What follows belongs to an exercise in optimizing a design on an open flow for small area; a production flow would make more cautious choices.
RTL that was checked went through simulation tests only; none was proved equivalent to the original.
Not every run is shown, and edits may drop behaviour that the tests do not exercise.
The RTL of runs 2 and 3 was laid out without a check of its function.
No driver is modelled on the clock port, so clocking that relies on it looks cheaper here than on a real chip.

`flow/design.v`:
```
module window_gen #(
    parameter int DATA_W = 8,
    parameter int IMG_W  = 32
)(
    input  logic                 clk,
    input  logic                 rst_n,        
    input  logic                 pixel_vld,    
    input  logic [DATA_W-1:0]    pixel_in,     
    output logic [DATA_W-1:0]    w00, w01, w02,   
    output logic [DATA_W-1:0]    w10, w11, w12,   
    output logic [DATA_W-1:0]    w20, w21, w22    
);
    logic [DATA_W-1:0] linebuf1 [0:IMG_W-1];  
    logic [DATA_W-1:0] linebuf2 [0:IMG_W-1];  
    logic [$clog2(IMG_W)-1:0] col;
    logic [DATA_W-1:0] shift2 [0:2];  
    logic [DATA_W-1:0] shift1 [0:2];  
    logic [DATA_W-1:0] shift0 [0:2];  
    always_ff @(posedge clk or negedge rst_n) begin
        if (!rst_n) begin
            col <= '0;
            for (int i = 0; i < 3; i++) begin
                shift2[i] <= '0;
                shift1[i] <= '0;
                shift0[i] <= '0;
            end
        end else if (pixel_vld) begin
            shift2[2] <= shift2[1];
            shift2[1] <= shift2[0];
            shift2[0] <= pixel_in;
            shift1[2] <= shift1[1];
            shift1[1] <= shift1[0];
            shift1[0] <= linebuf1[col];
            shift0[2] <= shift0[1];
            shift0[1] <= shift0[0];
            shift0[0] <= linebuf2[col];
            linebuf2[col] <= linebuf1[col];
            linebuf1[col] <= pixel_in;
            /*verilator lint_off WIDTHEXPAND*/
            col <= (col == IMG_W-1) ? '0 : col + 1;
            /*verilator lint_on WIDTHEXPAND*/
        end
    end
    assign { w00, w01, w02 } = { shift0[2], shift0[1], shift0[0] };
    assign { w10, w11, w12 } = { shift1[2], shift1[1], shift1[0] };
    assign { w20, w21, w22 } = { shift2[2], shift2[1], shift2[0] };
endmodule
module gaussian_blur (
  input  logic        clk,
  input  logic        rst_n,
  input  logic [7:0]  pixel_in,
  input  logic        pixel_vld,
  output logic [7:0]  pixel_out,
  output logic        pixel_vld_out
);
  localparam int IMG_W = 32;
  localparam int IMG_H = 24;
  logic [7:0] w00, w01, w02;
  logic [7:0] w10, w11, w12;
  logic [7:0] w20, w21, w22;
  /*verilator lint_off WIDTHEXPAND*/
  window_gen #(
    .DATA_W(8),
    .IMG_W (IMG_W)
  ) win0 (
    .clk       (clk),
    .rst_n     (rst_n),
    .pixel_in  (pixel_in),
    .pixel_vld (pixel_vld),
    .w00       (w00), .w01(w01), .w02(w02),
    .w10       (w10), .w11(w11), .w12(w12),
    .w20       (w20), .w21(w21), .w22(w22)
  );
  /*verilator lint_on WIDTHEXPAND*/
  logic [15:0] mac_sum;
  always_comb begin
    mac_sum = {{8{1'b0}}, w00}       + ({{8{1'b0}}, w01} << 1) + {{8{1'b0}}, w02}
            + ({{8{1'b0}}, w10} << 1) + ({{8{1'b0}}, w11} << 2) + ({{8{1'b0}}, w12} << 1)
            + {{8{1'b0}}, w20}       + ({{8{1'b0}}, w21} << 1) + {{8{1'b0}}, w22};
  end
  logic [1:0] vld_pipe;
  always_ff @(posedge clk or negedge rst_n) begin
    if (!rst_n)
      vld_pipe <= 2'b0;
    else
      vld_pipe <= {vld_pipe[0], pixel_vld};
  end
  logic [1:0] row0_pipe;
  always_ff @(posedge clk or negedge rst_n) begin
    if (!rst_n)
      row0_pipe <= 2'b0;
    else
      row0_pipe <= {row0_pipe[0], (row_cnt == 0)};
  end
  logic [$clog2(IMG_W)-1:0] col_cnt;
  logic [$clog2(IMG_H)-1:0] row_cnt;
  always_ff @(posedge clk or negedge rst_n) begin
    if (!rst_n) begin
      col_cnt <= '0;
      row_cnt <= '0;
    end else if (pixel_vld) begin
      /*verilator lint_off WIDTHEXPAND*/
      if (col_cnt == IMG_W-1) begin
        col_cnt <= '0;
        row_cnt <= (row_cnt == IMG_H-1) ? '0 : row_cnt + 1;
      end else begin
        col_cnt <= col_cnt + 1;
      end
      /*verilator lint_on WIDTHEXPAND*/
    end
  end
  always_ff @(posedge clk or negedge rst_n) begin
    if (!rst_n) begin
      pixel_out     <= '0;
      pixel_vld_out <= 1'b0;
    end else begin
      /*verilator lint_off WIDTHTRUNC*/
      if (row0_pipe[1]) begin
        pixel_out <= mac_sum[9:2];    
      end else begin
        pixel_out <= mac_sum[11:4];   
      end
      /*verilator lint_on WIDTHTRUNC*/
      pixel_vld_out <= vld_pipe[1];
    end
  end
endmodule
```
`flow/run.sh`:
```
#!/bin/bash
# synth_recipe.tcl (not shown) runs the flow's synth.tcl, then flattens the netlist and writes it again
# the make line also repeats each setting of config.mk as NAME=value (left out here)
make -C /OpenROAD-flow-scripts/flow DESIGN_CONFIG=/design/flow/config.mk WORK_HOME=/design/flow/orfs CLKGATE_MAP_FILE= SYNTH_SCRIPT=/design/flow/synth_recipe.tcl finish
```
`flow/config.mk`:
```
export PLATFORM = sky130hd
export DESIGN_NAME = gaussian_blur
export DESIGN_NICKNAME = gaussian_blur
export VERILOG_FILES = /design/flow/design.v
export SDC_FILE = /design/flow/constraint.sdc
export NUM_CORES = 4
export LEC_CHECK = 0
export CAP_MARGIN = 20
export CORE_MARGIN = 2
export CORE_UTILIZATION = 40
export SLEW_MARGIN = 20
```
`flow/constraint.sdc`:
```
create_clock -name core_clock -period 5.0 [get_ports {clk}]
set_input_delay 1.0000 -clock core_clock [delete_from_list [all_inputs] [get_ports {clk}]]
set_output_delay 1.0000 -clock core_clock [all_outputs]
set_load 0.01 [all_outputs]
```
Figure 1. Signal routing as the flow saved it (run 1).
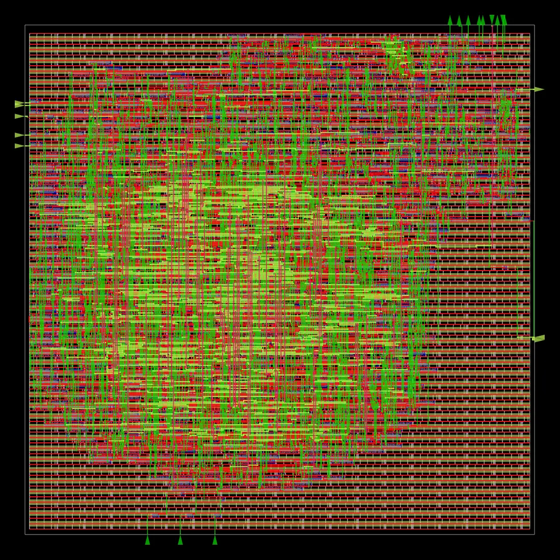
via count: 16136
GRT Overall Usage: 24.2%

Figure 2. Ports around the boundary (run 1).
(2 px per um) Pins as bars across the die edge, other pins in grey.
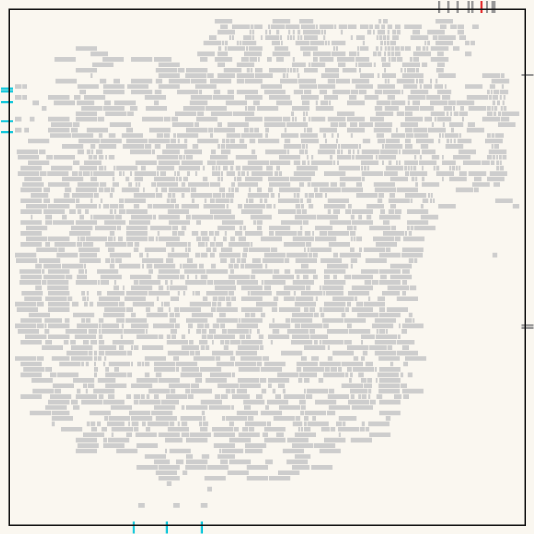
colour	port	pins	direction	edge
red	`clk`	1	input	top
cyan	`pixel_in`	8	input	5 left, 3 bottom
all pins by edge	9 top, 5 left, 3 bottom, 3 right
Die Wd: 257 um
port bufs: 19

==> flow_metrics.env, run 1 <==
export IMPL_fin_skew_ps=26.6
export IMPL_fin_util_pct=46.9
export IMPL_tritoncts_num_buffers=66
export IMPL_synth_cells_most_frequent="512 x edfxtp_1, 104 x inv_1, 102 x nand2_1"
export IMPL_layout_drive_gt1_share_pct=18.0
export IMPL_ys_seq_area_share_pct=69.7
export IMPL_critPathSlowestCell="fa_1"
export IMPL_ys_types=78
export IMPL_cp_arrival_ps=4930
export IMPL_std_cell_rows=92
export IMPL_cp_start_kind="flop"
export IMPL_post_route_worst_setup_slack_ps=550
export IMPL_relSlewSlack_pct=22.9
export IMPL_synth_top_area_share_pct=59.9
export IMPL_endpoint_kind="flop"
export IMPL_synth_area_leader_cell="edfxtp_1"
export IMPL_cts_sinks=612
export IMPL_grt_ovfl_total=0
export IMPL_synth_area_per_cell_um2=15.3
export IMPL_grt_first_pass_wirelength_um=115000
export IMPL_cts_max_level=3
export IMPL_tns_ps=0
export IMPL_synth_seq_cells=612
export IMPL_synth_nets=1760
export IMPL_synth_edff_count=512
export IMPL_drv_slew=0
export IMPL_synth_warnings=7
export IMPL_place_ws_ps=550
export IMPL_synth_most_common_cell="edfxtp_1"
export IMPL_diodes=0
export IMPL_fmax_mhz=225
export IMPL_crit_required_ps=5480
export IMPL_synth_ff_type="edfxtp_1"
export IMPL_setup_viol=0
export IMPL_synthCells=1672
export IMPL_root_buffer="clkbuf_16"
export IMPL_maxCapViolations=0
export IMPL_floorplan_initialDensity_pct=40.6
export IMPL_gp_congestion=0.913
export IMPL_rsz0062_at_grt="false"
export IMPL_antenna_found_initial=3
export IMPL_drtIter0Drc=2440
export IMPL_cp_common_cell="fa_1"
export IMPL_ys_async_sr_fraction_pct=16.3
export IMPL_grt_max_degree=66
export IMPL_slowest_delay_ps=540
export IMPL_critPathBufInv=4
export IMPL_crit_family="adder cells"
export IMPL_worst_pin_slew_ps=1150
export IMPL_cts_path_max_buffers=3
export IMPL_core_area_um2=63200
export IMPL_ant_nets=0
export IMPL_clkLatencyLatePin_ps=610
export IMPL_cts_setup_buffers=0
export IMPL_grt_pass1_vias=15820
export IMPL_firstDrtPassIters=6
export IMPL_fin_crit_sh_pct=89.0
export IMPL_syn2layout_area_growth_pct=15.5
export IMPL_status="complete, no violations"
export IMPL_wl_per_cell_um=30.0
export IMPL_worstSetupPathType="reg2reg"
export IMPL_nNetsFinal=1855
export IMPL_routed_via_density=6.07
export IMPL_dpl_hpwl_um=50400
export IMPL_netlist_area_um2=25700
export IMPL_cts_tree="done"
export IMPL_hold_class="in2async"
export IMPL_yosys_top_cells_area="edfxtp_1 60%, dfrtp_1 9.8%, fa_1 4.1%"
export IMPL_drc=0
export IMPL_hold_buffers=0
export IMPL_cts_resized=0
export IMPL_crit_chain="inv_1, fa_1, inv_1, fa_1, fa_1, inv_1, fa_1, inv_1, ha_1, fa_1, a21o_1, a21oi_1, nor4b_1, a211o_1, mux2_2"
export IMPL_pin_count=20
export IMPL_post_route_min_period_ps=4450
export IMPL_path_max_fanout=3
export IMPL_path_clk_slew_ps=60
export IMPL_die_area_um2=66200
export IMPL_hold_viol=0
Figure 3. The metal 1 layer (run 1).
(1.5 px per um)
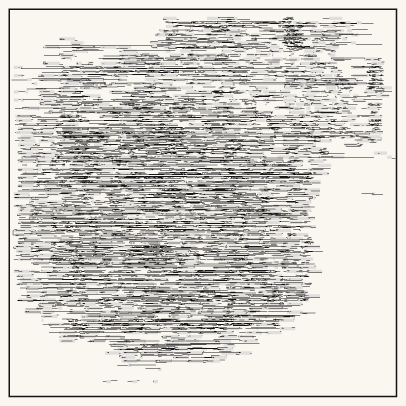
share of all routed wire	39%
main direction	horizontal
wire length on this layer	30.8 mm
met1 Track Usage GR: 32.8%
Routed Wire Length: 79700 um

[run 1: final timing paths]
check,startpoint,to,slack [ps],cells after the start
max,win0.shift0[1][2],pixel_out[5],550,15
min,rst_n,win0.shift2[2][5],300,1
max reg2reg,win0.shift0[1][2],pixel_out[5],550,15
min reg2reg,vld_pipe[0],vld_pipe[1],350,0
max in group asynchronous,rst_n,win0.shift1[1][2],3700,2
min in group core_clock,vld_pipe[0],vld_pipe[1],350,0
[run 1: cells in the final DEF (no fill, tap or decap), types with 11 or more instances in the layout]
master           netlist  layout
edfxtp_1             512     512
inv_1                104     104
nand2_1              102     102
dfrtp_1              100      97
buf_4                  9      97
a22oi_1               73      73
clkbuf_16              0      69
mux2i_1               65      65
mux2_2                63      63
o21ai_0               62      62
fa_1                  52      52
nor2_1                54      46
nand3_1               38      38
o22ai_1               34      34
ha_1                  25      24
a32oi_1               23      23
a21oi_1               26      23
nor3_2                 0      20
a22o_1                18      18
clkdlybuf4s50_1        0      17
and3_1                11      11
a32o_1                11      11
a221oi_1              11      11
[run 1: layer usage]
| layer | wire, um | vias up | share of wire [%] | global-route usage [%] |
|---|---|---|---|---|
| li1 | - | 6618 | - | - |
| met1 | 30800 | 8165 | 39 | 32.8 |
| met2 | 35800 | 1146 | 45 | 37.0 |
| met3 | 9050 | 207 | 11 | 5.69 |
| met4 | 4010 | 0 | 5.0 | 10.8 |
| met5 | 0 | - | 0 | 0 |
[run 1: state kept, by name (all words and copies together) (netlist names)]
signal         cells
col_cnt            5
pixel_out          8
pixel_vld_out      1
row0_pipe          2
row_cnt            5
vld_pipe           2
win0.col           5
win0.linebuf1    256
win0.linebuf2    256
win0.shift0       24
win0.shift1       24
win0.shift2       24
[run 1: logic make-up (layout without fill, tap and decap cells)]
kind of cell               count (synthesis)  in the layout  synth area share (%)
DFF                                      612            612                  69.7
AOI/OAI and AO/OA                        333            333                  9.40
and+or+nand+nor                          315            315                  6.27
buffers and inverters                    196            338                  3.43
muxes                                    134            134                  5.76
adders and majority gates                 77             77                  5.28
xor gates and xnor gates                   5              5                 0.171
[run 1: through the flow]
stage	hold WS [ps]	cells	cell area (um^2)
global placement	332	2545	27400
floorplan	331	1672	25700
finish	298	2660	29600
global route	281	2660	29600
CTS	276	2660	29600
detailed placement	337	2545	27400
[run 1: cell type report]
class / count / area (um^2)
flip-flops and latches: 612 / 17900
repair buffers: 117 / 958
fillers: 5428 / 33600
well taps: 846 / 1060
clock buffers: 80 / 1780
multi-input cells: 864 / 7110
clock inverters: 35 / 440
inverters: 106 / 398
==> run 2, diff against run 1 <==
==> flow/design.v (replaced) <==
module window_gen #(
    parameter int DATA_W = 8,
    parameter int IMG_W  = 32
)(
    input  logic              clk,
    input  logic              pixel_vld,
    input  logic [DATA_W-1:0] pixel_in,
    output logic [DATA_W-1:0] tap0,
    output logic [DATA_W-1:0] tap32,
    output logic [DATA_W-1:0] tap64
);
    logic [DATA_W-1:0] sr [0:2*IMG_W];
    always_ff @(posedge clk) begin
        if (pixel_vld) begin
            sr[0] <= pixel_in;
            for (int i = 1; i <= 2*IMG_W; i++)
                sr[i] <= sr[i-1];
        end
    end
    assign tap0  = sr[0];
    assign tap32 = sr[IMG_W];
    assign tap64 = sr[2*IMG_W];
endmodule
module gaussian_blur (
  input  logic        clk,
  input  logic        rst_n,
  input  logic [7:0]  pixel_in,
  input  logic        pixel_vld,
  output logic [7:0]  pixel_out,
  output logic        pixel_vld_out
);
  localparam int IMG_W = 32;
  localparam int IMG_H = 24;
  logic [7:0] tap0, tap32, tap64;
  logic [9:0] v0;           
  logic [9:0] v1, v2;       
  window_gen #(.DATA_W(8), .IMG_W(IMG_W)) win0 (
    .clk      (clk),
    .pixel_vld(pixel_vld),
    .pixel_in (pixel_in),
    .tap0     (tap0),
    .tap32    (tap32),
    .tap64    (tap64)
  );
  logic [8:0] cs_s;         
  logic [9:0] cs_c;         
  assign cs_s[0] = tap64[0] ^ tap0[0];
  assign cs_c[0] = 1'b0;
  assign cs_c[1] = tap64[0] & tap0[0];
  for (genvar i = 1; i < 8; i++) begin : g_csa0
    assign cs_s[i]   = tap64[i] ^ tap0[i] ^ tap32[i-1];
    assign cs_c[i+1] = (tap64[i] & tap0[i]) | (tap64[i] & tap32[i-1]) | (tap0[i] & tap32[i-1]);
  end
  assign cs_s[8] = tap32[7];
  assign cs_c[9] = 1'b0;
  logic [10:0] rc0;
  assign rc0[0] = 1'b0;
  for (genvar i = 0; i < 10; i++) begin : g_cpa0
    logic a, b;
    assign a = (i < 9) ? cs_s[i] : 1'b0;
    assign b = cs_c[i];
    assign v0[i]    = a ^ b ^ rc0[i];
    assign rc0[i+1] = (a & b) | (a & rc0[i]) | (b & rc0[i]);
  end
  always_ff @(posedge clk) begin
    if (pixel_vld) begin
      v1 <= v0;
      v2 <= v1;
    end
  end
  logic [11:0] sum;
  logic [10:0] ss_s;
  logic [11:0] ss_c;
  assign ss_s[0] = v2[0] ^ v0[0];
  assign ss_c[0] = 1'b0;
  assign ss_c[1] = v2[0] & v0[0];
  for (genvar i = 1; i < 10; i++) begin : g_csa1
    assign ss_s[i]   = v2[i] ^ v0[i] ^ v1[i-1];
    assign ss_c[i+1] = (v2[i] & v0[i]) | (v2[i] & v1[i-1]) | (v0[i] & v1[i-1]);
  end
  assign ss_s[10] = v1[9];
  assign ss_c[11] = 1'b0;
  logic [12:0] rc1;
  assign rc1[0] = 1'b0;
  for (genvar i = 0; i < 12; i++) begin : g_cpa1
    logic a, b;
    assign a = (i < 11) ? ss_s[i] : 1'b0;
    assign b = ss_c[i];
    assign sum[i]   = a ^ b ^ rc1[i];
    assign rc1[i+1] = (a & b) | (a & rc1[i]) | (b & rc1[i]);
  end
  logic [1:0] vld_pipe;
  always_ff @(posedge clk or negedge rst_n) begin
    if (!rst_n) begin
      vld_pipe      <= 2'b0;
      pixel_vld_out <= 1'b0;
    end else begin
      vld_pipe      <= {vld_pipe[0], pixel_vld};
      pixel_vld_out <= vld_pipe[1];
    end
  end
  logic [$clog2(IMG_W)-1:0] col_cnt;
  logic [$clog2(IMG_H)-1:0] row_cnt;
  always_ff @(posedge clk or negedge rst_n) begin
    if (!rst_n) begin
      col_cnt <= '0;
      row_cnt <= '0;
    end else if (vld_pipe[1]) begin
      col_cnt <= col_cnt + 1'b1;
      if (&col_cnt)
        row_cnt <= (row_cnt == IMG_H-1) ? '0 : row_cnt + 1'b1;
    end
  end
  always_ff @(posedge clk) begin
    if (row_cnt == 0)
      pixel_out <= sum[9:2];
    else
      pixel_out <= sum[11:4];
  end
endmodule
--- a/flow/config.mk
+++ b/flow/config.mk
@@ -9,3 +9,4 @@
 export CORE_MARGIN = 2
 export CORE_UTILIZATION = 40
+export CTS_BUF_LIST = sky130_fd_sc_hd__clkbuf_8
 export SLEW_MARGIN = 20
Figure 4. Metal 3 (run 2).
(3 px per um)
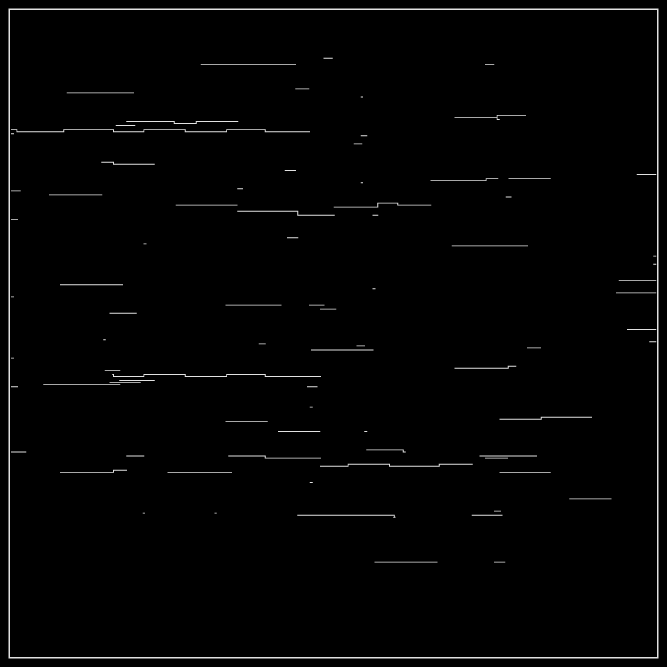
wire length on this layer	1070 um
main direction	horizontal
via count: 6303
GR Util met3: 3.75%
Routed Wire Length: 22300 um

Figure 5. The metal 1 layer (run 2).
(1.5 px per um)
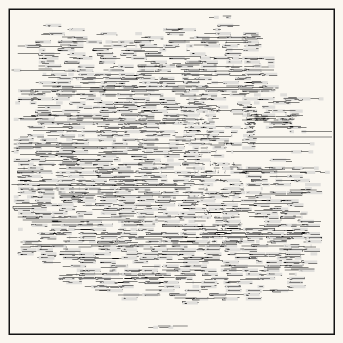
longest straight run	107 um
nets with wire on the layer	840
met1 Track Usage GR: 15.6%

Figure 6. Cell sizes after repair (run 2).
(1.5 px per um)
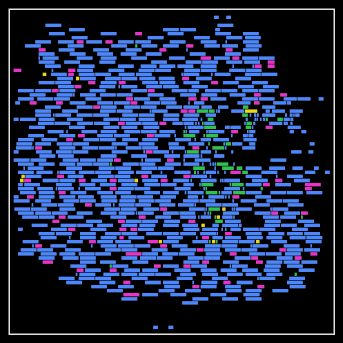
colour	size	cells	most used
magenta	_6 and larger	100	clkbuf_8
blue	_0 and _1 cells	717	edfxtp_1
green	_2 cells	44	fa_2
yellow	_3 and _4 cells	12	buf_4
Non-CTS buffers: 33
worst setup margin: -626 ps
cell area after layout: 20600 um^2
Area growth syn-to-layout: 14.9%

==> flow_metrics.env, run 2 <==
export IMPL_status="complete, but fails checks"
export IMPL_violatedChecks="negative setup slack"
export IMPL_r2r_end="pixel_out[7]"
export IMPL_ys_types=20
export IMPL_layout_common_cells="540 x edfxtp_1, 88 x clkbuf_8, 80 x inv_1, 18 x fa_1, 18 x clkdlybuf4s50_1"
export IMPL_grtUsageTotal_pct=9.84
export IMPL_nNetsFinal=863
export IMPL_synth_warnings=3
export IMPL_critPathBufInv=8
export IMPL_layout_drive_gt1_share_pct=17.9
export IMPL_maxCapViolations=0
export IMPL_diodes=0
export IMPL_ant_nets=0
export IMPL_setup_viol=3
export IMPL_grt_max_degree=133
export IMPL_pin_count=20
export IMPL_synth_area_leader_cell="edfxtp_1"
export IMPL_clkLatencyLatePin_ps=650
export IMPL_slowest_delay_ps=530
export IMPL_fin_skew_ps=28.4
export IMPL_whs_path_depth=0
export IMPL_cp_depth=22
export IMPL_ys_async_sr_fraction_pct=2.32
export IMPL_drv_slew=0
export IMPL_post_route_min_period_ps=5630
export IMPL_synth_edff_count=540
export IMPL_root_buffer="clkbuf_8"
export IMPL_post_route_worst_setup_slack_ps=-626
export IMPL_yosys_top_cells_area="edfxtp_1 90%, fa_1 3.6%, dfrtp_1 1.8%"
export IMPL_reg_top3="win0.sr (520), v1 (10), v2 (10)"
export IMPL_critPathSlowestCell="fa_1"
export IMPL_tns_ps=-1600
export IMPL_die_w_um=216
==> run 2: final cells by class <==
cell class | instances | area [um^2] | area share [%]
Clock buffer | 88 | 1210 | 5.88
Multi-Input combinational cell | 73 | 1030 | 4.99
Clock inverter | 57 | 339 | 1.65
Timing Repair Buffer | 33 | 350 | 1.70
Sequential cell | 561 | 16700 | 81.1
Tap cell | 592 | 741 | 3.60
Inverter | 61 | 229 | 1.11
==> run 2: worst max path at each step <==
stage	startpoint	to
finish	win0.sr[0][1]	pixel_out[7]
global route	win0.sr[0][1]	pixel_out[7]
CTS	win0.sr[32][0]	pixel_out[7]
detailed placement	win0.sr[32][0]	pixel_out[7]
global placement	win0.sr[32][0]	pixel_out[7]
floorplan	win0.sr[0][1]	pixel_out[7]
==> run 2: cells by family after synthesis <==
logic type | after synthesis | share of synthesized area (%)
xor+xnor | 5 | 0.244
buf+inv | 61 | 1.28
mux | 11 | 0.677
fa+ha+maj | 37 | 3.92
simple gates | 16 | 0.531
compound gates | 4 | 0.147
flops | 561 | 93.2
==> run 2: what timing repair did <==
item / in CTS / in global routing
setup buffers: 2 / 1
endpoints found under the setup margin: 4 / 4
hold buffers: 0 / 0
pin swaps: 7 / 1
gates resized for setup: 0 / 11
hold endpoints to repair: 0 / 0
==> run 2: routing by layer <==
layer / vias up / global-route usage, % / wire (um)
met5: - / 0 / 0
met2: 117 / 11.5 / 8530
met3: 57 / 3.75 / 1070
met4: 0 / 4.94 / 648
li1: 2904 / - / -
met1: 3225 / 15.6 / 12100
==> run 2: metrics by stage <==
stage          hold slack (ps)  utilization, %  setup slack, ps
4_1_cts                    349            46.5             -628
5_1_grt                    364            46.6             -796
3_3_place_gp               332            43.0             -657
6_report                   346            46.6             -626
2_1_floorplan              331               -             -522
3_5_place_dp               336            43.0             -737
==> run 3, diff against run 2 <==
--- a/flow/config.mk
+++ b/flow/config.mk
@@ -9,4 +9,3 @@
 export CORE_MARGIN = 2
 export CORE_UTILIZATION = 40
-export CTS_BUF_LIST = sky130_fd_sc_hd__clkbuf_8
 export SLEW_MARGIN = 20
Figure 7. Cell sizes after repair (run 3).
(1.5 px per um)
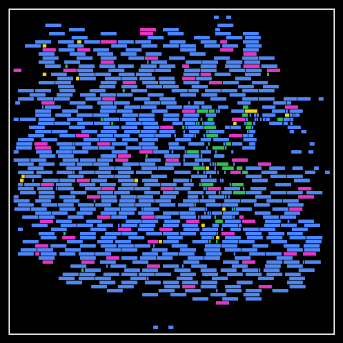
colour	size	cells	most used
yellow	_3 and _4 cells	15	buf_4
magenta	_6 and larger	69	clkbuf_16
blue	_0 and _1 cells	700	edfxtp_1
green	_2 cells	39	fa_2
Area growth syn-to-layout: 15.9%
Non-CTS buffers: 32
worst setup margin: -613 ps

Figure 8. Metal 3 (run 3).
(3 px per um)
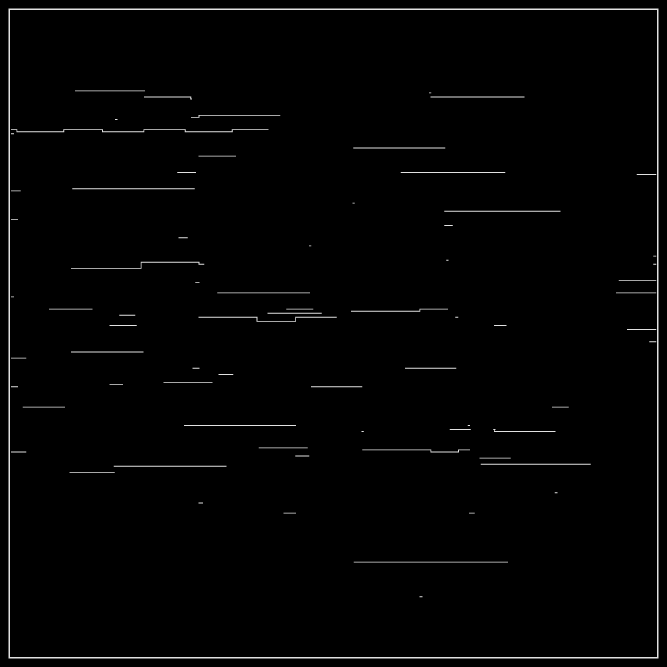
main direction	horizontal
nets with wire on the layer	32
longest straight run	51.1 um
share of all routed wire	4.8%
GR Util met3: 2.57%
via count: 6178
Routed Wire Length: 21300 um

Figure 9. Signal routing as the flow saved it (run 3).
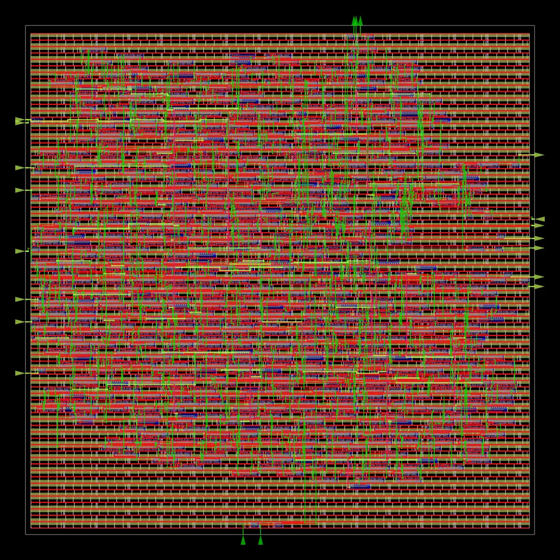
GRT Overall Usage: 9.19%
met3 wire len: 1020 um
routed wl met2: 8060 um

==> flow_metrics.env, run 3 <==
export IMPL_status="complete, but fails checks"
export IMPL_violatedChecks="negative setup slack"
export IMPL_yosys_top_cells_area="edfxtp_1 90%, fa_1 3.6%, dfrtp_1 1.8%"
export IMPL_endpoint_kind="flop"
export IMPL_tritoncts_num_buffers=53
export IMPL_post_route_min_period_ps=5610
export IMPL_synth_edff_count=540
export IMPL_hold_slack_ps=346
export IMPL_hold_class="reg2reg"
export IMPL_routed_via_density=4.37
export IMPL_clkLatencyLatePin_ps=570
export IMPL_diodes=0
export IMPL_grt_max_degree=133
export IMPL_synth_top_area_share_pct=90.5
export IMPL_port_buffers=19
export IMPL_hp_start="vld_pipe[0]"
export IMPL_largest_register_ffs=520
export IMPL_ys_types=20
export IMPL_largest_register="win0.sr"
export IMPL_firstDrtPassIters=6
export IMPL_worstSetupPathType="reg2reg"
export IMPL_critPathSlowestCell="fa_1"
export IMPL_post_route_worst_setup_slack_ps=-613
export IMPL_place_ws_ps=-737
export IMPL_synthCells=695
export IMPL_critPathBufInv=6
export IMPL_synth_area_per_cell_um2=25.8
export IMPL_drc=0
export IMPL_grt_pass1_vias=6098
export IMPL_rsz0062_at_grt="true"
export IMPL_setup_viol=4
export IMPL_worstSetupStartpoint="win0.sr[32][0]"
export IMPL_floorplan_initialDensity_pct=40.5
export IMPL_cts_path_max_buffers=3
export IMPL_dpl_hpwl_um=10300
export IMPL_cp_start_kind="flop"
export IMPL_fmax_mhz=178
export IMPL_crit_required_ps=5450
export IMPL_hold_viol=0
export IMPL_cp_common_cell="fa_2"
export IMPL_std_cell_rows=77
export IMPL_crit_chain="inv_2, fa_1, inv_1, ha_2, inv_2, fa_1, fa_1, inv_2, fa_2, fa_2, fa_2, fa_2, fa_2, fa_2, inv_2, fa_2, inv_2, fa_2, fa_1, mux2_2"
export IMPL_placed_cell_area_um2=19000
export IMPL_path_clk_slew_ps=60
export IMPL_ant_nets=0
export IMPL_synth_area_leader_cell="edfxtp_1"
export IMPL_fin_skew_ps=21.6
export IMPL_drv_slew=0
export IMPL_synth_most_common_cell="edfxtp_1"
export IMPL_cts_max_level=2
export IMPL_worstReg2RegStart="win0.sr[32][0]"
export IMPL_reg_top3="win0.sr (520), v1 (10), v2 (10)"
export IMPL_final_area_um2=20800
export IMPL_synth_nets=743
export IMPL_crit_family="adder cells"
export IMPL_root_buffer="clkbuf_16"
export IMPL_synth_seq_cells=561
export IMPL_cts_sinks=561
export IMPL_synth_cells_most_frequent="540 x edfxtp_1, 61 x inv_1, 32 x fa_1"
export IMPL_worst_pin_slew_ps=1010
export IMPL_die_w_um=216
export IMPL_die_area_um2=46500
export IMPL_nNetsFinal=830
export IMPL_pin_count=20
export IMPL_layout_common_cells="540 x edfxtp_1, 54 x clkbuf_16, 53 x inv_1, 21 x fa_1, 18 x clkdlybuf4s50_1"
export IMPL_drtIter0Drc=514
export IMPL_relSlewSlack_pct=33.0
export IMPL_grt_first_pass_wirelength_um=33900
export IMPL_layout_drive_gt1_share_pct=14.9
export IMPL_n_fill_cell=3595
[run 3: changes by cell type in the layout (fill, tap and decap cells not counted), moves of 3 or more]
cell,before,now
clkbuf_1,0,9
clkbuf_8,88,2
fa_2,14,11
clkbuf_16,0,54
inv_1,80,53
fa_1,18,21
inv_2,11,8
[run 3: cells by family (layout without fill, tap and decap cells)]
group | after synthesis | count (layout) | share of synthesized area, %
DFF | 561 | 561 | 93.2
buffers and inverters | 61 | 189 | 1.28
adders and majority gates | 37 | 37 | 3.92
and+or+nand+nor | 16 | 16 | 0.531
muxes | 11 | 11 | 0.677
xor gates and xnor gates | 5 | 5 | 0.244
AOI/OAI and AO/OA | 4 | 4 | 0.147
[run 3: routing by layer]
metal  global-route usage [%]  share of wire [%]  up-vias
met5                        0                  0        -
met1                     15.3                 55     3196
met4                     3.45                2.3        0
met2                     11.1                 38      101
li1                         -                  -     2837
met3                     2.57                4.8       44
[run 3: path summary, 6_finish.rpt]
path	end	slack (ps)	depth (start not counted)
worst max-delay path	pixel_out[7]	-610	20
worst min-delay path	vld_pipe[1]	350	0
worst max register to register	pixel_out[7]	-610	20
worst min register to register	vld_pipe[1]	350	0
max in group asynchronous	row_cnt[3]	3780	1
min in group asynchronous	col_cnt[3]	830	1
[run 3: through the flow]
stage	std cells	util (%)
2_1_floorplan	695	-
4_1_cts	1415	47.0
3_5_place_dp	1317	43.0
3_3_place_gp	1317	43.0
5_1_grt	1415	47.0
6_report	1415	47.0
[run 3: what timing repair did]
action                                  4_1_cts  5_1_grt
pin swaps                                     7        2
endpoints found under the setup margin        4        4
cloned                                        0        0
resized for setup                             1        4
hold buffers                                  0        0
hold endpoints to repair                      0        0
buffers inserted                              2        0
[run 3: worst reg2reg max path: cells and delay by family, from the launching register on]
family	cells	cell delay, ps
fa+ha+maj	13	4510
buf+inv	6	320
flops	1	400
mux	1	260
[run 3: cell type report]
type | count | area (um^2) | share of cell area, %
Clock buffer | 65 | 1410 | 6.80
Clock inverter | 31 | 317 | 1.52
Inverter | 61 | 229 | 1.10
Multi-Input combinational cell | 73 | 1020 | 4.91
Sequential cell | 561 | 16700 | 80.4
Tap cell | 592 | 741 | 3.57
Timing Repair Buffer | 32 | 343 | 1.65
==> run 4, diff against run 3 <==
--- a/flow/design.v
+++ b/flow/design.v
@@ -43,24 +43,5 @@
     .tap64    (tap64)
   );
-  logic [8:0] cs_s;         
-  logic [9:0] cs_c;         
-  assign cs_s[0] = tap64[0] ^ tap0[0];
-  assign cs_c[0] = 1'b0;
-  assign cs_c[1] = tap64[0] & tap0[0];
-  for (genvar i = 1; i < 8; i++) begin : g_csa0
-    assign cs_s[i]   = tap64[i] ^ tap0[i] ^ tap32[i-1];
-    assign cs_c[i+1] = (tap64[i] & tap0[i]) | (tap64[i] & tap32[i-1]) | (tap0[i] & tap32[i-1]);
-  end
-  assign cs_s[8] = tap32[7];
-  assign cs_c[9] = 1'b0;
-  logic [10:0] rc0;
-  assign rc0[0] = 1'b0;
-  for (genvar i = 0; i < 10; i++) begin : g_cpa0
-    logic a, b;
-    assign a = (i < 9) ? cs_s[i] : 1'b0;
-    assign b = cs_c[i];
-    assign v0[i]    = a ^ b ^ rc0[i];
-    assign rc0[i+1] = (a & b) | (a & rc0[i]) | (b & rc0[i]);
-  end
+  assign v0 = {2'b00, tap64} + {1'b0, tap32, 1'b0} + {2'b00, tap0};
   always_ff @(posedge clk) begin
     if (pixel_vld) begin
@@ -70,24 +51,5 @@
   end
   logic [11:0] sum;
-  logic [10:0] ss_s;
-  logic [11:0] ss_c;
-  assign ss_s[0] = v2[0] ^ v0[0];
-  assign ss_c[0] = 1'b0;
-  assign ss_c[1] = v2[0] & v0[0];
-  for (genvar i = 1; i < 10; i++) begin : g_csa1
-    assign ss_s[i]   = v2[i] ^ v0[i] ^ v1[i-1];
-    assign ss_c[i+1] = (v2[i] & v0[i]) | (v2[i] & v1[i-1]) | (v0[i] & v1[i-1]);
-  end
-  assign ss_s[10] = v1[9];
-  assign ss_c[11] = 1'b0;
-  logic [12:0] rc1;
-  assign rc1[0] = 1'b0;
-  for (genvar i = 0; i < 12; i++) begin : g_cpa1
-    logic a, b;
-    assign a = (i < 11) ? ss_s[i] : 1'b0;
-    assign b = ss_c[i];
-    assign sum[i]   = a ^ b ^ rc1[i];
-    assign rc1[i+1] = (a & b) | (a & rc1[i]) | (b & rc1[i]);
-  end
+  assign sum = {2'b00, v2} + {1'b0, v1, 1'b0} + {2'b00, v0};
   logic [1:0] vld_pipe;
   always_ff @(posedge clk or negedge rst_n) begin
--- a/flow/config.mk
+++ b/flow/config.mk
@@ -9,3 +9,6 @@
 export CORE_MARGIN = 2
 export CORE_UTILIZATION = 40
+export CTS_BUF_LIST = sky130_fd_sc_hd__clkbuf_8
+export CTS_CLUSTER_DIAMETER = 60
+export CTS_CLUSTER_SIZE = 20
 export SLEW_MARGIN = 20
Figure 10. Ports around the boundary (run 4).
(2 px per um) Pins as bars across the die edge, other pins in grey.
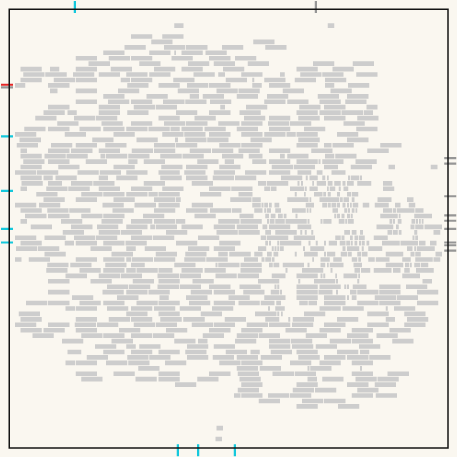
colour	port	pins	direction	edge
cyan	`pixel_in`	8	input	4 left, 3 bottom, 1 top
red	`clk`	1	input	left
all pins by edge	9 right, 6 left, 3 bottom, 2 top
Die Wd: 219 um
Die Ht: 219 um

Figure 11. Signal routing as the flow saved it (run 4).
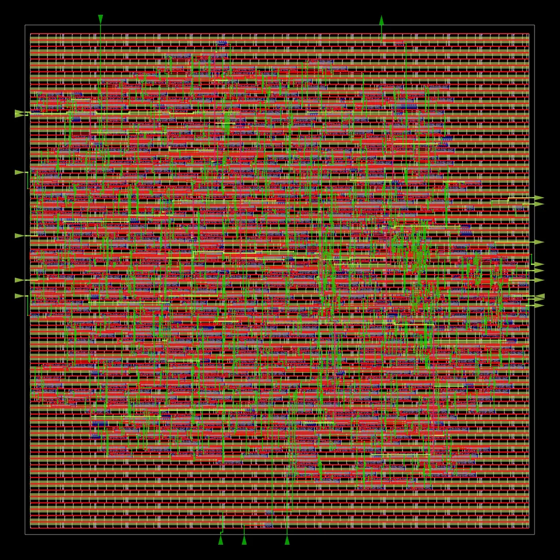
Routed met1 length: 12500 um
GRT Overall Usage: 9.37%
via count: 6706
Routed Wire Length: 22600 um

Figure 12. The metal 1 layer (run 4).
(1.5 px per um)
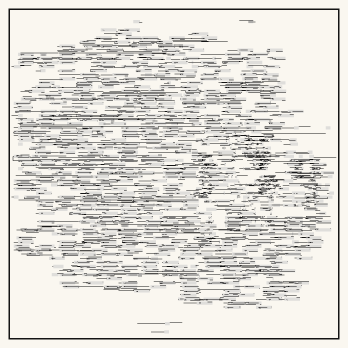
wire length on this layer	12500 um
share of all routed wire	55%
met1 Track Usage GR: 15.4%

==> flow_metrics.env, run 4 <==
export IMPL_floorplan_initialDensity_pct=40.6
export IMPL_worstSetupPathType="reg2reg"
export IMPL_core_area_um2=45400
export IMPL_synth_warnings=3
export IMPL_path_clk_slew_ps=110
export IMPL_syn2layout_area_growth_pct=9.32
export IMPL_relSlewSlack_pct=44.9
export IMPL_nNetsFinal=896
export IMPL_worstReg2RegStart="win0.sr[0][1]"
export IMPL_cts_max_level=2
export IMPL_hold_viol=0
export IMPL_fmax_mhz=222
export IMPL_largest_register_ffs=520
export IMPL_clkLatencyLatePin_ps=590
export IMPL_setup_viol=0
export IMPL_firstDrtPassIters=4
export IMPL_synth_seq_cells=561
export IMPL_ys_seq_area_share_pct=90.7
export IMPL_hold_buffers=0
export IMPL_synthCells=783
export IMPL_path_max_fanout=8
export IMPL_netlist_area_um2=18400
export IMPL_ant_nets=0
export IMPL_fin_skew_ps=34.2
export IMPL_largest_register="win0.sr"
export IMPL_endpoint_kind="flop"
export IMPL_n_fill_cell=3805
export IMPL_placed_cell_area_um2=19400
export IMPL_cp_start_kind="flop"
export IMPL_synth_area_leader_cell="edfxtp_1"
export IMPL_drv_slew=0
export IMPL_seqCellArea_um2=16700
export IMPL_status="complete, no violations"
export IMPL_yosys_top_cells_area="edfxtp_1 88%, fa_1 2.0%, dfrtp_1 1.8%"
export IMPL_tritoncts_num_buffers=38
export IMPL_cts_sinks=561
export IMPL_layout_drive_gt1_share_pct=8.34
export IMPL_rsz0062_at_grt="false"
export IMPL_synth_edff_count=540
export IMPL_final_area_um2=20100
export IMPL_grt_max_degree=109
export IMPL_ys_async_sr_fraction_pct=2.32
export IMPL_multi_input_area_um2=1480
export IMPL_die_area_um2=47800
export IMPL_synth_nets=833
export IMPL_antenna_found_initial=0
export IMPL_maxCapViolations=0
export IMPL_cts_path_max_buffers=3
export IMPL_layout_commonest_cell="edfxtp_1"
export IMPL_fin_crit_sh_pct=90.0
export IMPL_grt_ovfl_total=0
export IMPL_gp_congestion=0.725
export IMPL_layout_common_cells="540 x edfxtp_1, 55 x inv_1, 38 x clkbuf_8, 21 x ha_1"
export IMPL_crit_required_ps=5450
export IMPL_dpl_hpwl_um=11700
export IMPL_grt_pass1_vias=6421
export IMPL_synth_cells_most_frequent="540 x edfxtp_1, 52 x inv_1, 21 x ha_1"
export IMPL_routed_via_density=4.58
export IMPL_worst_pin_slew_ps=826
export IMPL_cts_tree="done"
export IMPL_synth_most_common_cell="edfxtp_1"
export IMPL_grt_first_pass_wirelength_um=35100
export IMPL_pin_count=20
export IMPL_tns_ps=0
export IMPL_r2r_cells=19
export IMPL_hp_start="vld_pipe[0]"
export IMPL_cp_arrival_ps=4950
export IMPL_synth_top_area_share_pct=88.0
export IMPL_worstSetupStartpoint="win0.sr[0][1]"
export IMPL_wl_per_cell_um=15.5
export IMPL_std_cell_rows=78
export IMPL_synth_area_per_cell_um2=23.5
export IMPL_drtIter0Drc=703
export IMPL_root_buffer="clkbuf_8"
export IMPL_port_buffers=19
export IMPL_hold_class="reg2reg"
export IMPL_whs_path_depth=0
export IMPL_cts_setup_buffers=0
export IMPL_ys_types=47
export IMPL_drc=0
export IMPL_reg_top3="win0.sr (520), v1 (10), v2 (10)"
export IMPL_synth_ff_type="edfxtp_1"
export IMPL_post_route_min_period_ps=4500
export IMPL_cts_resized=0
-- run 4: cell types whose count changed after synthesis, moves of 9 or more --
cell,change
ha_1,+16
a21oi_1,+10
fa_1,-14
nand2_1,+11
o21ai_0,+14
inv_1,-9
xnor2_1,+10
-- run 4: logic make-up after synthesis --
logic type	Yosys count	share of synthesized area [%]
flops	561	90.7
buf+inv	57	1.30
compound gates	53	2.02
simple gates	52	1.59
fa+ha+maj	39	3.38
xor+xnor	16	0.761
mux	5	0.278
-- run 4: final timing paths --
check | slack (ps) | endpoint
max | 500 | pixel_out[6]
min | 370 | vld_pipe[1]
max reg2reg | 500 | pixel_out[6]
min reg2reg | 370 | vld_pipe[1]
max in group asynchronous | 3830 | row_cnt[1]
min in group asynchronous | 780 | col_cnt[3]
-- run 4: cell type report --
| cell class | instances | area share [%] |
|---|---|---|
| flip-flops and latches | 561 | 82.9 |
| repair buffers | 28 | 1.49 |
| inverters | 52 | 0.969 |
| multi-input cells | 165 | 7.34 |
| well taps | 600 | 3.73 |
| clock buffers | 38 | 2.60 |
| diodes | 1 | 0.0124 |
| clock inverters | 19 | 0.920 |
-- run 4: per-stage QoR --
stage	hold slack (ps)	std cells	worst slack [ps]	util (%)
after floorplan	331	783	920	-
after global placement	334	1406	638	42.8
after detailed placement	347	1406	513	42.8
after CTS	372	1463	444	44.4
after global routing	377	1463	17.6	44.4
final	367	1464	500	44.4
-- run 4: worst max-delay path: stages, from the launching register on --
cell,delay [ps]
edfxtp_1,370
inv_1,60
fa_1,530
inv_1,50
ha_1,210
inv_1,70
fa_1,190
nor2b_1,50
o21ai_1,140
a21boi_0,190
o31ai_1,440
o21ai_0,210
fa_1,510
inv_1,40
ha_1,390
a21oi_1,290
nand2_1,90
o21ai_0,210
mux2i_1,250
a211oi_2,60
-- run 4: per-layer routing --
metal	routed length, um	part of all wire, %	track usage (%)	vias up
met5	0	0	0	-
met4	441	1.9	2.86	0
met3	919	4.1	2.45	41
met2	8810	39	11.9	79
met1	12500	55	15.4	3474
li1	-	-	-	3112
==> run 5, diff against run 4 <==
--- a/flow/config.mk
+++ b/flow/config.mk
@@ -8,5 +8,5 @@
 export CAP_MARGIN = 20
 export CORE_MARGIN = 2
-export CORE_UTILIZATION = 40
+export CORE_UTILIZATION = 70
 export CTS_BUF_LIST = sky130_fd_sc_hd__clkbuf_8
 export CTS_CLUSTER_DIAMETER = 60
Figure 13. Signal routing as the flow saved it (run 5).
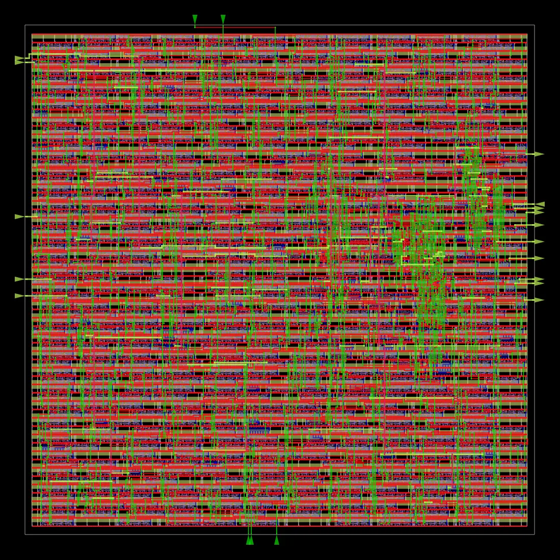
Routed Wire Length: 21800 um
met3 wire len: 873 um
GRT Overall Usage: 15.9%
Top Layer Used: met4

Figure 14. Cell sizes after repair (run 5).
(2 px per um)
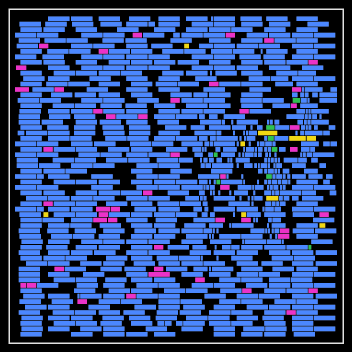
colour	size	cells
green	_2 cells	8
blue	_0 and _1 cells	790
magenta	_6 and larger	47
yellow	_3 and _4 cells	9
worst setup margin: 342 ps
cell area after layout: 19700 um^2
Non-CTS buffers: 24
Area growth syn-to-layout: 6.98%

Figure 15. Metal 3 (run 5).
(3 px per um)
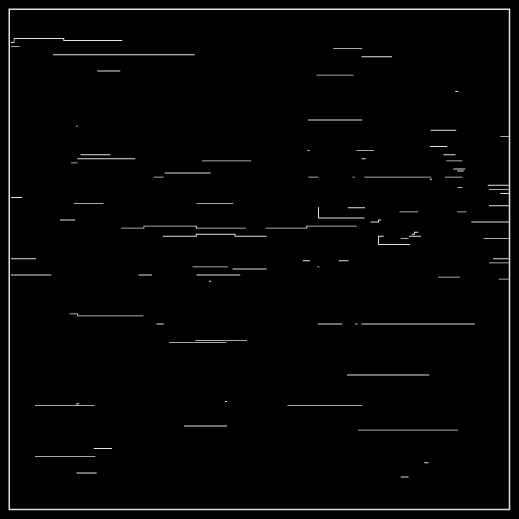
share of all routed wire	4.0%
nets with wire on the layer	49
GR Util met3: 2.88%
via count: 6668

==> flow_metrics.env, run 5 <==
export IMPL_grt_first_pass_wirelength_um=34500
export IMPL_final_cells=1189
export IMPL_cts_tree="done"
export IMPL_tns_ps=0
export IMPL_layout_commonest_cell="edfxtp_1"
export IMPL_cts_setup_buffers=0
export IMPL_fin_util_pct=76.0
export IMPL_gp_congestion=0.784
export IMPL_met1_usage_pct=26.6
export IMPL_post_route_min_period_ps=4660
export IMPL_dpl_hpwl_um=11200
export IMPL_crit_required_ps=5440
export IMPL_r2r_end="pixel_out[6]"
export IMPL_largest_register="win0.sr"
export IMPL_drv_slew=0
export IMPL_die_h_um=166
export IMPL_std_cell_rows=59
export IMPL_synth_top_area_share_pct=88.0
export IMPL_cts_resized=0
export IMPL_path_clk_slew_ps=110
export IMPL_fmax_mhz=215
export IMPL_largest_register_ffs=520
export IMPL_synth_most_common_cell="edfxtp_1"
export IMPL_worstSetupPathType="reg2reg"
export IMPL_core_area_um2=25900
export IMPL_routed_via_density=5.61
export IMPL_whs_path_depth=0
export IMPL_synth_nets=833
export IMPL_port_buffers=19
export IMPL_die_area_um2=27600
export IMPL_root_buffer="clkbuf_8"
export IMPL_nNetsFinal=890
export IMPL_worstReg2RegStart="win0.sr[0][1]"
export IMPL_pin_count=20
export IMPL_hold_buffers=0
export IMPL_status="complete, no violations"
export IMPL_path_max_fanout=8
export IMPL_fin_crit_sh_pct=93.2
export IMPL_grt_pass1_vias=6487
export IMPL_synthCells=783
export IMPL_antenna_found_initial=0
export IMPL_reg_top3="win0.sr (520), v1 (10), v2 (10)"
export IMPL_layout_drive_gt1_share_pct=7.49
export IMPL_setup_viol=0
export IMPL_hold_viol=0
export IMPL_holdPathEnd="vld_pipe[1]"
export IMPL_relSlewSlack_pct=46.7
export IMPL_yosys_top_cells_area="edfxtp_1 88%, fa_1 2.0%, dfrtp_1 1.8%"
export IMPL_synth_seq_cells=561
export IMPL_drc=0
export IMPL_ys_types=47
export IMPL_synth_warnings=3
export IMPL_hold_class="reg2reg"
export IMPL_worst_pin_slew_ps=800
export IMPL_hold_slack_ps=372
export IMPL_diodes=0
export IMPL_placed_cells=1137
export IMPL_cp_start_kind="flop"
run 5: cell counts after synthesis:
Identical to the previous run, type by type.
run 5: logic make-up (layout without fill, tap and decap cells):
logic type,Yosys count,in the layout,synth area share [%]
and+or+nand+nor,52,52,1.59
DFF,561,561,90.7
adders and majority gates,39,39,3.38
muxes,5,5,0.278
xor gates and xnor gates,16,16,0.761
buffers and inverters,57,128,1.30
AOI/OAI and AO/OA,53,53,2.02
run 5: through the flow:
step	setup slack (ps)	instance area (um^2)
floorplan	920	18400
global placement	669	19100
detailed placement	408	19100
CTS	391	19700
global route	34.8	19700
finish	342	19700
run 5: area by class of cell:
type,count,area [um^2]
clock inverter,15,131
multi-input combinational,165,1480
sequential,561,16700
tap,335,419
inverter,52,195
fill,1342,6210
clock buffer,37,509
timing repair buffer,24,270
run 5: layer usage:
layer | vias up | share of wire (%)
met5 | - | 0
met4 | 0 | 2.4
met3 | 42 | 4.0
met2 | 131 | 43
met1 | 3398 | 51
li1 | 3097 | -
run 5: worst max-delay path: stages, from the launching register on:
cell and delay (ps):
edfxtp_1 360, inv_1 60, fa_1 540, inv_1 50, ha_1 210, inv_1 70, fa_1 200, nor2b_1 60
o21ai_1 150, a21boi_0 190, o31ai_1 460, o21ai_0 230, fa_1 520, inv_1 40, ha_1 400, a21oi_1 280
nand2_1 90, o21ai_0 240, mux2i_1 320, a211oi_2 80
run 5: how the worst max path moves through the flow:
stage,from,slack (ps),to,cells past startpoint
after floorplan,win0.sr[32][0],920,pixel_out[6],20
after global placement,win0.sr[32][0],670,pixel_out[7],18
after detailed placement,win0.sr[0][1],410,pixel_out[6],19
after CTS,win0.sr[32][0],390,pixel_out[6],19
after global routing,win0.sr[0][1],30,pixel_out[6],19
final,win0.sr[0][1],340,pixel_out[6],19
==> run 6, diff against run 5 <==
--- a/flow/config.mk
+++ b/flow/config.mk
@@ -8,7 +8,4 @@
 export CAP_MARGIN = 20
 export CORE_MARGIN = 2
-export CORE_UTILIZATION = 70
-export CTS_BUF_LIST = sky130_fd_sc_hd__clkbuf_8
-export CTS_CLUSTER_DIAMETER = 60
-export CTS_CLUSTER_SIZE = 20
+export CORE_UTILIZATION = 40
 export SLEW_MARGIN = 20
Figure 16. The metal 1 layer (run 6).
(1.5 px per um)
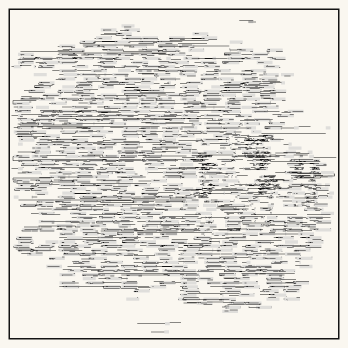
main direction	horizontal
wire length on this layer	12400 um
nets with wire on the layer	886
share of all routed wire	54%
met1 Track Usage GR: 15.7%
via count: 6833
Routed Wire Length: 23100 um

Figure 17. Cell sizes after repair (run 6).
(1.5 px per um)
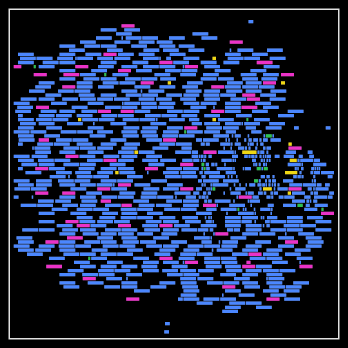
colour	size	cells	most used
green	_2 cells	15	clkinv_2
yellow	_3 and _4 cells	13	buf_4
magenta	_6 and larger	63	clkbuf_16
blue	_0 and _1 cells	809	edfxtp_1
cell area after layout: 21100 um^2
Area growth syn-to-layout: 14.4%

Figure 18. Signal routing as the flow saved it (run 6).
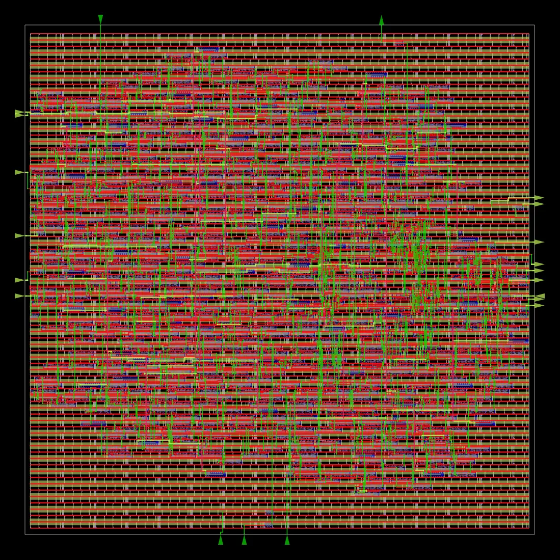
met3 wire len: 1070 um
routed wl met2: 8870 um
GRT Overall Usage: 9.77%
WL/cell: 15.4 um
Routed met1 length: 12400 um

==> flow_metrics.env, run 6 <==
export IMPL_status="complete, no violations"
export IMPL_place_ws_ps=513
export IMPL_pin_count=20
export IMPL_whs_path_depth=0
export IMPL_tritoncts_num_buffers=53
export IMPL_path_clk_slew_ps=60
export IMPL_fin_skew_ps=34.0
export IMPL_synth_warnings=3
export IMPL_synth_area_leader_cell="edfxtp_1"
export IMPL_fmax_mhz=223
export IMPL_cts_path_max_buffers=3
export IMPL_path_max_fanout=8
export IMPL_endpoint_kind="flop"
export IMPL_synth_cells_most_frequent="540 x edfxtp_1, 52 x inv_1, 21 x ha_1"
export IMPL_layout_common_cells="540 x edfxtp_1, 53 x clkbuf_16, 52 x inv_1, 21 x ha_1"
export IMPL_synth_most_common_cell="edfxtp_1"
export IMPL_crit_required_ps=5440
export IMPL_firstDrtPassIters=4
export IMPL_largest_register_ffs=520
export IMPL_drtIter0Drc=580
export IMPL_n_fill_cell=3718
export IMPL_yosys_top_cells_area="edfxtp_1 88%, fa_1 2.0%, dfrtp_1 1.8%"
export IMPL_r2r_cells=19
export IMPL_cts_sinks=561
export IMPL_cts_resized=0
export IMPL_maxCapViolations=0
export IMPL_core_area_um2=45400
export IMPL_ys_seq_area_share_pct=90.7
export IMPL_root_buffer="clkbuf_16"
export IMPL_std_cell_rows=78
export IMPL_cts_tree="done"
export IMPL_cts_max_level=2
export IMPL_routed_via_density=4.55
export IMPL_fin_crit_sh_pct=89.7
export IMPL_synthCells=783
export IMPL_rsz0062_at_grt="false"
export IMPL_cp_arrival_ps=4920
export IMPL_rrSetupSlack_ps=520
export IMPL_hold_slack_ps=355
export IMPL_die_area_um2=47800
export IMPL_synth_area_per_cell_um2=23.5
export IMPL_seqCellArea_um2=16700
export IMPL_port_buffers=19
export IMPL_multi_input_area_um2=1480
export IMPL_ys_types=47
export IMPL_hold_class="reg2reg"
export IMPL_fin_util_pct=46.4
export IMPL_ant_nets=0
export IMPL_synth_top_area_share_pct=88.0
export IMPL_drc=0
export IMPL_cts_setup_buffers=0
export IMPL_cp_start_kind="flop"
export IMPL_synth_nets=833
export IMPL_hold_viol=0
export IMPL_netlist_area_um2=18400
export IMPL_relSlewSlack_pct=46.2
export IMPL_ys_async_sr_fraction_pct=2.32
export IMPL_routed_top_layer="met4"
export IMPL_synth_ff_type="edfxtp_1"
export IMPL_reg_top3="win0.sr (520), v1 (10), v2 (10)"
export IMPL_grt_pass1_vias=6626
export IMPL_nNetsFinal=911
export IMPL_grt_max_degree=109
export IMPL_die_w_um=219
export IMPL_post_route_worst_setup_slack_ps=515
export IMPL_worst_pin_slew_ps=807
export IMPL_clkLatencyLatePin_ps=590
export IMPL_die_h_um=219
export IMPL_largest_register="win0.sr"
export IMPL_grt_first_pass_wirelength_um=36100
export IMPL_drv_slew=0
export IMPL_tns_ps=0
export IMPL_post_route_min_period_ps=4480
export IMPL_synth_seq_cells=561
export IMPL_layout_commonest_cell="edfxtp_1"
export IMPL_hold_buffers=0
export IMPL_worstSetupPathType="reg2reg"
export IMPL_setup_viol=0
export IMPL_grt_ovfl_total=0
export IMPL_dpl_hpwl_um=11700
export IMPL_synth_edff_count=540
export IMPL_gp_congestion=0.725
export IMPL_layout_drive_gt1_share_pct=10.1
export IMPL_floorplan_initialDensity_pct=40.6
export IMPL_antenna_found_initial=1
==> run 6: cell types whose count changed in the layout (fill, tap and decap cells not counted), moves of 3 or more <==
cell / before / now
buf_4: 2 / 6
bufinv_16: 1 / 4
clkbuf_1: 0 / 13
clkbuf_16: 0 / 53
clkbuf_8: 37 / 0
clkinv_1: 1 / 11
clkinv_2: 1 / 8
inv_1: 56 / 52
==> run 6: layout make-up <==
| type | instances | share of cell area [%] |
|---|---|---|
| clock buffers | 66 | 6.53 |
| multi-input cells | 165 | 7.02 |
| diodes | 1 | 0.0119 |
| repair buffers | 28 | 1.43 |
| inverters | 52 | 0.926 |
| clock inverters | 28 | 1.25 |
| flip-flops and latches | 561 | 79.3 |
| well taps | 600 | 3.56 |
==> run 6: cells by family after synthesis <==
kind of cell | count (synthesis) | synth area share [%]
buffers and inverters | 57 | 1.30
AOI/OAI and AO/OA | 53 | 2.02
adders and majority gates | 39 | 3.38
xor gates and xnor gates | 16 | 0.761
muxes | 5 | 0.278
DFF | 561 | 90.7
and+or+nand+nor | 52 | 1.59
==> run 6: worst max-delay path: stages (launching register included) <==
cell and delay (ps):
edfxtp_1 350, inv_1 60, fa_1 530, inv_1 50, ha_1 210, inv_1 70
fa_1 190, nor2b_1 50, o21ai_1 140, a21boi_0 180, o31ai_1 440, o21ai_0 210
fa_1 510, inv_1 40, ha_1 390, a21oi_1 290, nand2_1 90, o21ai_0 210
mux2i_1 250, a211oi_2 60
==> run 6: final timing paths <==
path,endpoint,from
min in group asynchronous,col_cnt[4],rst_n
max in group asynchronous,row_cnt[1],rst_n
max reg2reg,pixel_out[6],win0.sr[0][1]
max,pixel_out[6],win0.sr[0][1]
min reg2reg,vld_pipe[1],vld_pipe[0]
min,vld_pipe[1],vld_pipe[0]
==> run 6: metrics by stage <==
step                std cells  instance area (um^2)
floorplan                 783                 18400
global placement         1406                 19400
detailed placement       1406                 19400
CTS                      1500                 21100
global route             1500                 21100
finish                   1501                 21100
==> run 6: routing by layer <==
layer / GRT usage (%) / up-vias
li1: - / 3175
met1: 15.7 / 3492
met2: 12.0 / 110
met3: 2.48 / 56
met4: 5.03 / 0
met5: 0 / -
==> run 7, diff against run 6 <==
--- a/flow/design.v
+++ b/flow/design.v
@@ -6,19 +6,17 @@
     input  logic              pixel_vld,
     input  logic [DATA_W-1:0] pixel_in,
-    output logic [DATA_W-1:0] tap0,
     output logic [DATA_W-1:0] tap32,
     output logic [DATA_W-1:0] tap64
 );
-    logic [DATA_W-1:0] sr [0:2*IMG_W];
+    logic [DATA_W-1:0] sr [0:2*IMG_W-1];
     always_ff @(posedge clk) begin
         if (pixel_vld) begin
             sr[0] <= pixel_in;
-            for (int i = 1; i <= 2*IMG_W; i++)
+            for (int i = 1; i < 2*IMG_W; i++)
                 sr[i] <= sr[i-1];
         end
     end
-    assign tap0  = sr[0];
-    assign tap32 = sr[IMG_W];
-    assign tap64 = sr[2*IMG_W];
+    assign tap32 = sr[IMG_W-1];
+    assign tap64 = sr[2*IMG_W-1];
 endmodule
 module gaussian_blur (
@@ -32,18 +30,34 @@
   localparam int IMG_W = 32;
   localparam int IMG_H = 24;
-  logic [7:0] tap0, tap32, tap64;
-  logic [9:0] v0;           
-  logic [9:0] v1, v2;       
+  logic [7:0] tap32, tap64;
   window_gen #(.DATA_W(8), .IMG_W(IMG_W)) win0 (
     .clk      (clk),
     .pixel_vld(pixel_vld),
     .pixel_in (pixel_in),
-    .tap0     (tap0),
     .tap32    (tap32),
     .tap64    (tap64)
   );
-  assign v0 = {2'b00, tap64} + {1'b0, tap32, 1'b0} + {2'b00, tap0};
+  logic [8:0]  cs_s;
+  logic [9:0]  cs_c;
+  logic [10:0] rc0;
+  logic [9:0]  vin;
+  assign cs_s[0] = tap64[0] ^ pixel_in[0];
+  assign cs_c[0] = 1'b0;
+  assign cs_c[1] = tap64[0] & pixel_in[0];
+  for (genvar i = 1; i < 8; i++) begin : g_csa0
+    assign {cs_c[i+1], cs_s[i]} = tap64[i] + pixel_in[i] + tap32[i-1];
+  end
+  assign cs_s[8] = tap32[7];
+  assign cs_c[9] = 1'b0;
+  assign rc0[0] = 1'b0;
+  for (genvar i = 0; i < 10; i++) begin : g_cpa0
+    logic a;
+    assign a = (i < 9) ? cs_s[i] : 1'b0;
+    assign {rc0[i+1], vin[i]} = a + cs_c[i] + rc0[i];
+  end
+  logic [9:0] v0, v1, v2;
   always_ff @(posedge clk) begin
     if (pixel_vld) begin
+      v0 <= vin;
       v1 <= v0;
       v2 <= v1;
@@ -51,5 +65,21 @@
   end
   logic [11:0] sum;
-  assign sum = {2'b00, v2} + {1'b0, v1, 1'b0} + {2'b00, v0};
+  logic [10:0] ss_s;
+  logic [11:0] ss_c;
+  logic [12:0] rc1;
+  assign ss_s[0] = v2[0] ^ v0[0];
+  assign ss_c[0] = 1'b0;
+  assign ss_c[1] = v2[0] & v0[0];
+  for (genvar i = 1; i < 10; i++) begin : g_csa1
+    assign {ss_c[i+1], ss_s[i]} = v2[i] + v0[i] + v1[i-1];
+  end
+  assign ss_s[10] = v1[9];
+  assign ss_c[11] = 1'b0;
+  assign rc1[0] = 1'b0;
+  for (genvar i = 0; i < 12; i++) begin : g_cpa1
+    logic a;
+    assign a = (i < 11) ? ss_s[i] : 1'b0;
+    assign {rc1[i+1], sum[i]} = a + ss_c[i] + rc1[i];
+  end
   logic [1:0] vld_pipe;
   always_ff @(posedge clk or negedge rst_n) begin
@@ -71,5 +101,5 @@
       col_cnt <= col_cnt + 1'b1;
       if (&col_cnt)
-        row_cnt <= (row_cnt == IMG_H-1) ? '0 : row_cnt + 1'b1;
+        row_cnt <= (row_cnt == 5'(IMG_H-1)) ? '0 : row_cnt + 1'b1;
     end
   end
--- a/flow/config.mk
+++ b/flow/config.mk
@@ -9,3 +9,6 @@
 export CORE_MARGIN = 2
 export CORE_UTILIZATION = 40
+export CTS_BUF_LIST = sky130_fd_sc_hd__clkbuf_8
+export CTS_CLUSTER_DIAMETER = 60
+export CTS_CLUSTER_SIZE = 20
 export SLEW_MARGIN = 20
Figure 19. Metal 3 (run 7).
(3 px per um)
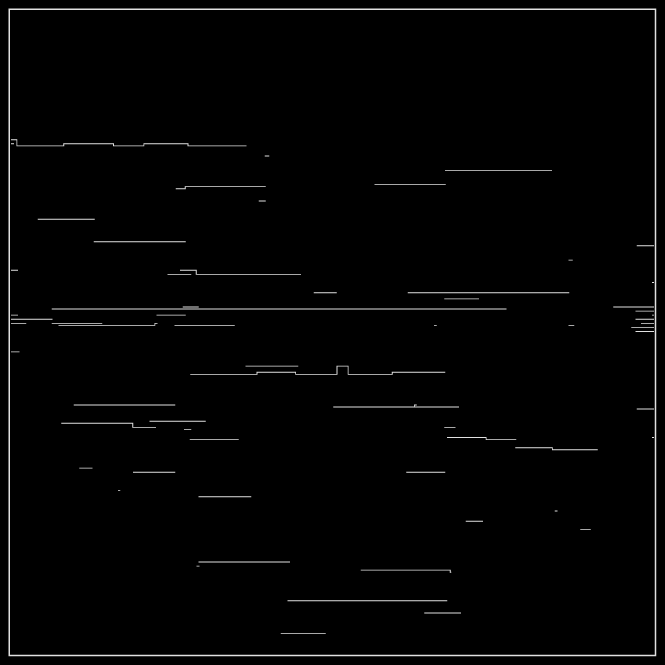
share of all routed wire	5.7%
longest straight run	151 um
wire length on this layer	1170 um
Routed Wire Length: 20600 um
via count: 5858
GR Util met3: 2.35%

Figure 20. Signal routing as the flow saved it (run 7).
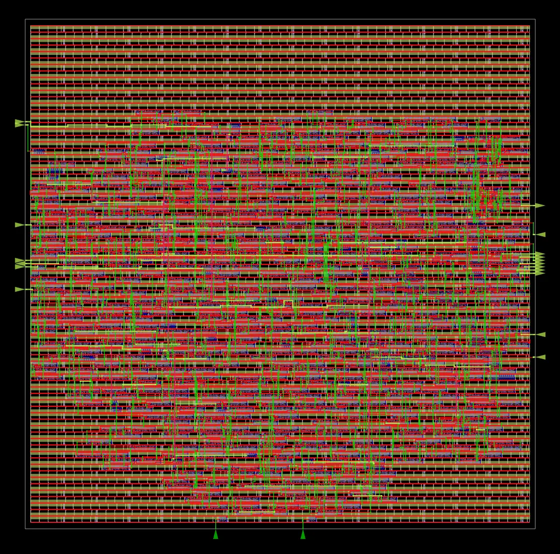
WL/cell: 15.7 um
met3 wire len: 1170 um
GRT Overall Usage: 8.91%
routed wl met2: 7680 um
Routed met1 length: 11300 um

Figure 21. Cell sizes after repair (run 7).
(1.5 px per um)
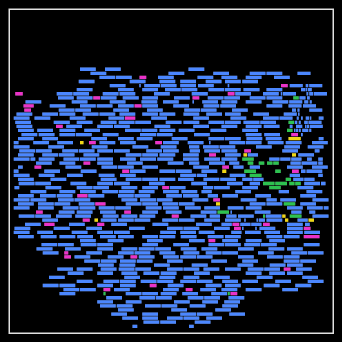
colour	size	cells
green	_2 cells	23
magenta	_6 and larger	45
blue	_0 and _1 cells	646
yellow	_3 and _4 cells	10
Non-CTS buffers: 26
cell area after layout: 19500 um^2
Area growth syn-to-layout: 9.57%

==> flow_metrics.env, run 7 <==
export IMPL_synthMuxAreaShare_pct=0.696
export IMPL_synth_most_common_cell="edfxtp_1"
export IMPL_ys_async_sr_fraction_pct=2.31
export IMPL_crit_required_ps=5320
export IMPL_diodes=0
export IMPL_maxCapViolations=0
export IMPL_synth_top_family_by_area="adder cells"
export IMPL_hold_viol=0
export IMPL_status="complete, no violations"
export IMPL_firstDrtPassIters=4
export IMPL_synth_warnings=3
export IMPL_floorplan_initialDensity_pct=40.4
export IMPL_synth_edff_count=542
export IMPL_layout_drive_gt1_share_pct=10.8
export IMPL_dpl_hpwl_um=9790
export IMPL_core_area_um2=44000
export IMPL_gp_congestion=0.663
export IMPL_routed_via_density=4.45
export IMPL_post_route_min_period_ps=4840
export IMPL_final_cells=1316
export IMPL_netlist_area_um2=17800
export IMPL_die_h_um=215
export IMPL_n_fill_cell=3670
export IMPL_grt_max_degree=121
export IMPL_path_clk_slew_ps=120
export IMPL_grt_first_pass_wirelength_um=32600
export IMPL_largest_register_ffs=512
export IMPL_yosys_top_cells_area="edfxtp_1 91%, fa_1 3.6%, dfrtp_1 1.8%"
export IMPL_cp_arrival_ps=5160
export IMPL_synth_xor_xnor_area_share_pct=0.246
export IMPL_worst_pin_slew_ps=739
export IMPL_drc=0
export IMPL_synth_area_leader_cell="edfxtp_1"
export IMPL_path_max_fanout=2
export IMPL_tritoncts_num_buffers=36
export IMPL_cts_tree="done"
export IMPL_pin_count=20
export IMPL_drtIter0Drc=717
export IMPL_clkLatencyLatePin_ps=590
export IMPL_port_buffers=19
export IMPL_placed_cell_area_um2=18800
export IMPL_drv_slew=0
export IMPL_die_area_um2=46200
export IMPL_grt_pass1_vias=5743
export IMPL_worstSetupPathType="in2reg"
export IMPL_nNetsFinal=757
export IMPL_endpoint_kind="flop"
export IMPL_seqCellArea_um2=16800
export IMPL_fmax_mhz=207
export IMPL_cts_max_level=2
export IMPL_std_cell_rows=77
export IMPL_hold_class="reg2reg"
export IMPL_synth_cells_most_frequent="542 x edfxtp_1, 32 x fa_1, 13 x dfrtp_1"
export IMPL_rsz0062_at_grt="false"
export IMPL_antenna_found_initial=3
export IMPL_cts_path_max_buffers=3
export IMPL_synth_compound_area_share_pct=0.232
export IMPL_synth_top_area_share_pct=91.4
export IMPL_hold_buffers=0
export IMPL_synthCells=646
export IMPL_ys_seq_area_share_pct=94.2
export IMPL_setup_viol=0
export IMPL_layout_commonest_cell="edfxtp_1"
## run 7: cell types whose count changed in the layout (fill, tap and decap cells not counted), sizes merged, moves of 14 or more
cell	change
clkinv	-14
clkbuf	-29
inv	-39
fa	+14
ha	-16
## run 7: path summary, 6_finish.rpt
kind	start	endpoint	slack [ps]	cells past startpoint
setup / recovery	pixel_in[1]	v0[8]	160	12
hold / removal	vld_pipe[0]	vld_pipe[1]	370	0
min in group asynchronous	rst_n	pixel_vld_out	780	1
hold reg to reg	vld_pipe[0]	vld_pipe[1]	370	0
setup reg to reg	v0[1]	pixel_out[6]	190	12
max in group asynchronous	rst_n	row_cnt[3]	3830	1
## run 7: logic make-up (layout without fill, tap and decap cells)
| logic type | after synthesis | count (layout) |
|---|---|---|
| flip-flops | 563 | 563 |
| adder cells (fa/ha/maj) | 37 | 37 |
| AND/OR/NAND/NOR | 14 | 14 |
| multiplexers | 11 | 11 |
| buffers and inverters | 9 | 87 |
| AO/OA/AOI/OAI | 7 | 7 |
| XOR/XNOR | 5 | 5 |
## run 7: worst max-delay path: stages
cell             delay [ps]
clkdlybuf4s50_1         480
fa_1                    490
ha_1                    190
inv_1                    80
fa_1                    170
inv_1                    50
fa_1                    450
fa_2                    410
fa_1                    450
fa_1                    460
fa_1                    460
fa_1                    460
## run 7: layout make-up
class                           count  share of cell area (%)
Clock buffer                       37                    2.61
Clock inverter                     16                   0.686
Inverter                            8                   0.154
Multi-Input combinational cell     74                    5.29
Sequential cell                   563                    85.9
Tap cell                          592                    3.80
Timing Repair Buffer               26                    1.53
## run 7: metal layers
layer	up-vias	routed length, um	track usage [%]
met2	89	7680	10.6
met3	37	1170	2.35
met4	0	441	2.99
met5	-	0	0
li1	2663	-	-
met1	3069	11300	15.2
## run 7: through the flow
step	hold slack [ps]	setup WS, ps	utilization, %
after floorplan	331	38.1	-
after global placement	333	-530	42.8
after detailed placement	340	-528	42.8
after CTS	373	48.3	44.3
after global routing	385	24.6	44.3
final	369	160	44.3
## run 7: what timing repair did
| item | in CTS | in global routing |
|---|---|---|
| endpoints found under the setup margin | 2 | 3 |
| resized for setup | 1 | 1 |
| buffers inserted | 1 | 1 |
| hold endpoints to repair | 0 | 0 |
| pin swaps | 4 | 3 |
==> run 8, diff against run 7 <==
==> flow/flow/run.sh (new file) <==
#!/bin/bash
# Own layout flow: the standard ORFS flow with smaller port buffers and a
# leaner clock tree (no dummy clock loads). Each tool's output goes to its own
# log in the work folder.
set -euo pipefail
export BUFFER_PORTS_ARGS="-buffer_cell sky130_fd_sc_hd__buf_1"
export CTS_ARGS="-sink_clustering_enable -repair_clock_nets -buf_list sky130_fd_sc_hd__clkbuf_8 -sink_clustering_size 20 -sink_clustering_max_diameter 60 -dont_use_dummy_load"
bash standard.sh > standard.log 2>&1
==> flow/standard.sh (new file) <==
#!/bin/bash
# synth_recipe.tcl (not shown) runs the flow's synth.tcl, then flattens the netlist and writes it again
# the make line also repeats each setting of config.mk as NAME=value (left out here)
make -C /OpenROAD-flow-scripts/flow DESIGN_CONFIG=/design/flow/config.mk WORK_HOME=/design/flow/orfs CLKGATE_MAP_FILE= SYNTH_SCRIPT=/design/flow/synth_recipe.tcl "${@:-finish}"
removed: flow/run.sh
Figure 22. Signal routing as the flow saved it (run 8).
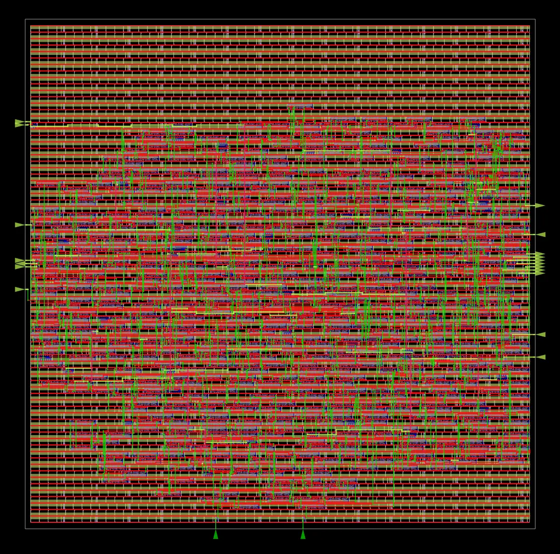
WL/cell: 15.8 um
Routed Wire Length: 20500 um

Figure 23. Metal 3 (run 8).
(3 px per um)
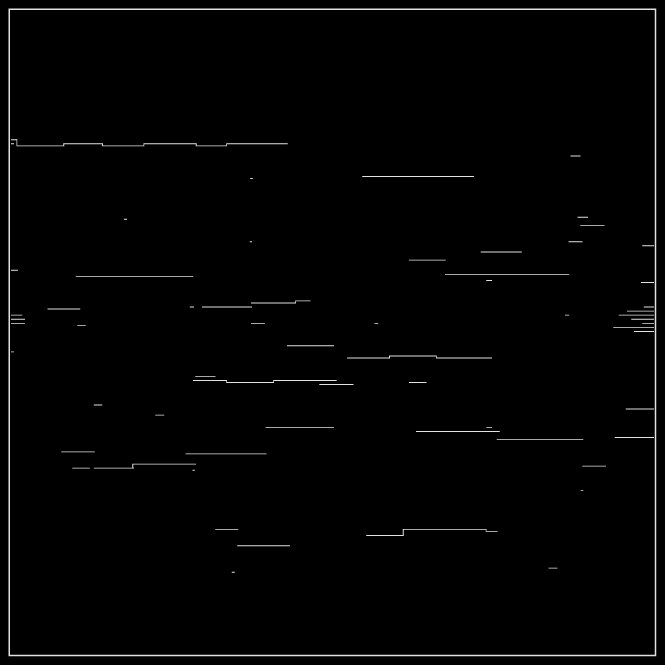
main direction	horizontal
longest straight run	41.2 um
nets with wire on the layer	33
wire length on this layer	800 um
share of all routed wire	3.9%
via count: 5827
GR Util met3: 2.17%

Figure 24. The metal 1 layer (run 8).
(1.5 px per um)
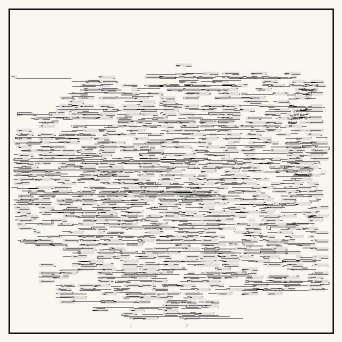
nets with wire on the layer	724
wire length on this layer	11600 um
longest straight run	110 um
share of all routed wire	56%
main direction	horizontal
met1 Track Usage GR: 15.0%

==> flow_metrics.env, run 8 <==
export IMPL_cts_tree="done"
export IMPL_grtUsageTotal_pct=8.86
export IMPL_rsz0062_at_grt="false"
export IMPL_ant_nets=0
export IMPL_slowest_delay_ps=500
export IMPL_diodes=0
export IMPL_synth_edff_count=542
export IMPL_synth_ff_type="edfxtp_1"
export IMPL_path_max_fanout=2
export IMPL_clkLatencyLatePin_ps=580
export IMPL_syn2layout_area_growth_pct=7.94
export IMPL_relSlewSlack_pct=40.7
export IMPL_floorplan_initialDensity_pct=40.4
export IMPL_netlist_area_um2=17800
export IMPL_worstSetupPathType="reg2reg"
export IMPL_synth_top_area_share_pct=91.4
export IMPL_layout_common_cells="542 x edfxtp_1, 35 x clkbuf_8, 24 x fa_1, 18 x buf_1, 13 x dfrtp_1"
export IMPL_synth_cells_most_frequent="542 x edfxtp_1, 32 x fa_1, 13 x dfrtp_1"
export IMPL_grt_pass1_vias=5706
export IMPL_tns_ps=0
export IMPL_fin_util_pct=43.6
export IMPL_synth_area_leader_cell="edfxtp_1"
export IMPL_fmax_mhz=208
export IMPL_routed_via_density=4.49
export IMPL_fin_skew_ps=40.7
export IMPL_port_buffers=19
export IMPL_synth_seq_cells=563
export IMPL_path_clk_slew_ps=110
export IMPL_r2r_cells=12
export IMPL_synth_nets=694
export IMPL_cts_path_max_buffers=3
export IMPL_layout_commonest_cell="edfxtp_1"
export IMPL_place_ws_ps=-191
export IMPL_status="complete, no violations"
export IMPL_final_cells=1297
export IMPL_drtIter0Drc=630
export IMPL_fin_crit_sh_pct=96.2
export IMPL_whs_path_depth=0
export IMPL_critPathSlowestCell="fa_1"
export IMPL_tritoncts_num_buffers=35
export IMPL_crit_chain="fa_1, and3_4, fa_2, fa_2, fa_2, fa_2, fa_2, fa_2, fa_2, fa_2, fa_1, mux2_2"
export IMPL_largest_register_ffs=512
export IMPL_hold_viol=0
export IMPL_synthCells=646
export IMPL_gp_congestion=0.673
export IMPL_synth_warnings=3
==> run 8: cell counts after synthesis <==
Identical to the previous run, type by type.
==> run 8: final cells by class <==
| type | instances | area (um^2) |
|---|---|---|
| Clock buffer | 35 | 482 |
| Fill cell | 3678 | 24800 |
| Inverter | 8 | 30.0 |
| Multi-Input combinational cell | 74 | 1030 |
| Sequential cell | 563 | 16800 |
| Tap cell | 592 | 741 |
| Timing Repair Buffer | 25 | 170 |
==> run 8: routing by layer <==
| layer | vias up | wire, um | track usage [%] |
|---|---|---|---|
| li1 | 2635 | - | - |
| met1 | 3069 | 11600 | 15.0 |
| met2 | 86 | 7670 | 10.9 |
| met3 | 37 | 799 | 2.17 |
| met4 | 0 | 449 | 3.08 |
| met5 | - | 0 | 0 |
==> run 8: repair_timing <==
action / in CTS / in global routing
gates cloned: 0 / 0
hold endpoints to repair: 0 / 0
hold buffers: 0 / 0
setup endpoints to repair: 2 / 2
pin swaps: 3 / 6
buffers inserted: 1 / 0
resized for setup: 1 / 0
==> run 8: path summary, 6_finish.rpt <==
check / startpoint / to / slack (ps)
setup reg to reg: v0[1] / pixel_out[6] / 190
max in group asynchronous: rst_n / col_cnt[1] / 4090
setup / recovery: v0[1] / pixel_out[6] / 190
hold reg to reg: win0.sr[44][3] / win0.sr[45][3] / 380
hold / removal: win0.sr[44][3] / win0.sr[45][3] / 380
min in group asynchronous: rst_n / row_cnt[2] / 450
==> run 8: logic make-up (layout without fill, tap and decap cells) <==
family | count (synthesis) | after routing | synth area share (%)
mux | 11 | 11 | 0.696
buf+inv | 9 | 68 | 0.197
xor+xnor | 5 | 5 | 0.246
compound gates | 7 | 7 | 0.232
fa+ha+maj | 37 | 37 | 3.95
flops | 563 | 563 | 94.2
simple gates | 14 | 14 | 0.513
==> run 8: critical path: cells and delay by family, from the launching register on <==
family	cells	cell delay, ps
muxes	1	270
and+or+nand+nor	1	170
DFF	1	430
adders and majority gates	10	3870
==> run 9, diff against run 8 <==
==> flow/flow/run.sh (replaced) <==
#!/bin/bash
# Own layout flow: the standard ORFS flow with small port buffers and a
# lean clock tree (no dummy clock loads, a clock slew target for CTS repair).
# Tool output goes to standard.log.
set -euo pipefail
export BUFFER_PORTS_ARGS="-buffer_cell sky130_fd_sc_hd__buf_1"
export CTS_ARGS="-sink_clustering_enable -repair_clock_nets -dont_use_dummy_load -buf_list sky130_fd_sc_hd__clkbuf_16 -sink_clustering_size 36 -sink_clustering_max_diameter 90"
export PRE_CTS_TCL="$PWD/flow/pre_cts.tcl"
bash standard.sh > standard.log 2>&1
==> flow/flow/pre_cts.tcl (new file) <==
set_max_transition 0.100 -clock_path [all_clocks]
--- a/flow/config.mk
+++ b/flow/config.mk
@@ -9,6 +9,3 @@
 export CORE_MARGIN = 2
 export CORE_UTILIZATION = 40
-export CTS_BUF_LIST = sky130_fd_sc_hd__clkbuf_8
-export CTS_CLUSTER_DIAMETER = 60
-export CTS_CLUSTER_SIZE = 20
 export SLEW_MARGIN = 20
Figure 25. The metal 1 layer (run 9).
(1.5 px per um)
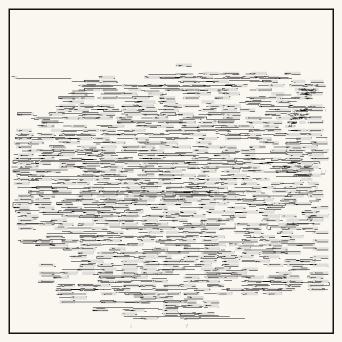
share of all routed wire	57%
main direction	horizontal
longest straight run	96.4 um
nets with wire on the layer	710
wire length on this layer	11400 um
via count: 5773
met1 Track Usage GR: 14.8%
Routed Wire Length: 20100 um

Figure 26. Ports around the boundary (run 9).
(2 px per um) Pins as bars across the die edge, other pins in grey.
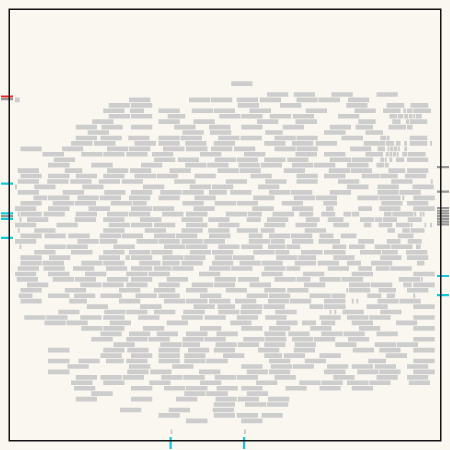
colour	port	pins	direction	edge
cyan	`pixel_in`	8	input	4 left, 2 right, 2 bottom
red	`clk`	1	input	left
all pins by edge	11 right, 7 left, 2 bottom
Die Ht: 215 um
Die Wd: 215 um

Figure 27. Signal routing as the flow saved it (run 9).
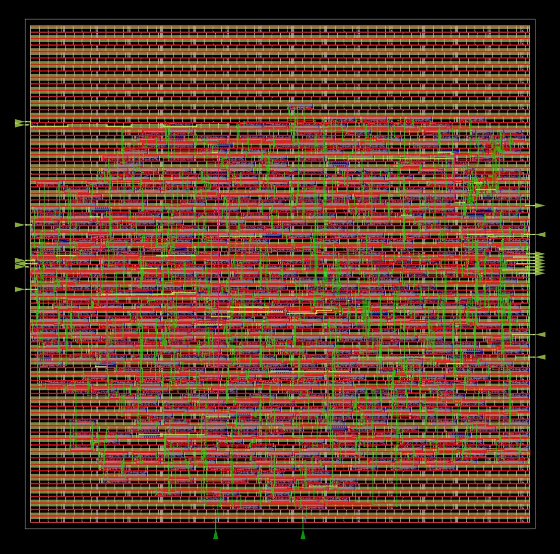
Routed met1 length: 11400 um
met3 wire len: 614 um

==> flow_metrics.env, run 9 <==
export IMPL_layout_common_cells="542 x edfxtp_1, 24 x fa_1, 19 x clkbuf_16, 18 x buf_1, 13 x dfrtp_1"
export IMPL_ant_nets=0
export IMPL_synth_edff_count=542
export IMPL_synth_cells_most_frequent="542 x edfxtp_1, 32 x fa_1, 13 x dfrtp_1"
export IMPL_crit_required_ps=5440
export IMPL_gp_congestion=0.673
export IMPL_synth_top_area_share_pct=91.4
export IMPL_status="complete, no violations"
export IMPL_worstSetupPathType="reg2reg"
export IMPL_relSlewSlack_pct=40.2
export IMPL_synth_most_common_cell="edfxtp_1"
export IMPL_pin_count=20
export IMPL_cp_start_kind="flop"
export IMPL_port_buffers=19
export IMPL_endpoint_kind="flop"
export IMPL_wl_per_cell_um=15.7
export IMPL_tns_ps=0
export IMPL_hold_slack_ps=370
export IMPL_antenna_found_initial=1
export IMPL_ys_types=20
export IMPL_grt_pass1_vias=5515
export IMPL_post_route_min_period_ps=4830
export IMPL_largest_register="win0.sr"
export IMPL_netlist_area_um2=17800
export IMPL_grt_use_met3_pct=1.47
export IMPL_hold_class="reg2reg"
export IMPL_diodes=0
export IMPL_core_area_um2=44000
export IMPL_hold_viol=0
export IMPL_worst_pin_slew_ps=897
export IMPL_synth_warnings=3
export IMPL_largest_register_ffs=512
export IMPL_hold_buffers=0
export IMPL_synth_ff_type="edfxtp_1"
export IMPL_cp_arrival_ps=5270
export IMPL_synth_area_leader_cell="edfxtp_1"
export IMPL_post_route_worst_setup_slack_ps=166
export IMPL_setup_viol=0
export IMPL_grt_ovfl_total=0
export IMPL_place_ws_ps=-191
export IMPL_ys_seq_area_share_pct=94.2
export IMPL_path_max_fanout=2
export IMPL_grtUsageTotal_pct=8.50
export IMPL_tritoncts_num_buffers=19
export IMPL_synth_seq_cells=563
export IMPL_syn2layout_area_growth_pct=7.90
export IMPL_rsz0062_at_grt="false"
export IMPL_dpl_hpwl_um=10100
export IMPL_nNetsFinal=739
export IMPL_firstDrtPassIters=4
export IMPL_floorplan_initialDensity_pct=40.4
export IMPL_n_fill_cell=3681
export IMPL_yosys_top_cells_area="edfxtp_1 91%, fa_1 3.6%, dfrtp_1 1.8%"
export IMPL_fin_crit_sh_pct=96.7
export IMPL_ys_async_sr_fraction_pct=2.31
export IMPL_clkLatencyLatePin_ps=540
export IMPL_grt_first_pass_wirelength_um=31300
export IMPL_layout_commonest_cell="edfxtp_1"
export IMPL_std_cell_rows=77
export IMPL_cts_tree="done"
export IMPL_grt_max_degree=122
export IMPL_use_met2_pct=10.8
export IMPL_layout_drive_gt1_share_pct=6.82
export IMPL_die_area_um2=46200
export IMPL_maxCapViolations=0
export IMPL_drtIter0Drc=693
export IMPL_path_clk_slew_ps=120
export IMPL_drv_slew=0
export IMPL_fin_skew_ps=23.7
export IMPL_cts_sinks=563
export IMPL_fmax_mhz=207
export IMPL_drc=0
export IMPL_synth_nets=694
export IMPL_synth_area_per_cell_um2=27.6
export IMPL_synthCells=646
export IMPL_top_usage_layer="met1"
export IMPL_routed_via_density=4.51
-- run 9: routing by layer --
| metal | wire length (um) | vias up |
|---|---|---|
| li1 | - | 2610 |
| met1 | 11400 | 3073 |
| met2 | 7680 | 62 |
| met3 | 614 | 28 |
| met4 | 426 | 0 |
| met5 | 0 | - |
-- run 9: area by class of cell --
| cell class | instances | area (um^2) | share of cell area [%] |
|---|---|---|---|
| well taps | 592 | 741 | 3.86 |
| flip-flops and latches | 563 | 16800 | 87.3 |
| repair buffers | 25 | 170 | 0.886 |
| multi-input cells | 74 | 1030 | 5.36 |
| inverters | 8 | 30.0 | 0.156 |
| clock buffers | 19 | 475 | 2.48 |
-- run 9: per-stage QoR --
step,std cells,utilization (%),area (um^2)
after detailed placement,1261,42.5,18700
after global placement,1261,42.5,18700
after CTS,1281,43.6,19200
final,1281,43.6,19200
after global routing,1281,43.6,19200
after floorplan,646,-,17800
-- run 9: final timing paths --
kind                       cells after the start            to  slack (ps)   startpoint
setup / recovery                              12  pixel_out[6]         170        v0[1]
hold / removal                                 0   vld_pipe[1]         370  vld_pipe[0]
setup reg to reg                              12  pixel_out[6]         170        v0[1]
hold reg to reg                                0   vld_pipe[1]         370  vld_pipe[0]
max in group asynchronous                      1    col_cnt[1]        4100        rst_n
min in group asynchronous                      1    row_cnt[4]         460        rst_n
-- run 9: kinds of logic after synthesis --
family / share of synthesized area [%]
mux: 0.696
xor+xnor: 0.246
flops: 94.2
fa+ha+maj: 3.95
compound gates: 0.232
buf+inv: 0.197
simple gates: 0.513
-- run 9: worst max-delay path, cell delays in order (launching register included) --
cell and delay [ps]:
edfxtp_1 440, fa_1 500, and3_4 170, fa_2 340, fa_2 370, fa_2 380, fa_2 390, fa_2 340
fa_2 360, fa_2 390, fa_2 350, fa_1 450, mux2_2 270
-- run 9: what timing repair did --
item	in CTS	in global routing
buffers inserted	1	0
setup endpoints to repair	2	2
hold endpoints to repair	0	0
gates cloned	0	0
resized for setup	1	0
pin swaps	3	6
==> run 10, diff against run 9 <==
==> flow/flow/run.sh (replaced) <==
#!/bin/bash
# Own layout flow: the standard ORFS flow with small port buffers and a
# lean clock tree (no dummy clock loads). Tool output goes to standard.log.
set -euo pipefail
export BUFFER_PORTS_ARGS="-buffer_cell sky130_fd_sc_hd__buf_1"
export CTS_ARGS="-sink_clustering_enable -repair_clock_nets -dont_use_dummy_load -buf_list sky130_fd_sc_hd__clkbuf_4 -sink_clustering_size 10 -sink_clustering_max_diameter 40"
bash standard.sh > standard.log 2>&1
removed: flow/flow/pre_cts.tcl
Figure 28. Signal routing as the flow saved it (run 10).
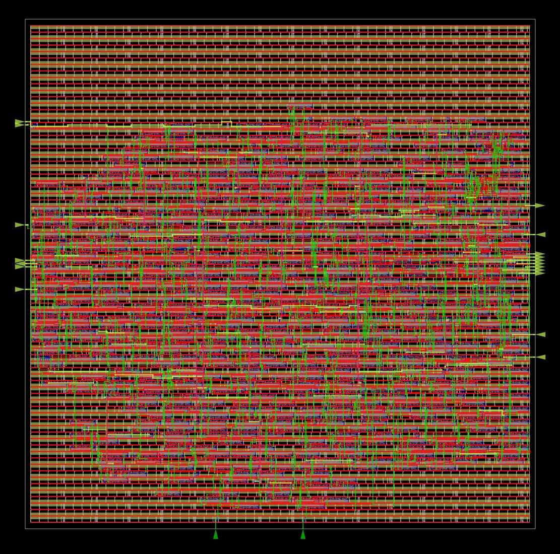
GRT Overall Usage: 9.30%
Routed Wire Length: 21200 um
via count: 5987
WL/cell: 15.9 um
Routed met1 length: 11600 um

Figure 29. Metal 3 (run 10).
(3 px per um)
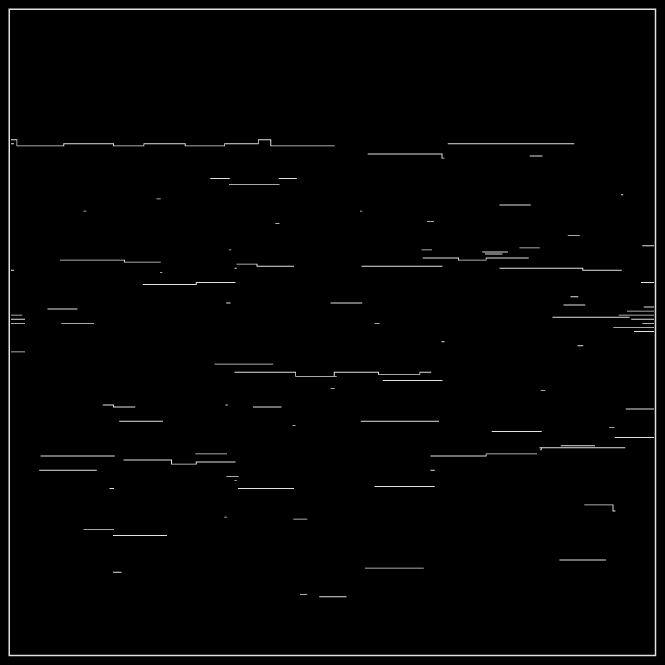
share of all routed wire	5.3%
nets with wire on the layer	45
wire length on this layer	1120 um
GR Util met3: 3.01%

Figure 30. Ports around the boundary (run 10).
(2 px per um) Pins as bars across the die edge, other pins in grey.
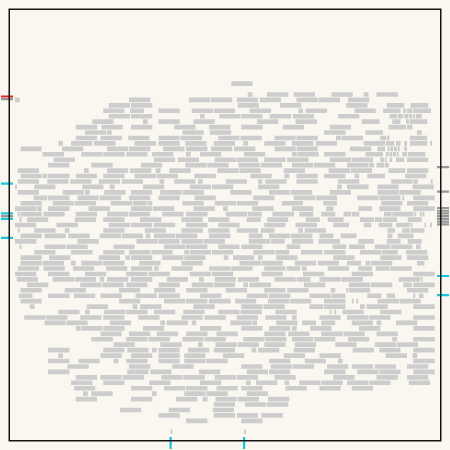
colour	port	pins	direction	edge
red	`clk`	1	input	left
cyan	`pixel_in`	8	input	4 left, 2 right, 2 bottom
all pins by edge	11 right, 7 left, 2 bottom

==> flow_metrics.env, run 10 <==
export IMPL_grt_first_pass_wirelength_um=33100
export IMPL_path_clk_slew_ps=110
export IMPL_status="complete, no violations"
export IMPL_floorplan_initialDensity_pct=40.4
export IMPL_firstDrtPassIters=4
export IMPL_die_h_um=215
export IMPL_synth_most_common_cell="edfxtp_1"
export IMPL_core_area_um2=44000
export IMPL_std_cell_rows=77
export IMPL_fmax_mhz=207
export IMPL_endpoint_kind="flop"
export IMPL_cts_tree="done"
export IMPL_grt_ovfl_total=0
export IMPL_ys_async_sr_fraction_pct=2.31
export IMPL_layout_drive_gt1_share_pct=13.0
export IMPL_root_buffer="clkbuf_4"
export IMPL_tritoncts_num_buffers=68
export IMPL_pin_count=20
export IMPL_hold_class="in2async"
export IMPL_cp_arrival_ps=5430
export IMPL_post_route_min_period_ps=4820
export IMPL_drc=0
export IMPL_drv_slew=0
export IMPL_post_route_worst_setup_slack_ps=180
export IMPL_netlist_area_um2=17800
export IMPL_synth_ff_type="edfxtp_1"
export IMPL_layout_commonest_cell="edfxtp_1"
export IMPL_r2r_cells=12
export IMPL_largest_register_ffs=512
export IMPL_port_buffers=19
export IMPL_dpl_hpwl_um=10100
export IMPL_synth_area_leader_cell="edfxtp_1"
export IMPL_worstSetupStartpoint="v1[0]"
export IMPL_cts_sinks=563
export IMPL_gp_congestion=0.673
export IMPL_die_area_um2=46200
export IMPL_maxCapViolations=0
export IMPL_hold_viol=0
export IMPL_routed_via_density=4.49
export IMPL_path_max_fanout=2
export IMPL_die_w_um=215
export IMPL_setup_viol=0
export IMPL_clkLatencyLatePin_ps=720
export IMPL_ys_seq_area_share_pct=94.2
export IMPL_rrSetupSlack_ps=180
export IMPL_worstSetupPathType="reg2reg"
export IMPL_hold_buffers=0
export IMPL_grt_pass1_vias=5968
export IMPL_synth_warnings=3
export IMPL_place_ws_ps=-191
export IMPL_worst_pin_slew_ps=891
export IMPL_syn2layout_area_growth_pct=8.13
export IMPL_synth_nets=694
export IMPL_layout_common_cells="542 x edfxtp_1, 69 x clkbuf_4, 24 x fa_1, 18 x buf_1, 13 x dfrtp_1"
export IMPL_worstReg2RegStart="v1[0]"
export IMPL_fin_crit_sh_pct=96.4
export IMPL_yosys_top_cells_area="edfxtp_1 91%, fa_1 3.6%, dfrtp_1 1.8%"
export IMPL_crit_required_ps=5610
export IMPL_fin_skew_ps=67.3
export IMPL_nNetsFinal=788
export IMPL_synth_edff_count=542
export IMPL_synth_area_per_cell_um2=27.6
export IMPL_cts_path_max_buffers=3
export IMPL_antenna_found_initial=2
export IMPL_drtIter0Drc=641
export IMPL_ys_types=20
export IMPL_relSlewSlack_pct=40.6
run 10: cell counts after synthesis:
No cell type changed its count.
run 10: worst paths after layout:
path / end
max in group asynchronous: col_cnt[0]
min in group core_clock: win0.sr[14][3]
setup / recovery: pixel_out[6]
hold / removal: row_cnt[4]
hold reg to reg: win0.sr[14][3]
setup reg to reg: pixel_out[6]
run 10: cell type report:
type                       count  area [um^2]
timing repair buffer          25          170
antenna                        2         5.00
tap                          592          741
inverter                       8         30.0
sequential                   563        16800
fill                        3712        24800
multi-input combinational     74         1030
clock buffer                  68          510
run 10: critical path, stage by stage (launching register included):
cell,delay [ps]
edfxtp_1,430
fa_1,480
and3_4,170
fa_2,340
fa_2,370
fa_2,380
fa_2,390
fa_2,340
fa_2,360
fa_2,390
fa_2,350
fa_1,450
mux2_2,270
run 10: cells by family (layout without fill, tap and decap cells):
kind of cell               Yosys count  in the layout  share of synthesized area (%)
AOI/OAI and AO/OA                    7              7                          0.232
xor gates and xnor gates             5              5                          0.246
adders and majority gates           37             37                           3.95
buffers and inverters                9            101                          0.197
DFF                                563            563                           94.2
muxes                               11             11                          0.696
other                                0              2                              0
and+or+nand+nor                     14             14                          0.513
run 10: timing repair:
item / 4_1_cts / 5_1_grt
setup endpoints to repair: 2 / 2
gates resized for setup: 1 / 0
setup buffers: 1 / 0
pin swaps: 3 / 6
endpoints found under the hold margin: 0 / 0
run 10: per-layer routing:
layer | global-route usage [%] | share of wire (%) | vias to the layer above | routed length (um)
li1 | - | - | 2743 | -
met1 | 15.1 | 55 | 3063 | 11600
met2 | 10.8 | 37 | 126 | 7770
met3 | 3.01 | 5.3 | 55 | 1120
met4 | 4.65 | 3.0 | 0 | 631
met5 | 0 | 0 | - | 0
run 10: through the flow:
stage,TNS [ps],util (%),hold slack [ps],area [um^2]
global placement,-278,42.5,332,18700
floorplan,0,-,331,17800
finish,0,43.7,285,19200
global route,0,43.7,263,19200
detailed placement,-467,42.5,346,18700
CTS,0,43.7,224,19200
==> run 11, diff against run 10 <==
==> flow/flow/run.sh (replaced) <==
#!/bin/bash
# Own layout flow: the standard ORFS flow with small port buffers and a
# lean clock tree (no dummy clock loads). Tool output goes to standard.log.
set -euo pipefail
export BUFFER_PORTS_ARGS="-buffer_cell sky130_fd_sc_hd__buf_1"
export CTS_ARGS="-sink_clustering_enable -repair_clock_nets -dont_use_dummy_load -buf_list sky130_fd_sc_hd__clkbuf_8 -sink_clustering_size 24 -sink_clustering_max_diameter 60"
bash standard.sh > standard.log 2>&1
--- a/flow/config.mk
+++ b/flow/config.mk
@@ -8,4 +8,4 @@
 export CAP_MARGIN = 20
 export CORE_MARGIN = 2
-export CORE_UTILIZATION = 40
+export CORE_UTILIZATION = 70
 export SLEW_MARGIN = 20
Figure 31. Metal 3 (run 11).
(3 px per um)
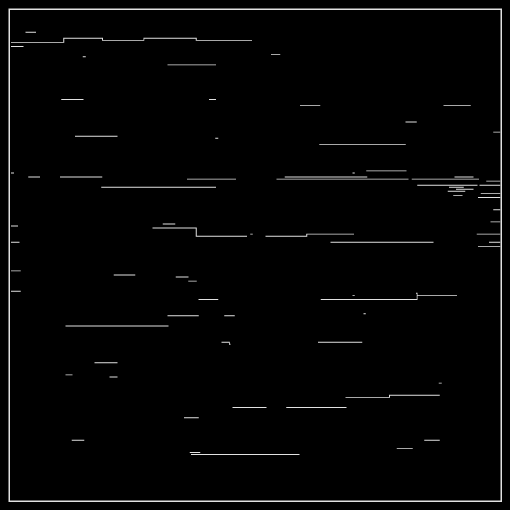
longest straight run	43.7 um
wire length on this layer	831 um
Routed Wire Length: 20200 um
via count: 5900
GR Util met3: 2.84%

Figure 32. Signal routing as the flow saved it (run 11).
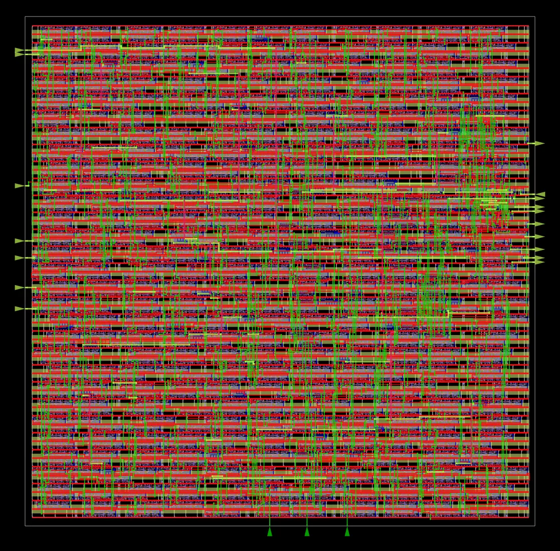
Routed met1 length: 10500 um
met3 wire len: 830 um
WL/cell: 19.4 um
GRT Overall Usage: 15.6%
routed wl met2: 8590 um

Figure 33. The metal 1 layer (run 11).
(2 px per um)
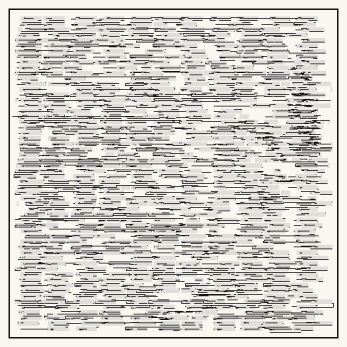
longest straight run	82.3 um
main direction	horizontal
met1 Track Usage GR: 27.0%

==> flow_metrics.env, run 11 <==
export IMPL_status="complete, no violations"
export IMPL_fmax_mhz=207
export IMPL_cp_start_kind="flop"
export IMPL_rrSetupSlack_ps=160
export IMPL_hp_start="vld_pipe[0]"
export IMPL_ys_seq_area_share_pct=94.2
export IMPL_yosys_top_cells_area="edfxtp_1 91%, fa_1 3.6%, dfrtp_1 1.8%"
export IMPL_die_h_um=163
export IMPL_worstReg2RegStart="v1[0]"
export IMPL_nNetsFinal=765
export IMPL_firstDrtPassIters=6
export IMPL_endpoint_kind="flop"
export IMPL_dpl_hpwl_um=10300
export IMPL_r2r_cells=12
export IMPL_path_clk_slew_ps=90
export IMPL_critPathSlowestCell="fa_1"
export IMPL_synth_most_common_cell="edfxtp_1"
export IMPL_root_buffer="clkbuf_8"
export IMPL_layout_commonest_cell="edfxtp_1"
export IMPL_die_area_um2=26700
export IMPL_antenna_found_initial=0
export IMPL_pin_count=20
export IMPL_r2r_end="pixel_out[6]"
export IMPL_core_area_um2=25100
export IMPL_hold_slack_ps=351
export IMPL_rsz0062_at_grt="false"
export IMPL_post_route_min_period_ps=4840
export IMPL_synth_nets=694
export IMPL_setup_viol=0
export IMPL_largest_register_ffs=512
export IMPL_die_w_um=163
export IMPL_hold_class="reg2reg"
export IMPL_final_cells=1045
export IMPL_tns_ps=0
export IMPL_critPathBufInv=0
export IMPL_worst_pin_slew_ps=930
export IMPL_drv_slew=0
export IMPL_n_fill_cell=1318
export IMPL_grt_ovfl_total=0
export IMPL_crit_required_ps=5410
export IMPL_placed_cells=1009
export IMPL_synth_area_leader_cell="edfxtp_1"
export IMPL_whs_path_depth=0
export IMPL_cp_common_cell="fa_2"
export IMPL_drc=0
export IMPL_grt_first_pass_wirelength_um=31300
export IMPL_layout_drive_gt1_share_pct=10.2
export IMPL_cts_max_level=2
export IMPL_relSlewSlack_pct=38.0
export IMPL_diodes=0
export IMPL_crit_family="adder cells"
export IMPL_synthCells=646
export IMPL_ys_async_sr_fraction_pct=2.31
export IMPL_cts_tree="done"
export IMPL_cp_arrival_ps=5250
export IMPL_worstSetupPathType="reg2reg"
export IMPL_ant_nets=0
export IMPL_netlist_area_um2=17800
export IMPL_synth_area_per_cell_um2=27.6
export IMPL_synth_cells_most_frequent="542 x edfxtp_1, 32 x fa_1, 13 x dfrtp_1"
export IMPL_ys_types=20
export IMPL_cts_sinks=563
export IMPL_grt_pass1_vias=5736
export IMPL_clkLatencyLatePin_ps=550
export IMPL_largest_register="win0.sr"
export IMPL_std_cell_rows=58
export IMPL_synth_seq_cells=563
export IMPL_grt_max_degree=100
export IMPL_floorplan_initialDensity_pct=70.9
export IMPL_path_max_fanout=2
export IMPL_synth_ff_type="edfxtp_1"
export IMPL_slowest_delay_ps=500
export IMPL_port_buffers=19
export IMPL_routed_via_density=5.65
export IMPL_fin_crit_sh_pct=96.7
export IMPL_cts_path_max_buffers=3
export IMPL_holdPathEnd="vld_pipe[1]"
export IMPL_synth_top_area_share_pct=91.4
export IMPL_gp_congestion=0.726
export IMPL_crit_chain="fa_1, and3_4, fa_2, fa_2, fa_2, fa_2, fa_2, fa_2, fa_2, fa_2, fa_1, mux2_2"
export IMPL_hold_viol=0
export IMPL_fin_skew_ps=42.6
export IMPL_cts_setup_buffers=0
export IMPL_drtIter0Drc=552
export IMPL_synth_warnings=3
export IMPL_syn2layout_area_growth_pct=6.62
export IMPL_layout_common_cells="542 x edfxtp_1, 36 x clkbuf_8, 24 x fa_1, 18 x buf_1, 13 x dfrtp_1"
export IMPL_synth_edff_count=542
export IMPL_maxCapViolations=0
export IMPL_tritoncts_num_buffers=36
run 11: cell count changes in the layout (fill, tap and decap cells not counted):
cell      change
clkbuf_4     -68
clkbuf_8     +36
buf_4         +8
diode_2       -2
buf_12        +1
run 11: metrics by stage:
| stage | instance area (um^2) | util (%) | worst slack, ps |
|---|---|---|---|
| final | 19000 | 75.6 | 163 |
| after global routing | 19000 | 75.6 | 35.3 |
| after CTS | 19000 | 75.6 | 7.54 |
| after detailed placement | 18500 | 73.6 | -204 |
| after global placement | 18500 | 73.6 | -151 |
| after floorplan | 17800 | - | 38.1 |
run 11: worst register-to-register path, cell delays in order, from the launching register on:
cell and delay, ps:
edfxtp_1 430, fa_1 500, and3_4 170, fa_2 390, fa_2 370, fa_2 390
fa_2 340, fa_2 350, fa_2 370, fa_2 350, fa_2 350, fa_1 440
mux2_2 270
run 11: area by class of cell:
class	count	area, um^2	area share [%]
sequential	563	16800	88.3
inverter	8	30.0	0.158
tap	330	413	2.18
timing repair buffer	34	250	1.32
multi-input combinational	74	1030	5.42
clock buffer	36	495	2.61
run 11: how the worst max path moves through the flow:
stage | endpoint | cells after the start | from | slack (ps)
global placement | v0[8] | 12 | pixel_in[1] | -150
floorplan | pixel_out[6] | 12 | v0[1] | 40
CTS | pixel_out[6] | 12 | v2[1] | 8
detailed placement | v0[8] | 12 | pixel_in[1] | -200
finish | pixel_out[6] | 12 | v1[0] | 160
global route | pixel_out[6] | 12 | v1[0] | 40
run 11: layer usage:
layer / GRT usage, % / up-vias / part of all wire, %
li1: - / 2665 / -
met1: 27.0 / 3092 / 52
met2: 21.2 / 111 / 42
met3: 2.84 / 32 / 4.1
met4: 4.35 / 0 / 1.7
met5: 0 / - / 0
run 11: repair_timing:
item                       4_1_cts  5_1_grt
gates resized for setup          1        0
setup endpoints to repair        2        2
hold buffers                     0        0
hold endpoints to repair         0        0
pin swaps                        6        6
run 11: logic make-up after synthesis:
logic type	Yosys count	share of synthesized area (%)
and+or+nand+nor	14	0.513
DFF	563	94.2
muxes	11	0.696
adders and majority gates	37	3.95
xor gates and xnor gates	5	0.246
AOI/OAI and AO/OA	7	0.232
buffers and inverters	9	0.197
==> run 12, diff against run 11 <==
==> flow/flow/run.sh (replaced) <==
#!/bin/bash
# Own layout flow: the standard ORFS flow with small port buffers and a
# lean clock tree (no dummy clock loads). Tool output goes to standard.log.
set -euo pipefail
export BUFFER_PORTS_ARGS="-buffer_cell sky130_fd_sc_hd__buf_1"
export CTS_ARGS="-sink_clustering_enable -repair_clock_nets -dont_use_dummy_load -buf_list sky130_fd_sc_hd__clkbuf_16 -sink_clustering_size 32 -sink_clustering_max_diameter 60"
bash standard.sh > standard.log 2>&1
Figure 34. Metal 3 (run 12).
(3 px per um)
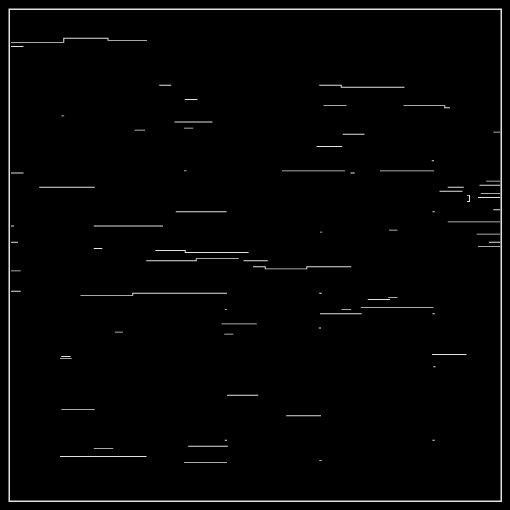
wire length on this layer	674 um
main direction	horizontal
nets with wire on the layer	41
longest straight run	31.3 um
via count: 5920
Routed Wire Length: 21000 um
GR Util met3: 2.69%

Figure 35. Ports around the boundary (run 12).
(3 px per um) Pins as bars across the die edge, other pins in grey.
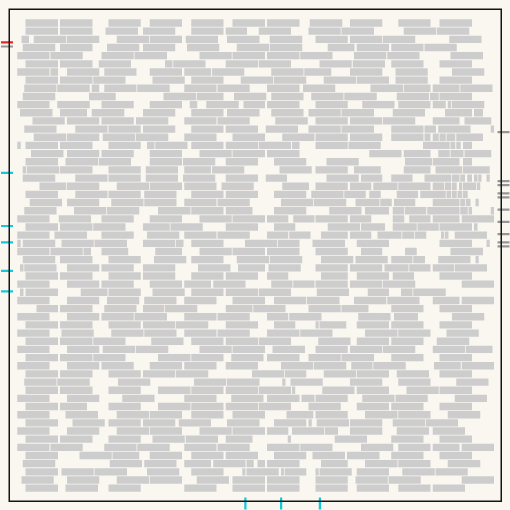
colour	port	pins	direction	edge
cyan	`pixel_in`	8	input	5 left, 3 bottom
red	`clk`	1	input	left
Die Wd: 163 um
Die Ht: 163 um

Figure 36. The metal 1 layer (run 12).
(2 px per um)
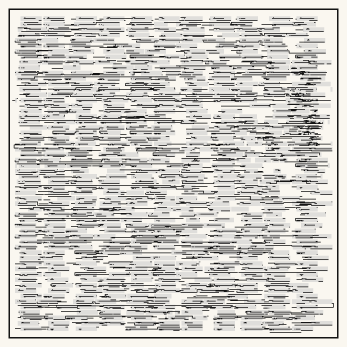
longest straight run	83.3 um
nets with wire on the layer	731
met1 Track Usage GR: 26.8%

==> flow_metrics.env, run 12 <==
export IMPL_worst_pin_slew_ps=924
export IMPL_status="complete, no violations"
export IMPL_hold_buffers=0
export IMPL_hold_viol=0
export IMPL_path_clk_slew_ps=60
export IMPL_synth_top_area_share_pct=91.4
export IMPL_syn2layout_area_growth_pct=8.90
export IMPL_synth_ff_type="edfxtp_1"
export IMPL_fmax_mhz=207
export IMPL_cp_start_kind="flop"
export IMPL_core_area_um2=25100
export IMPL_setup_viol=0
export IMPL_tritoncts_num_buffers=36
export IMPL_drtIter0Drc=525
export IMPL_pin_count=20
export IMPL_seqCellArea_um2=16800
export IMPL_nNetsFinal=765
export IMPL_post_route_min_period_ps=4830
export IMPL_worstSetupStartpoint="v1[0]"
export IMPL_largest_register="win0.sr"
export IMPL_clkLatencyLatePin_ps=520
export IMPL_n_fill_cell=1273
export IMPL_die_area_um2=26700
export IMPL_std_cell_rows=58
export IMPL_yosys_top_cells_area="edfxtp_1 91%, fa_1 3.6%, dfrtp_1 1.8%"
export IMPL_maxCapViolations=0
export IMPL_layout_commonest_cell="edfxtp_1"
export IMPL_largest_register_ffs=512
export IMPL_rsz0062_at_grt="false"
export IMPL_ys_seq_area_share_pct=94.2
export IMPL_crit_required_ps=5380
export IMPL_synth_warnings=3
export IMPL_fin_skew_ps=30.7
export IMPL_ant_nets=0
export IMPL_grtUsageTotal_pct=16.3
export IMPL_cts_setup_buffers=0
export IMPL_layout_drive_gt1_share_pct=10.2
export IMPL_synthCells=646
export IMPL_gp_congestion=0.726
export IMPL_place_ws_ps=-204
export IMPL_hp_start="vld_pipe[0]"
export IMPL_firstDrtPassIters=4
export IMPL_worstReg2RegStart="v1[0]"
export IMPL_path_max_fanout=2
export IMPL_antenna_found_initial=0
export IMPL_fin_crit_sh_pct=96.5
export IMPL_grt_max_degree=100
export IMPL_synth_area_leader_cell="edfxtp_1"
export IMPL_cp_arrival_ps=5210
export IMPL_layout_common_cells="542 x edfxtp_1, 36 x clkbuf_16, 24 x fa_1, 18 x buf_1, 13 x dfrtp_1"
export IMPL_floorplan_initialDensity_pct=70.9
export IMPL_cts_tree="done"
export IMPL_synth_nets=694
export IMPL_root_buffer="clkbuf_16"
export IMPL_ys_async_sr_fraction_pct=2.31
export IMPL_worstSetupPathType="reg2reg"
export IMPL_cts_sinks=563
export IMPL_endpoint_kind="flop"
## run 12: cell counts after synthesis
Identical to the previous run, type by type.
## run 12: through the flow
step,util (%),TNS (ps),area [um^2],hold WS (ps)
after global routing,77.2,0,19400,366
after floorplan,-,0,17800,331
after detailed placement,73.6,-603,18500,337
after CTS,77.2,0,19400,349
final,77.2,0,19400,349
after global placement,73.6,-274,18500,334
## run 12: final timing paths
| kind | end | slack, ps | depth (start not counted) |
|---|---|---|---|
| worst max register to register | pixel_out[6] | 170 | 12 |
| worst min-delay path | vld_pipe[1] | 350 | 0 |
| max in group asynchronous | col_cnt[0] | 4040 | 1 |
| min in group asynchronous | col_cnt[4] | 510 | 1 |
| worst max-delay path | pixel_out[6] | 170 | 12 |
| worst min register to register | vld_pipe[1] | 350 | 0 |
## run 12: worst max-delay path: stages (launching register included)
cell,delay (ps)
edfxtp_1,420
fa_1,500
and3_4,170
fa_2,390
fa_2,350
fa_2,360
fa_2,390
fa_2,350
fa_2,380
fa_2,350
fa_2,350
fa_1,440
mux2_2,270
## run 12: area by class of cell
cell class / instances / share of cell area [%]
flip-flops and latches: 563 / 86.5
multi-input cells: 74 / 5.31
clock buffers: 36 / 4.65
well taps: 330 / 2.13
repair buffers: 34 / 1.29
inverters: 8 / 0.155
## run 12: kinds of logic after synthesis
group / Yosys count / share of synthesized area [%]
DFF: 563 / 94.2
adders and majority gates: 37 / 3.95
and+or+nand+nor: 14 / 0.513
muxes: 11 / 0.696
buffers and inverters: 9 / 0.197
AOI/OAI and AO/OA: 7 / 0.232
xor gates and xnor gates: 5 / 0.246
## run 12: timing repair
item / in CTS / in global routing
pin swaps: 6 / 7
endpoints found under the setup margin: 2 / 2
resized for setup: 1 / 0
gates cloned: 0 / 0
## run 12: per-layer routing
metal,part of all wire [%],routed length (um),global-route usage (%)
met1,51,10600,26.8
met2,44,9250,23.4
met3,3.2,673,2.69
met4,2.2,467,4.78
met5,0,0,0
==> run 13, diff against run 12 <==
==> flow/flow/run.sh (replaced) <==
#!/bin/bash
# Own layout flow: the standard ORFS flow with small port buffers and a
# lean clock tree (no dummy clock loads). Tool output goes to standard.log.
set -euo pipefail
export BUFFER_PORTS_ARGS="-buffer_cell sky130_fd_sc_hd__buf_1"
export CTS_ARGS="-sink_clustering_enable -repair_clock_nets -dont_use_dummy_load -buf_list sky130_fd_sc_hd__clkbuf_8 -sink_clustering_size 20 -sink_clustering_max_diameter 60"
bash standard.sh > standard.log 2>&1
--- a/flow/config.mk
+++ b/flow/config.mk
@@ -6,6 +6,6 @@
 export NUM_CORES = 4
 export LEC_CHECK = 0
-export CAP_MARGIN = 20
+export CAP_MARGIN = 0
 export CORE_MARGIN = 2
-export CORE_UTILIZATION = 70
-export SLEW_MARGIN = 20
+export CORE_UTILIZATION = 40
+export SLEW_MARGIN = 0
Figure 37. Ports around the boundary (run 13).
(2 px per um) Pins as bars across the die edge, other pins in grey.
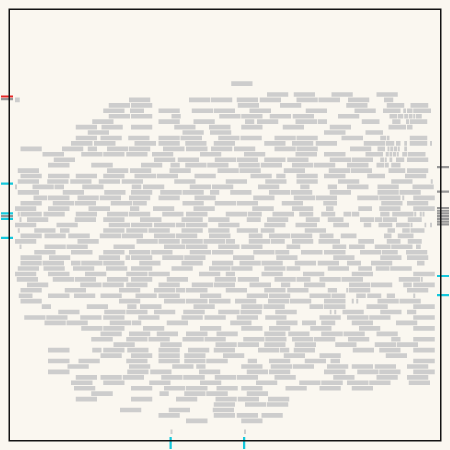
colour	port	pins	direction	edge
red	`clk`	1	input	left
cyan	`pixel_in`	8	input	4 left, 2 right, 2 bottom
all pins by edge	11 right, 7 left, 2 bottom
Die Wd: 215 um
Die Ht: 215 um

Figure 38. Cell sizes after repair (run 13).
(1.5 px per um)
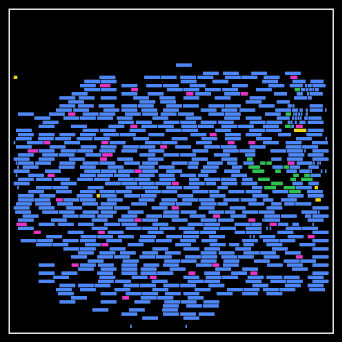
colour	size	cells	most used
blue	_0 and _1 cells	642	edfxtp_1
magenta	_6 and larger	39	clkbuf_8
green	_2 cells	19	mux2_2
yellow	_3 and _4 cells	5	buf_4
worst setup margin: 191 ps
cell area after layout: 19200 um^2
Non-CTS buffers: 25

==> flow_metrics.env, run 13 <==
export IMPL_status="complete, no violations"
export IMPL_r2r_end="pixel_out[6]"
export IMPL_layout_common_cells="542 x edfxtp_1, 35 x clkbuf_8, 24 x fa_1, 18 x buf_1, 13 x dfrtp_1"
export IMPL_core_area_um2=44000
export IMPL_maxCapViolations=0
export IMPL_top_usage_layer="met1"
export IMPL_synth_edff_count=542
export IMPL_synth_warnings=3
export IMPL_grt_max_degree=122
export IMPL_fmax_mhz=208
export IMPL_syn2layout_area_growth_pct=7.94
export IMPL_setup_viol=0
export IMPL_wl_per_cell_um=15.8
export IMPL_multi_input_area_um2=1030
export IMPL_tns_ps=0
export IMPL_synth_cells_most_frequent="542 x edfxtp_1, 32 x fa_1, 13 x dfrtp_1"
export IMPL_hp_start="win0.sr[44][3]"
export IMPL_relSlewSlack_pct=40.7
export IMPL_grt_pass1_vias=5706
export IMPL_fin_crit_sh_pct=96.2
export IMPL_cp_arrival_ps=5270
export IMPL_whs_path_depth=0
export IMPL_placed_cells=1261
export IMPL_synth_seq_cells=563
export IMPL_root_buffer="clkbuf_8"
export IMPL_use_met2_pct=10.9
export IMPL_gp_congestion=0.673
export IMPL_synthCells=646
export IMPL_cp_start_kind="flop"
export IMPL_place_ws_ps=-191
export IMPL_crit_required_ps=5460
export IMPL_drc=0
export IMPL_grtUsageTotal_pct=8.86
export IMPL_cts_sinks=563
export IMPL_r2r_cells=12
export IMPL_met1_usage_pct=15.0
export IMPL_synth_nets=694
export IMPL_grt_ovfl_total=0
export IMPL_ys_types=20
export IMPL_synth_most_common_cell="edfxtp_1"
export IMPL_largest_register="win0.sr"
export IMPL_cts_tree="done"
export IMPL_layout_drive_gt1_share_pct=8.94
export IMPL_worst_pin_slew_ps=889
export IMPL_firstDrtPassIters=4
export IMPL_grt_use_met3_pct=2.17
export IMPL_antenna_found_initial=1
export IMPL_ys_seq_area_share_pct=94.2
export IMPL_dpl_hpwl_um=10100
export IMPL_synth_area_per_cell_um2=27.6
export IMPL_die_area_um2=46200
export IMPL_placed_cell_area_um2=18700
export IMPL_worstReg2RegStart="v0[1]"
export IMPL_fin_util_pct=43.6
export IMPL_n_fill_cell=3678
export IMPL_synth_top_area_share_pct=91.4
export IMPL_cts_max_level=2
export IMPL_clkLatencyLatePin_ps=580
export IMPL_fin_skew_ps=40.7
export IMPL_std_cell_rows=77
export IMPL_path_clk_slew_ps=110
export IMPL_layout_commonest_cell="edfxtp_1"
export IMPL_hold_slack_ps=381
export IMPL_netlist_area_um2=17800
export IMPL_synth_ff_type="edfxtp_1"
export IMPL_final_cells=1297
==> run 13: cell counts after synthesis <==
No cell type changed its count.
==> run 13: area by class of cell <==
| class | count | area share [%] |
|---|---|---|
| well taps | 592 | 3.86 |
| flip-flops and latches | 563 | 87.2 |
| repair buffers | 25 | 0.886 |
| multi-input cells | 74 | 5.35 |
| inverters | 8 | 0.156 |
| clock buffers | 35 | 2.51 |
==> run 13: worst max path at each step <==
stage | start | to | slack [ps] | cells after the start
finish | v0[1] | pixel_out[6] | 190 | 12
global route | v0[1] | pixel_out[6] | 30 | 12
CTS | v1[0] | pixel_out[6] | 50 | 12
detailed placement | pixel_in[1] | v0[8] | -190 | 12
global placement | pixel_in[1] | v0[8] | -160 | 12
floorplan | v0[1] | pixel_out[6] | 40 | 12
==> run 13: cell families after synthesis <==
logic type / synth area share, %
buf+inv: 0.197
simple gates: 0.513
mux: 0.696
compound gates: 0.232
xor+xnor: 0.246
flops: 94.2
fa+ha+maj: 3.95
==> run 13: worst max-delay path, stage by stage, from the launching register on <==
cell and delay (ps):
edfxtp_1 430, fa_1 500, and3_4 170, fa_2 340, fa_2 370, fa_2 380
fa_2 390, fa_2 340, fa_2 360, fa_2 390, fa_2 350, fa_1 450
mux2_2 270
==> run 13: what timing repair did <==
| action | in CTS | in global routing |
|---|---|---|
| pin swaps | 3 | 6 |
| gates resized for setup | 1 | 0 |
| endpoints found under the setup margin | 2 | 2 |
| cloned | 0 | 0 |
| setup buffers | 1 | 0 |
==> run 13: layer usage <==
metal	share of wire, %	wire [um]
met1	56	11600
met2	37	7670
met3	3.9	799
met4	2.2	449
met5	0	0

-- afterwards: timing with drivers on the ports --
The flow's constraints put no driver on any port. The routed layouts listed below were extracted and timed again, unchanged, in two steps.
Step 1, drivers: a clkbuf_16 drives clk and a buf_2 each remaining input, both assumed.
Step 2 times the ports against the registers' clock, not the clock port: input delays grow and output delays shrink by t, the midpoint of the rising clock arrivals with the driver on.
Slacks: ideal / step 1 / step 2; pairs: ideal / step 1.
run | t, ns | slack for setup (ns) | worst register clock-pin slew, ns | pins driven straight from the clock port
run 1 | 0.657 | 0.550 / 0.550 / 0.550 | 0.07 / 0.07 | 1
run 2 | 0.679 | -0.626 / -0.626 / -0.626 | 0.06 / 0.06 | 1
run 3 | 0.611 | -0.613 / -0.613 / -0.613 | 0.06 / 0.06 | 1
run 4 | 0.620 | 0.500 / 0.500 / 0.500 | 0.12 / 0.12 | 1
run 5 | 0.596 | 0.342 / 0.342 / 0.342 | 0.12 / 0.12 | 1
run 6 | 0.629 | 0.515 / 0.515 / 0.515 | 0.06 / 0.06 | 1
run 7 | 0.622 | 0.160 / 0.177 / -0.445 | 0.12 / 0.12 | 1
run 8 | 0.595 | 0.191 / 0.191 / -0.140 | 0.11 / 0.11 | 1
run 9 | 0.577 | 0.166 / 0.166 / -0.132 | 0.12 / 0.12 | 1
run 10 | 0.734 | 0.180 / 0.180 / -0.098 | 0.11 / 0.11 | 1
run 11 | 0.568 | 0.163 / 0.163 / -0.161 | 0.12 / 0.12 | 1
run 12 | 0.553 | 0.173 / 0.173 / -0.186 | 0.10 / 0.10 | 1
run 13 | 0.595 | 0.191 / 0.191 / -0.140 | 0.11 / 0.11 | 1
With both steps, setup timing fails in 7 of these runs, where it was met with ideal ports. The setup slack of run 7, which loses most, moves by +0.017 ns with the drivers and by -0.605 ns with both steps.
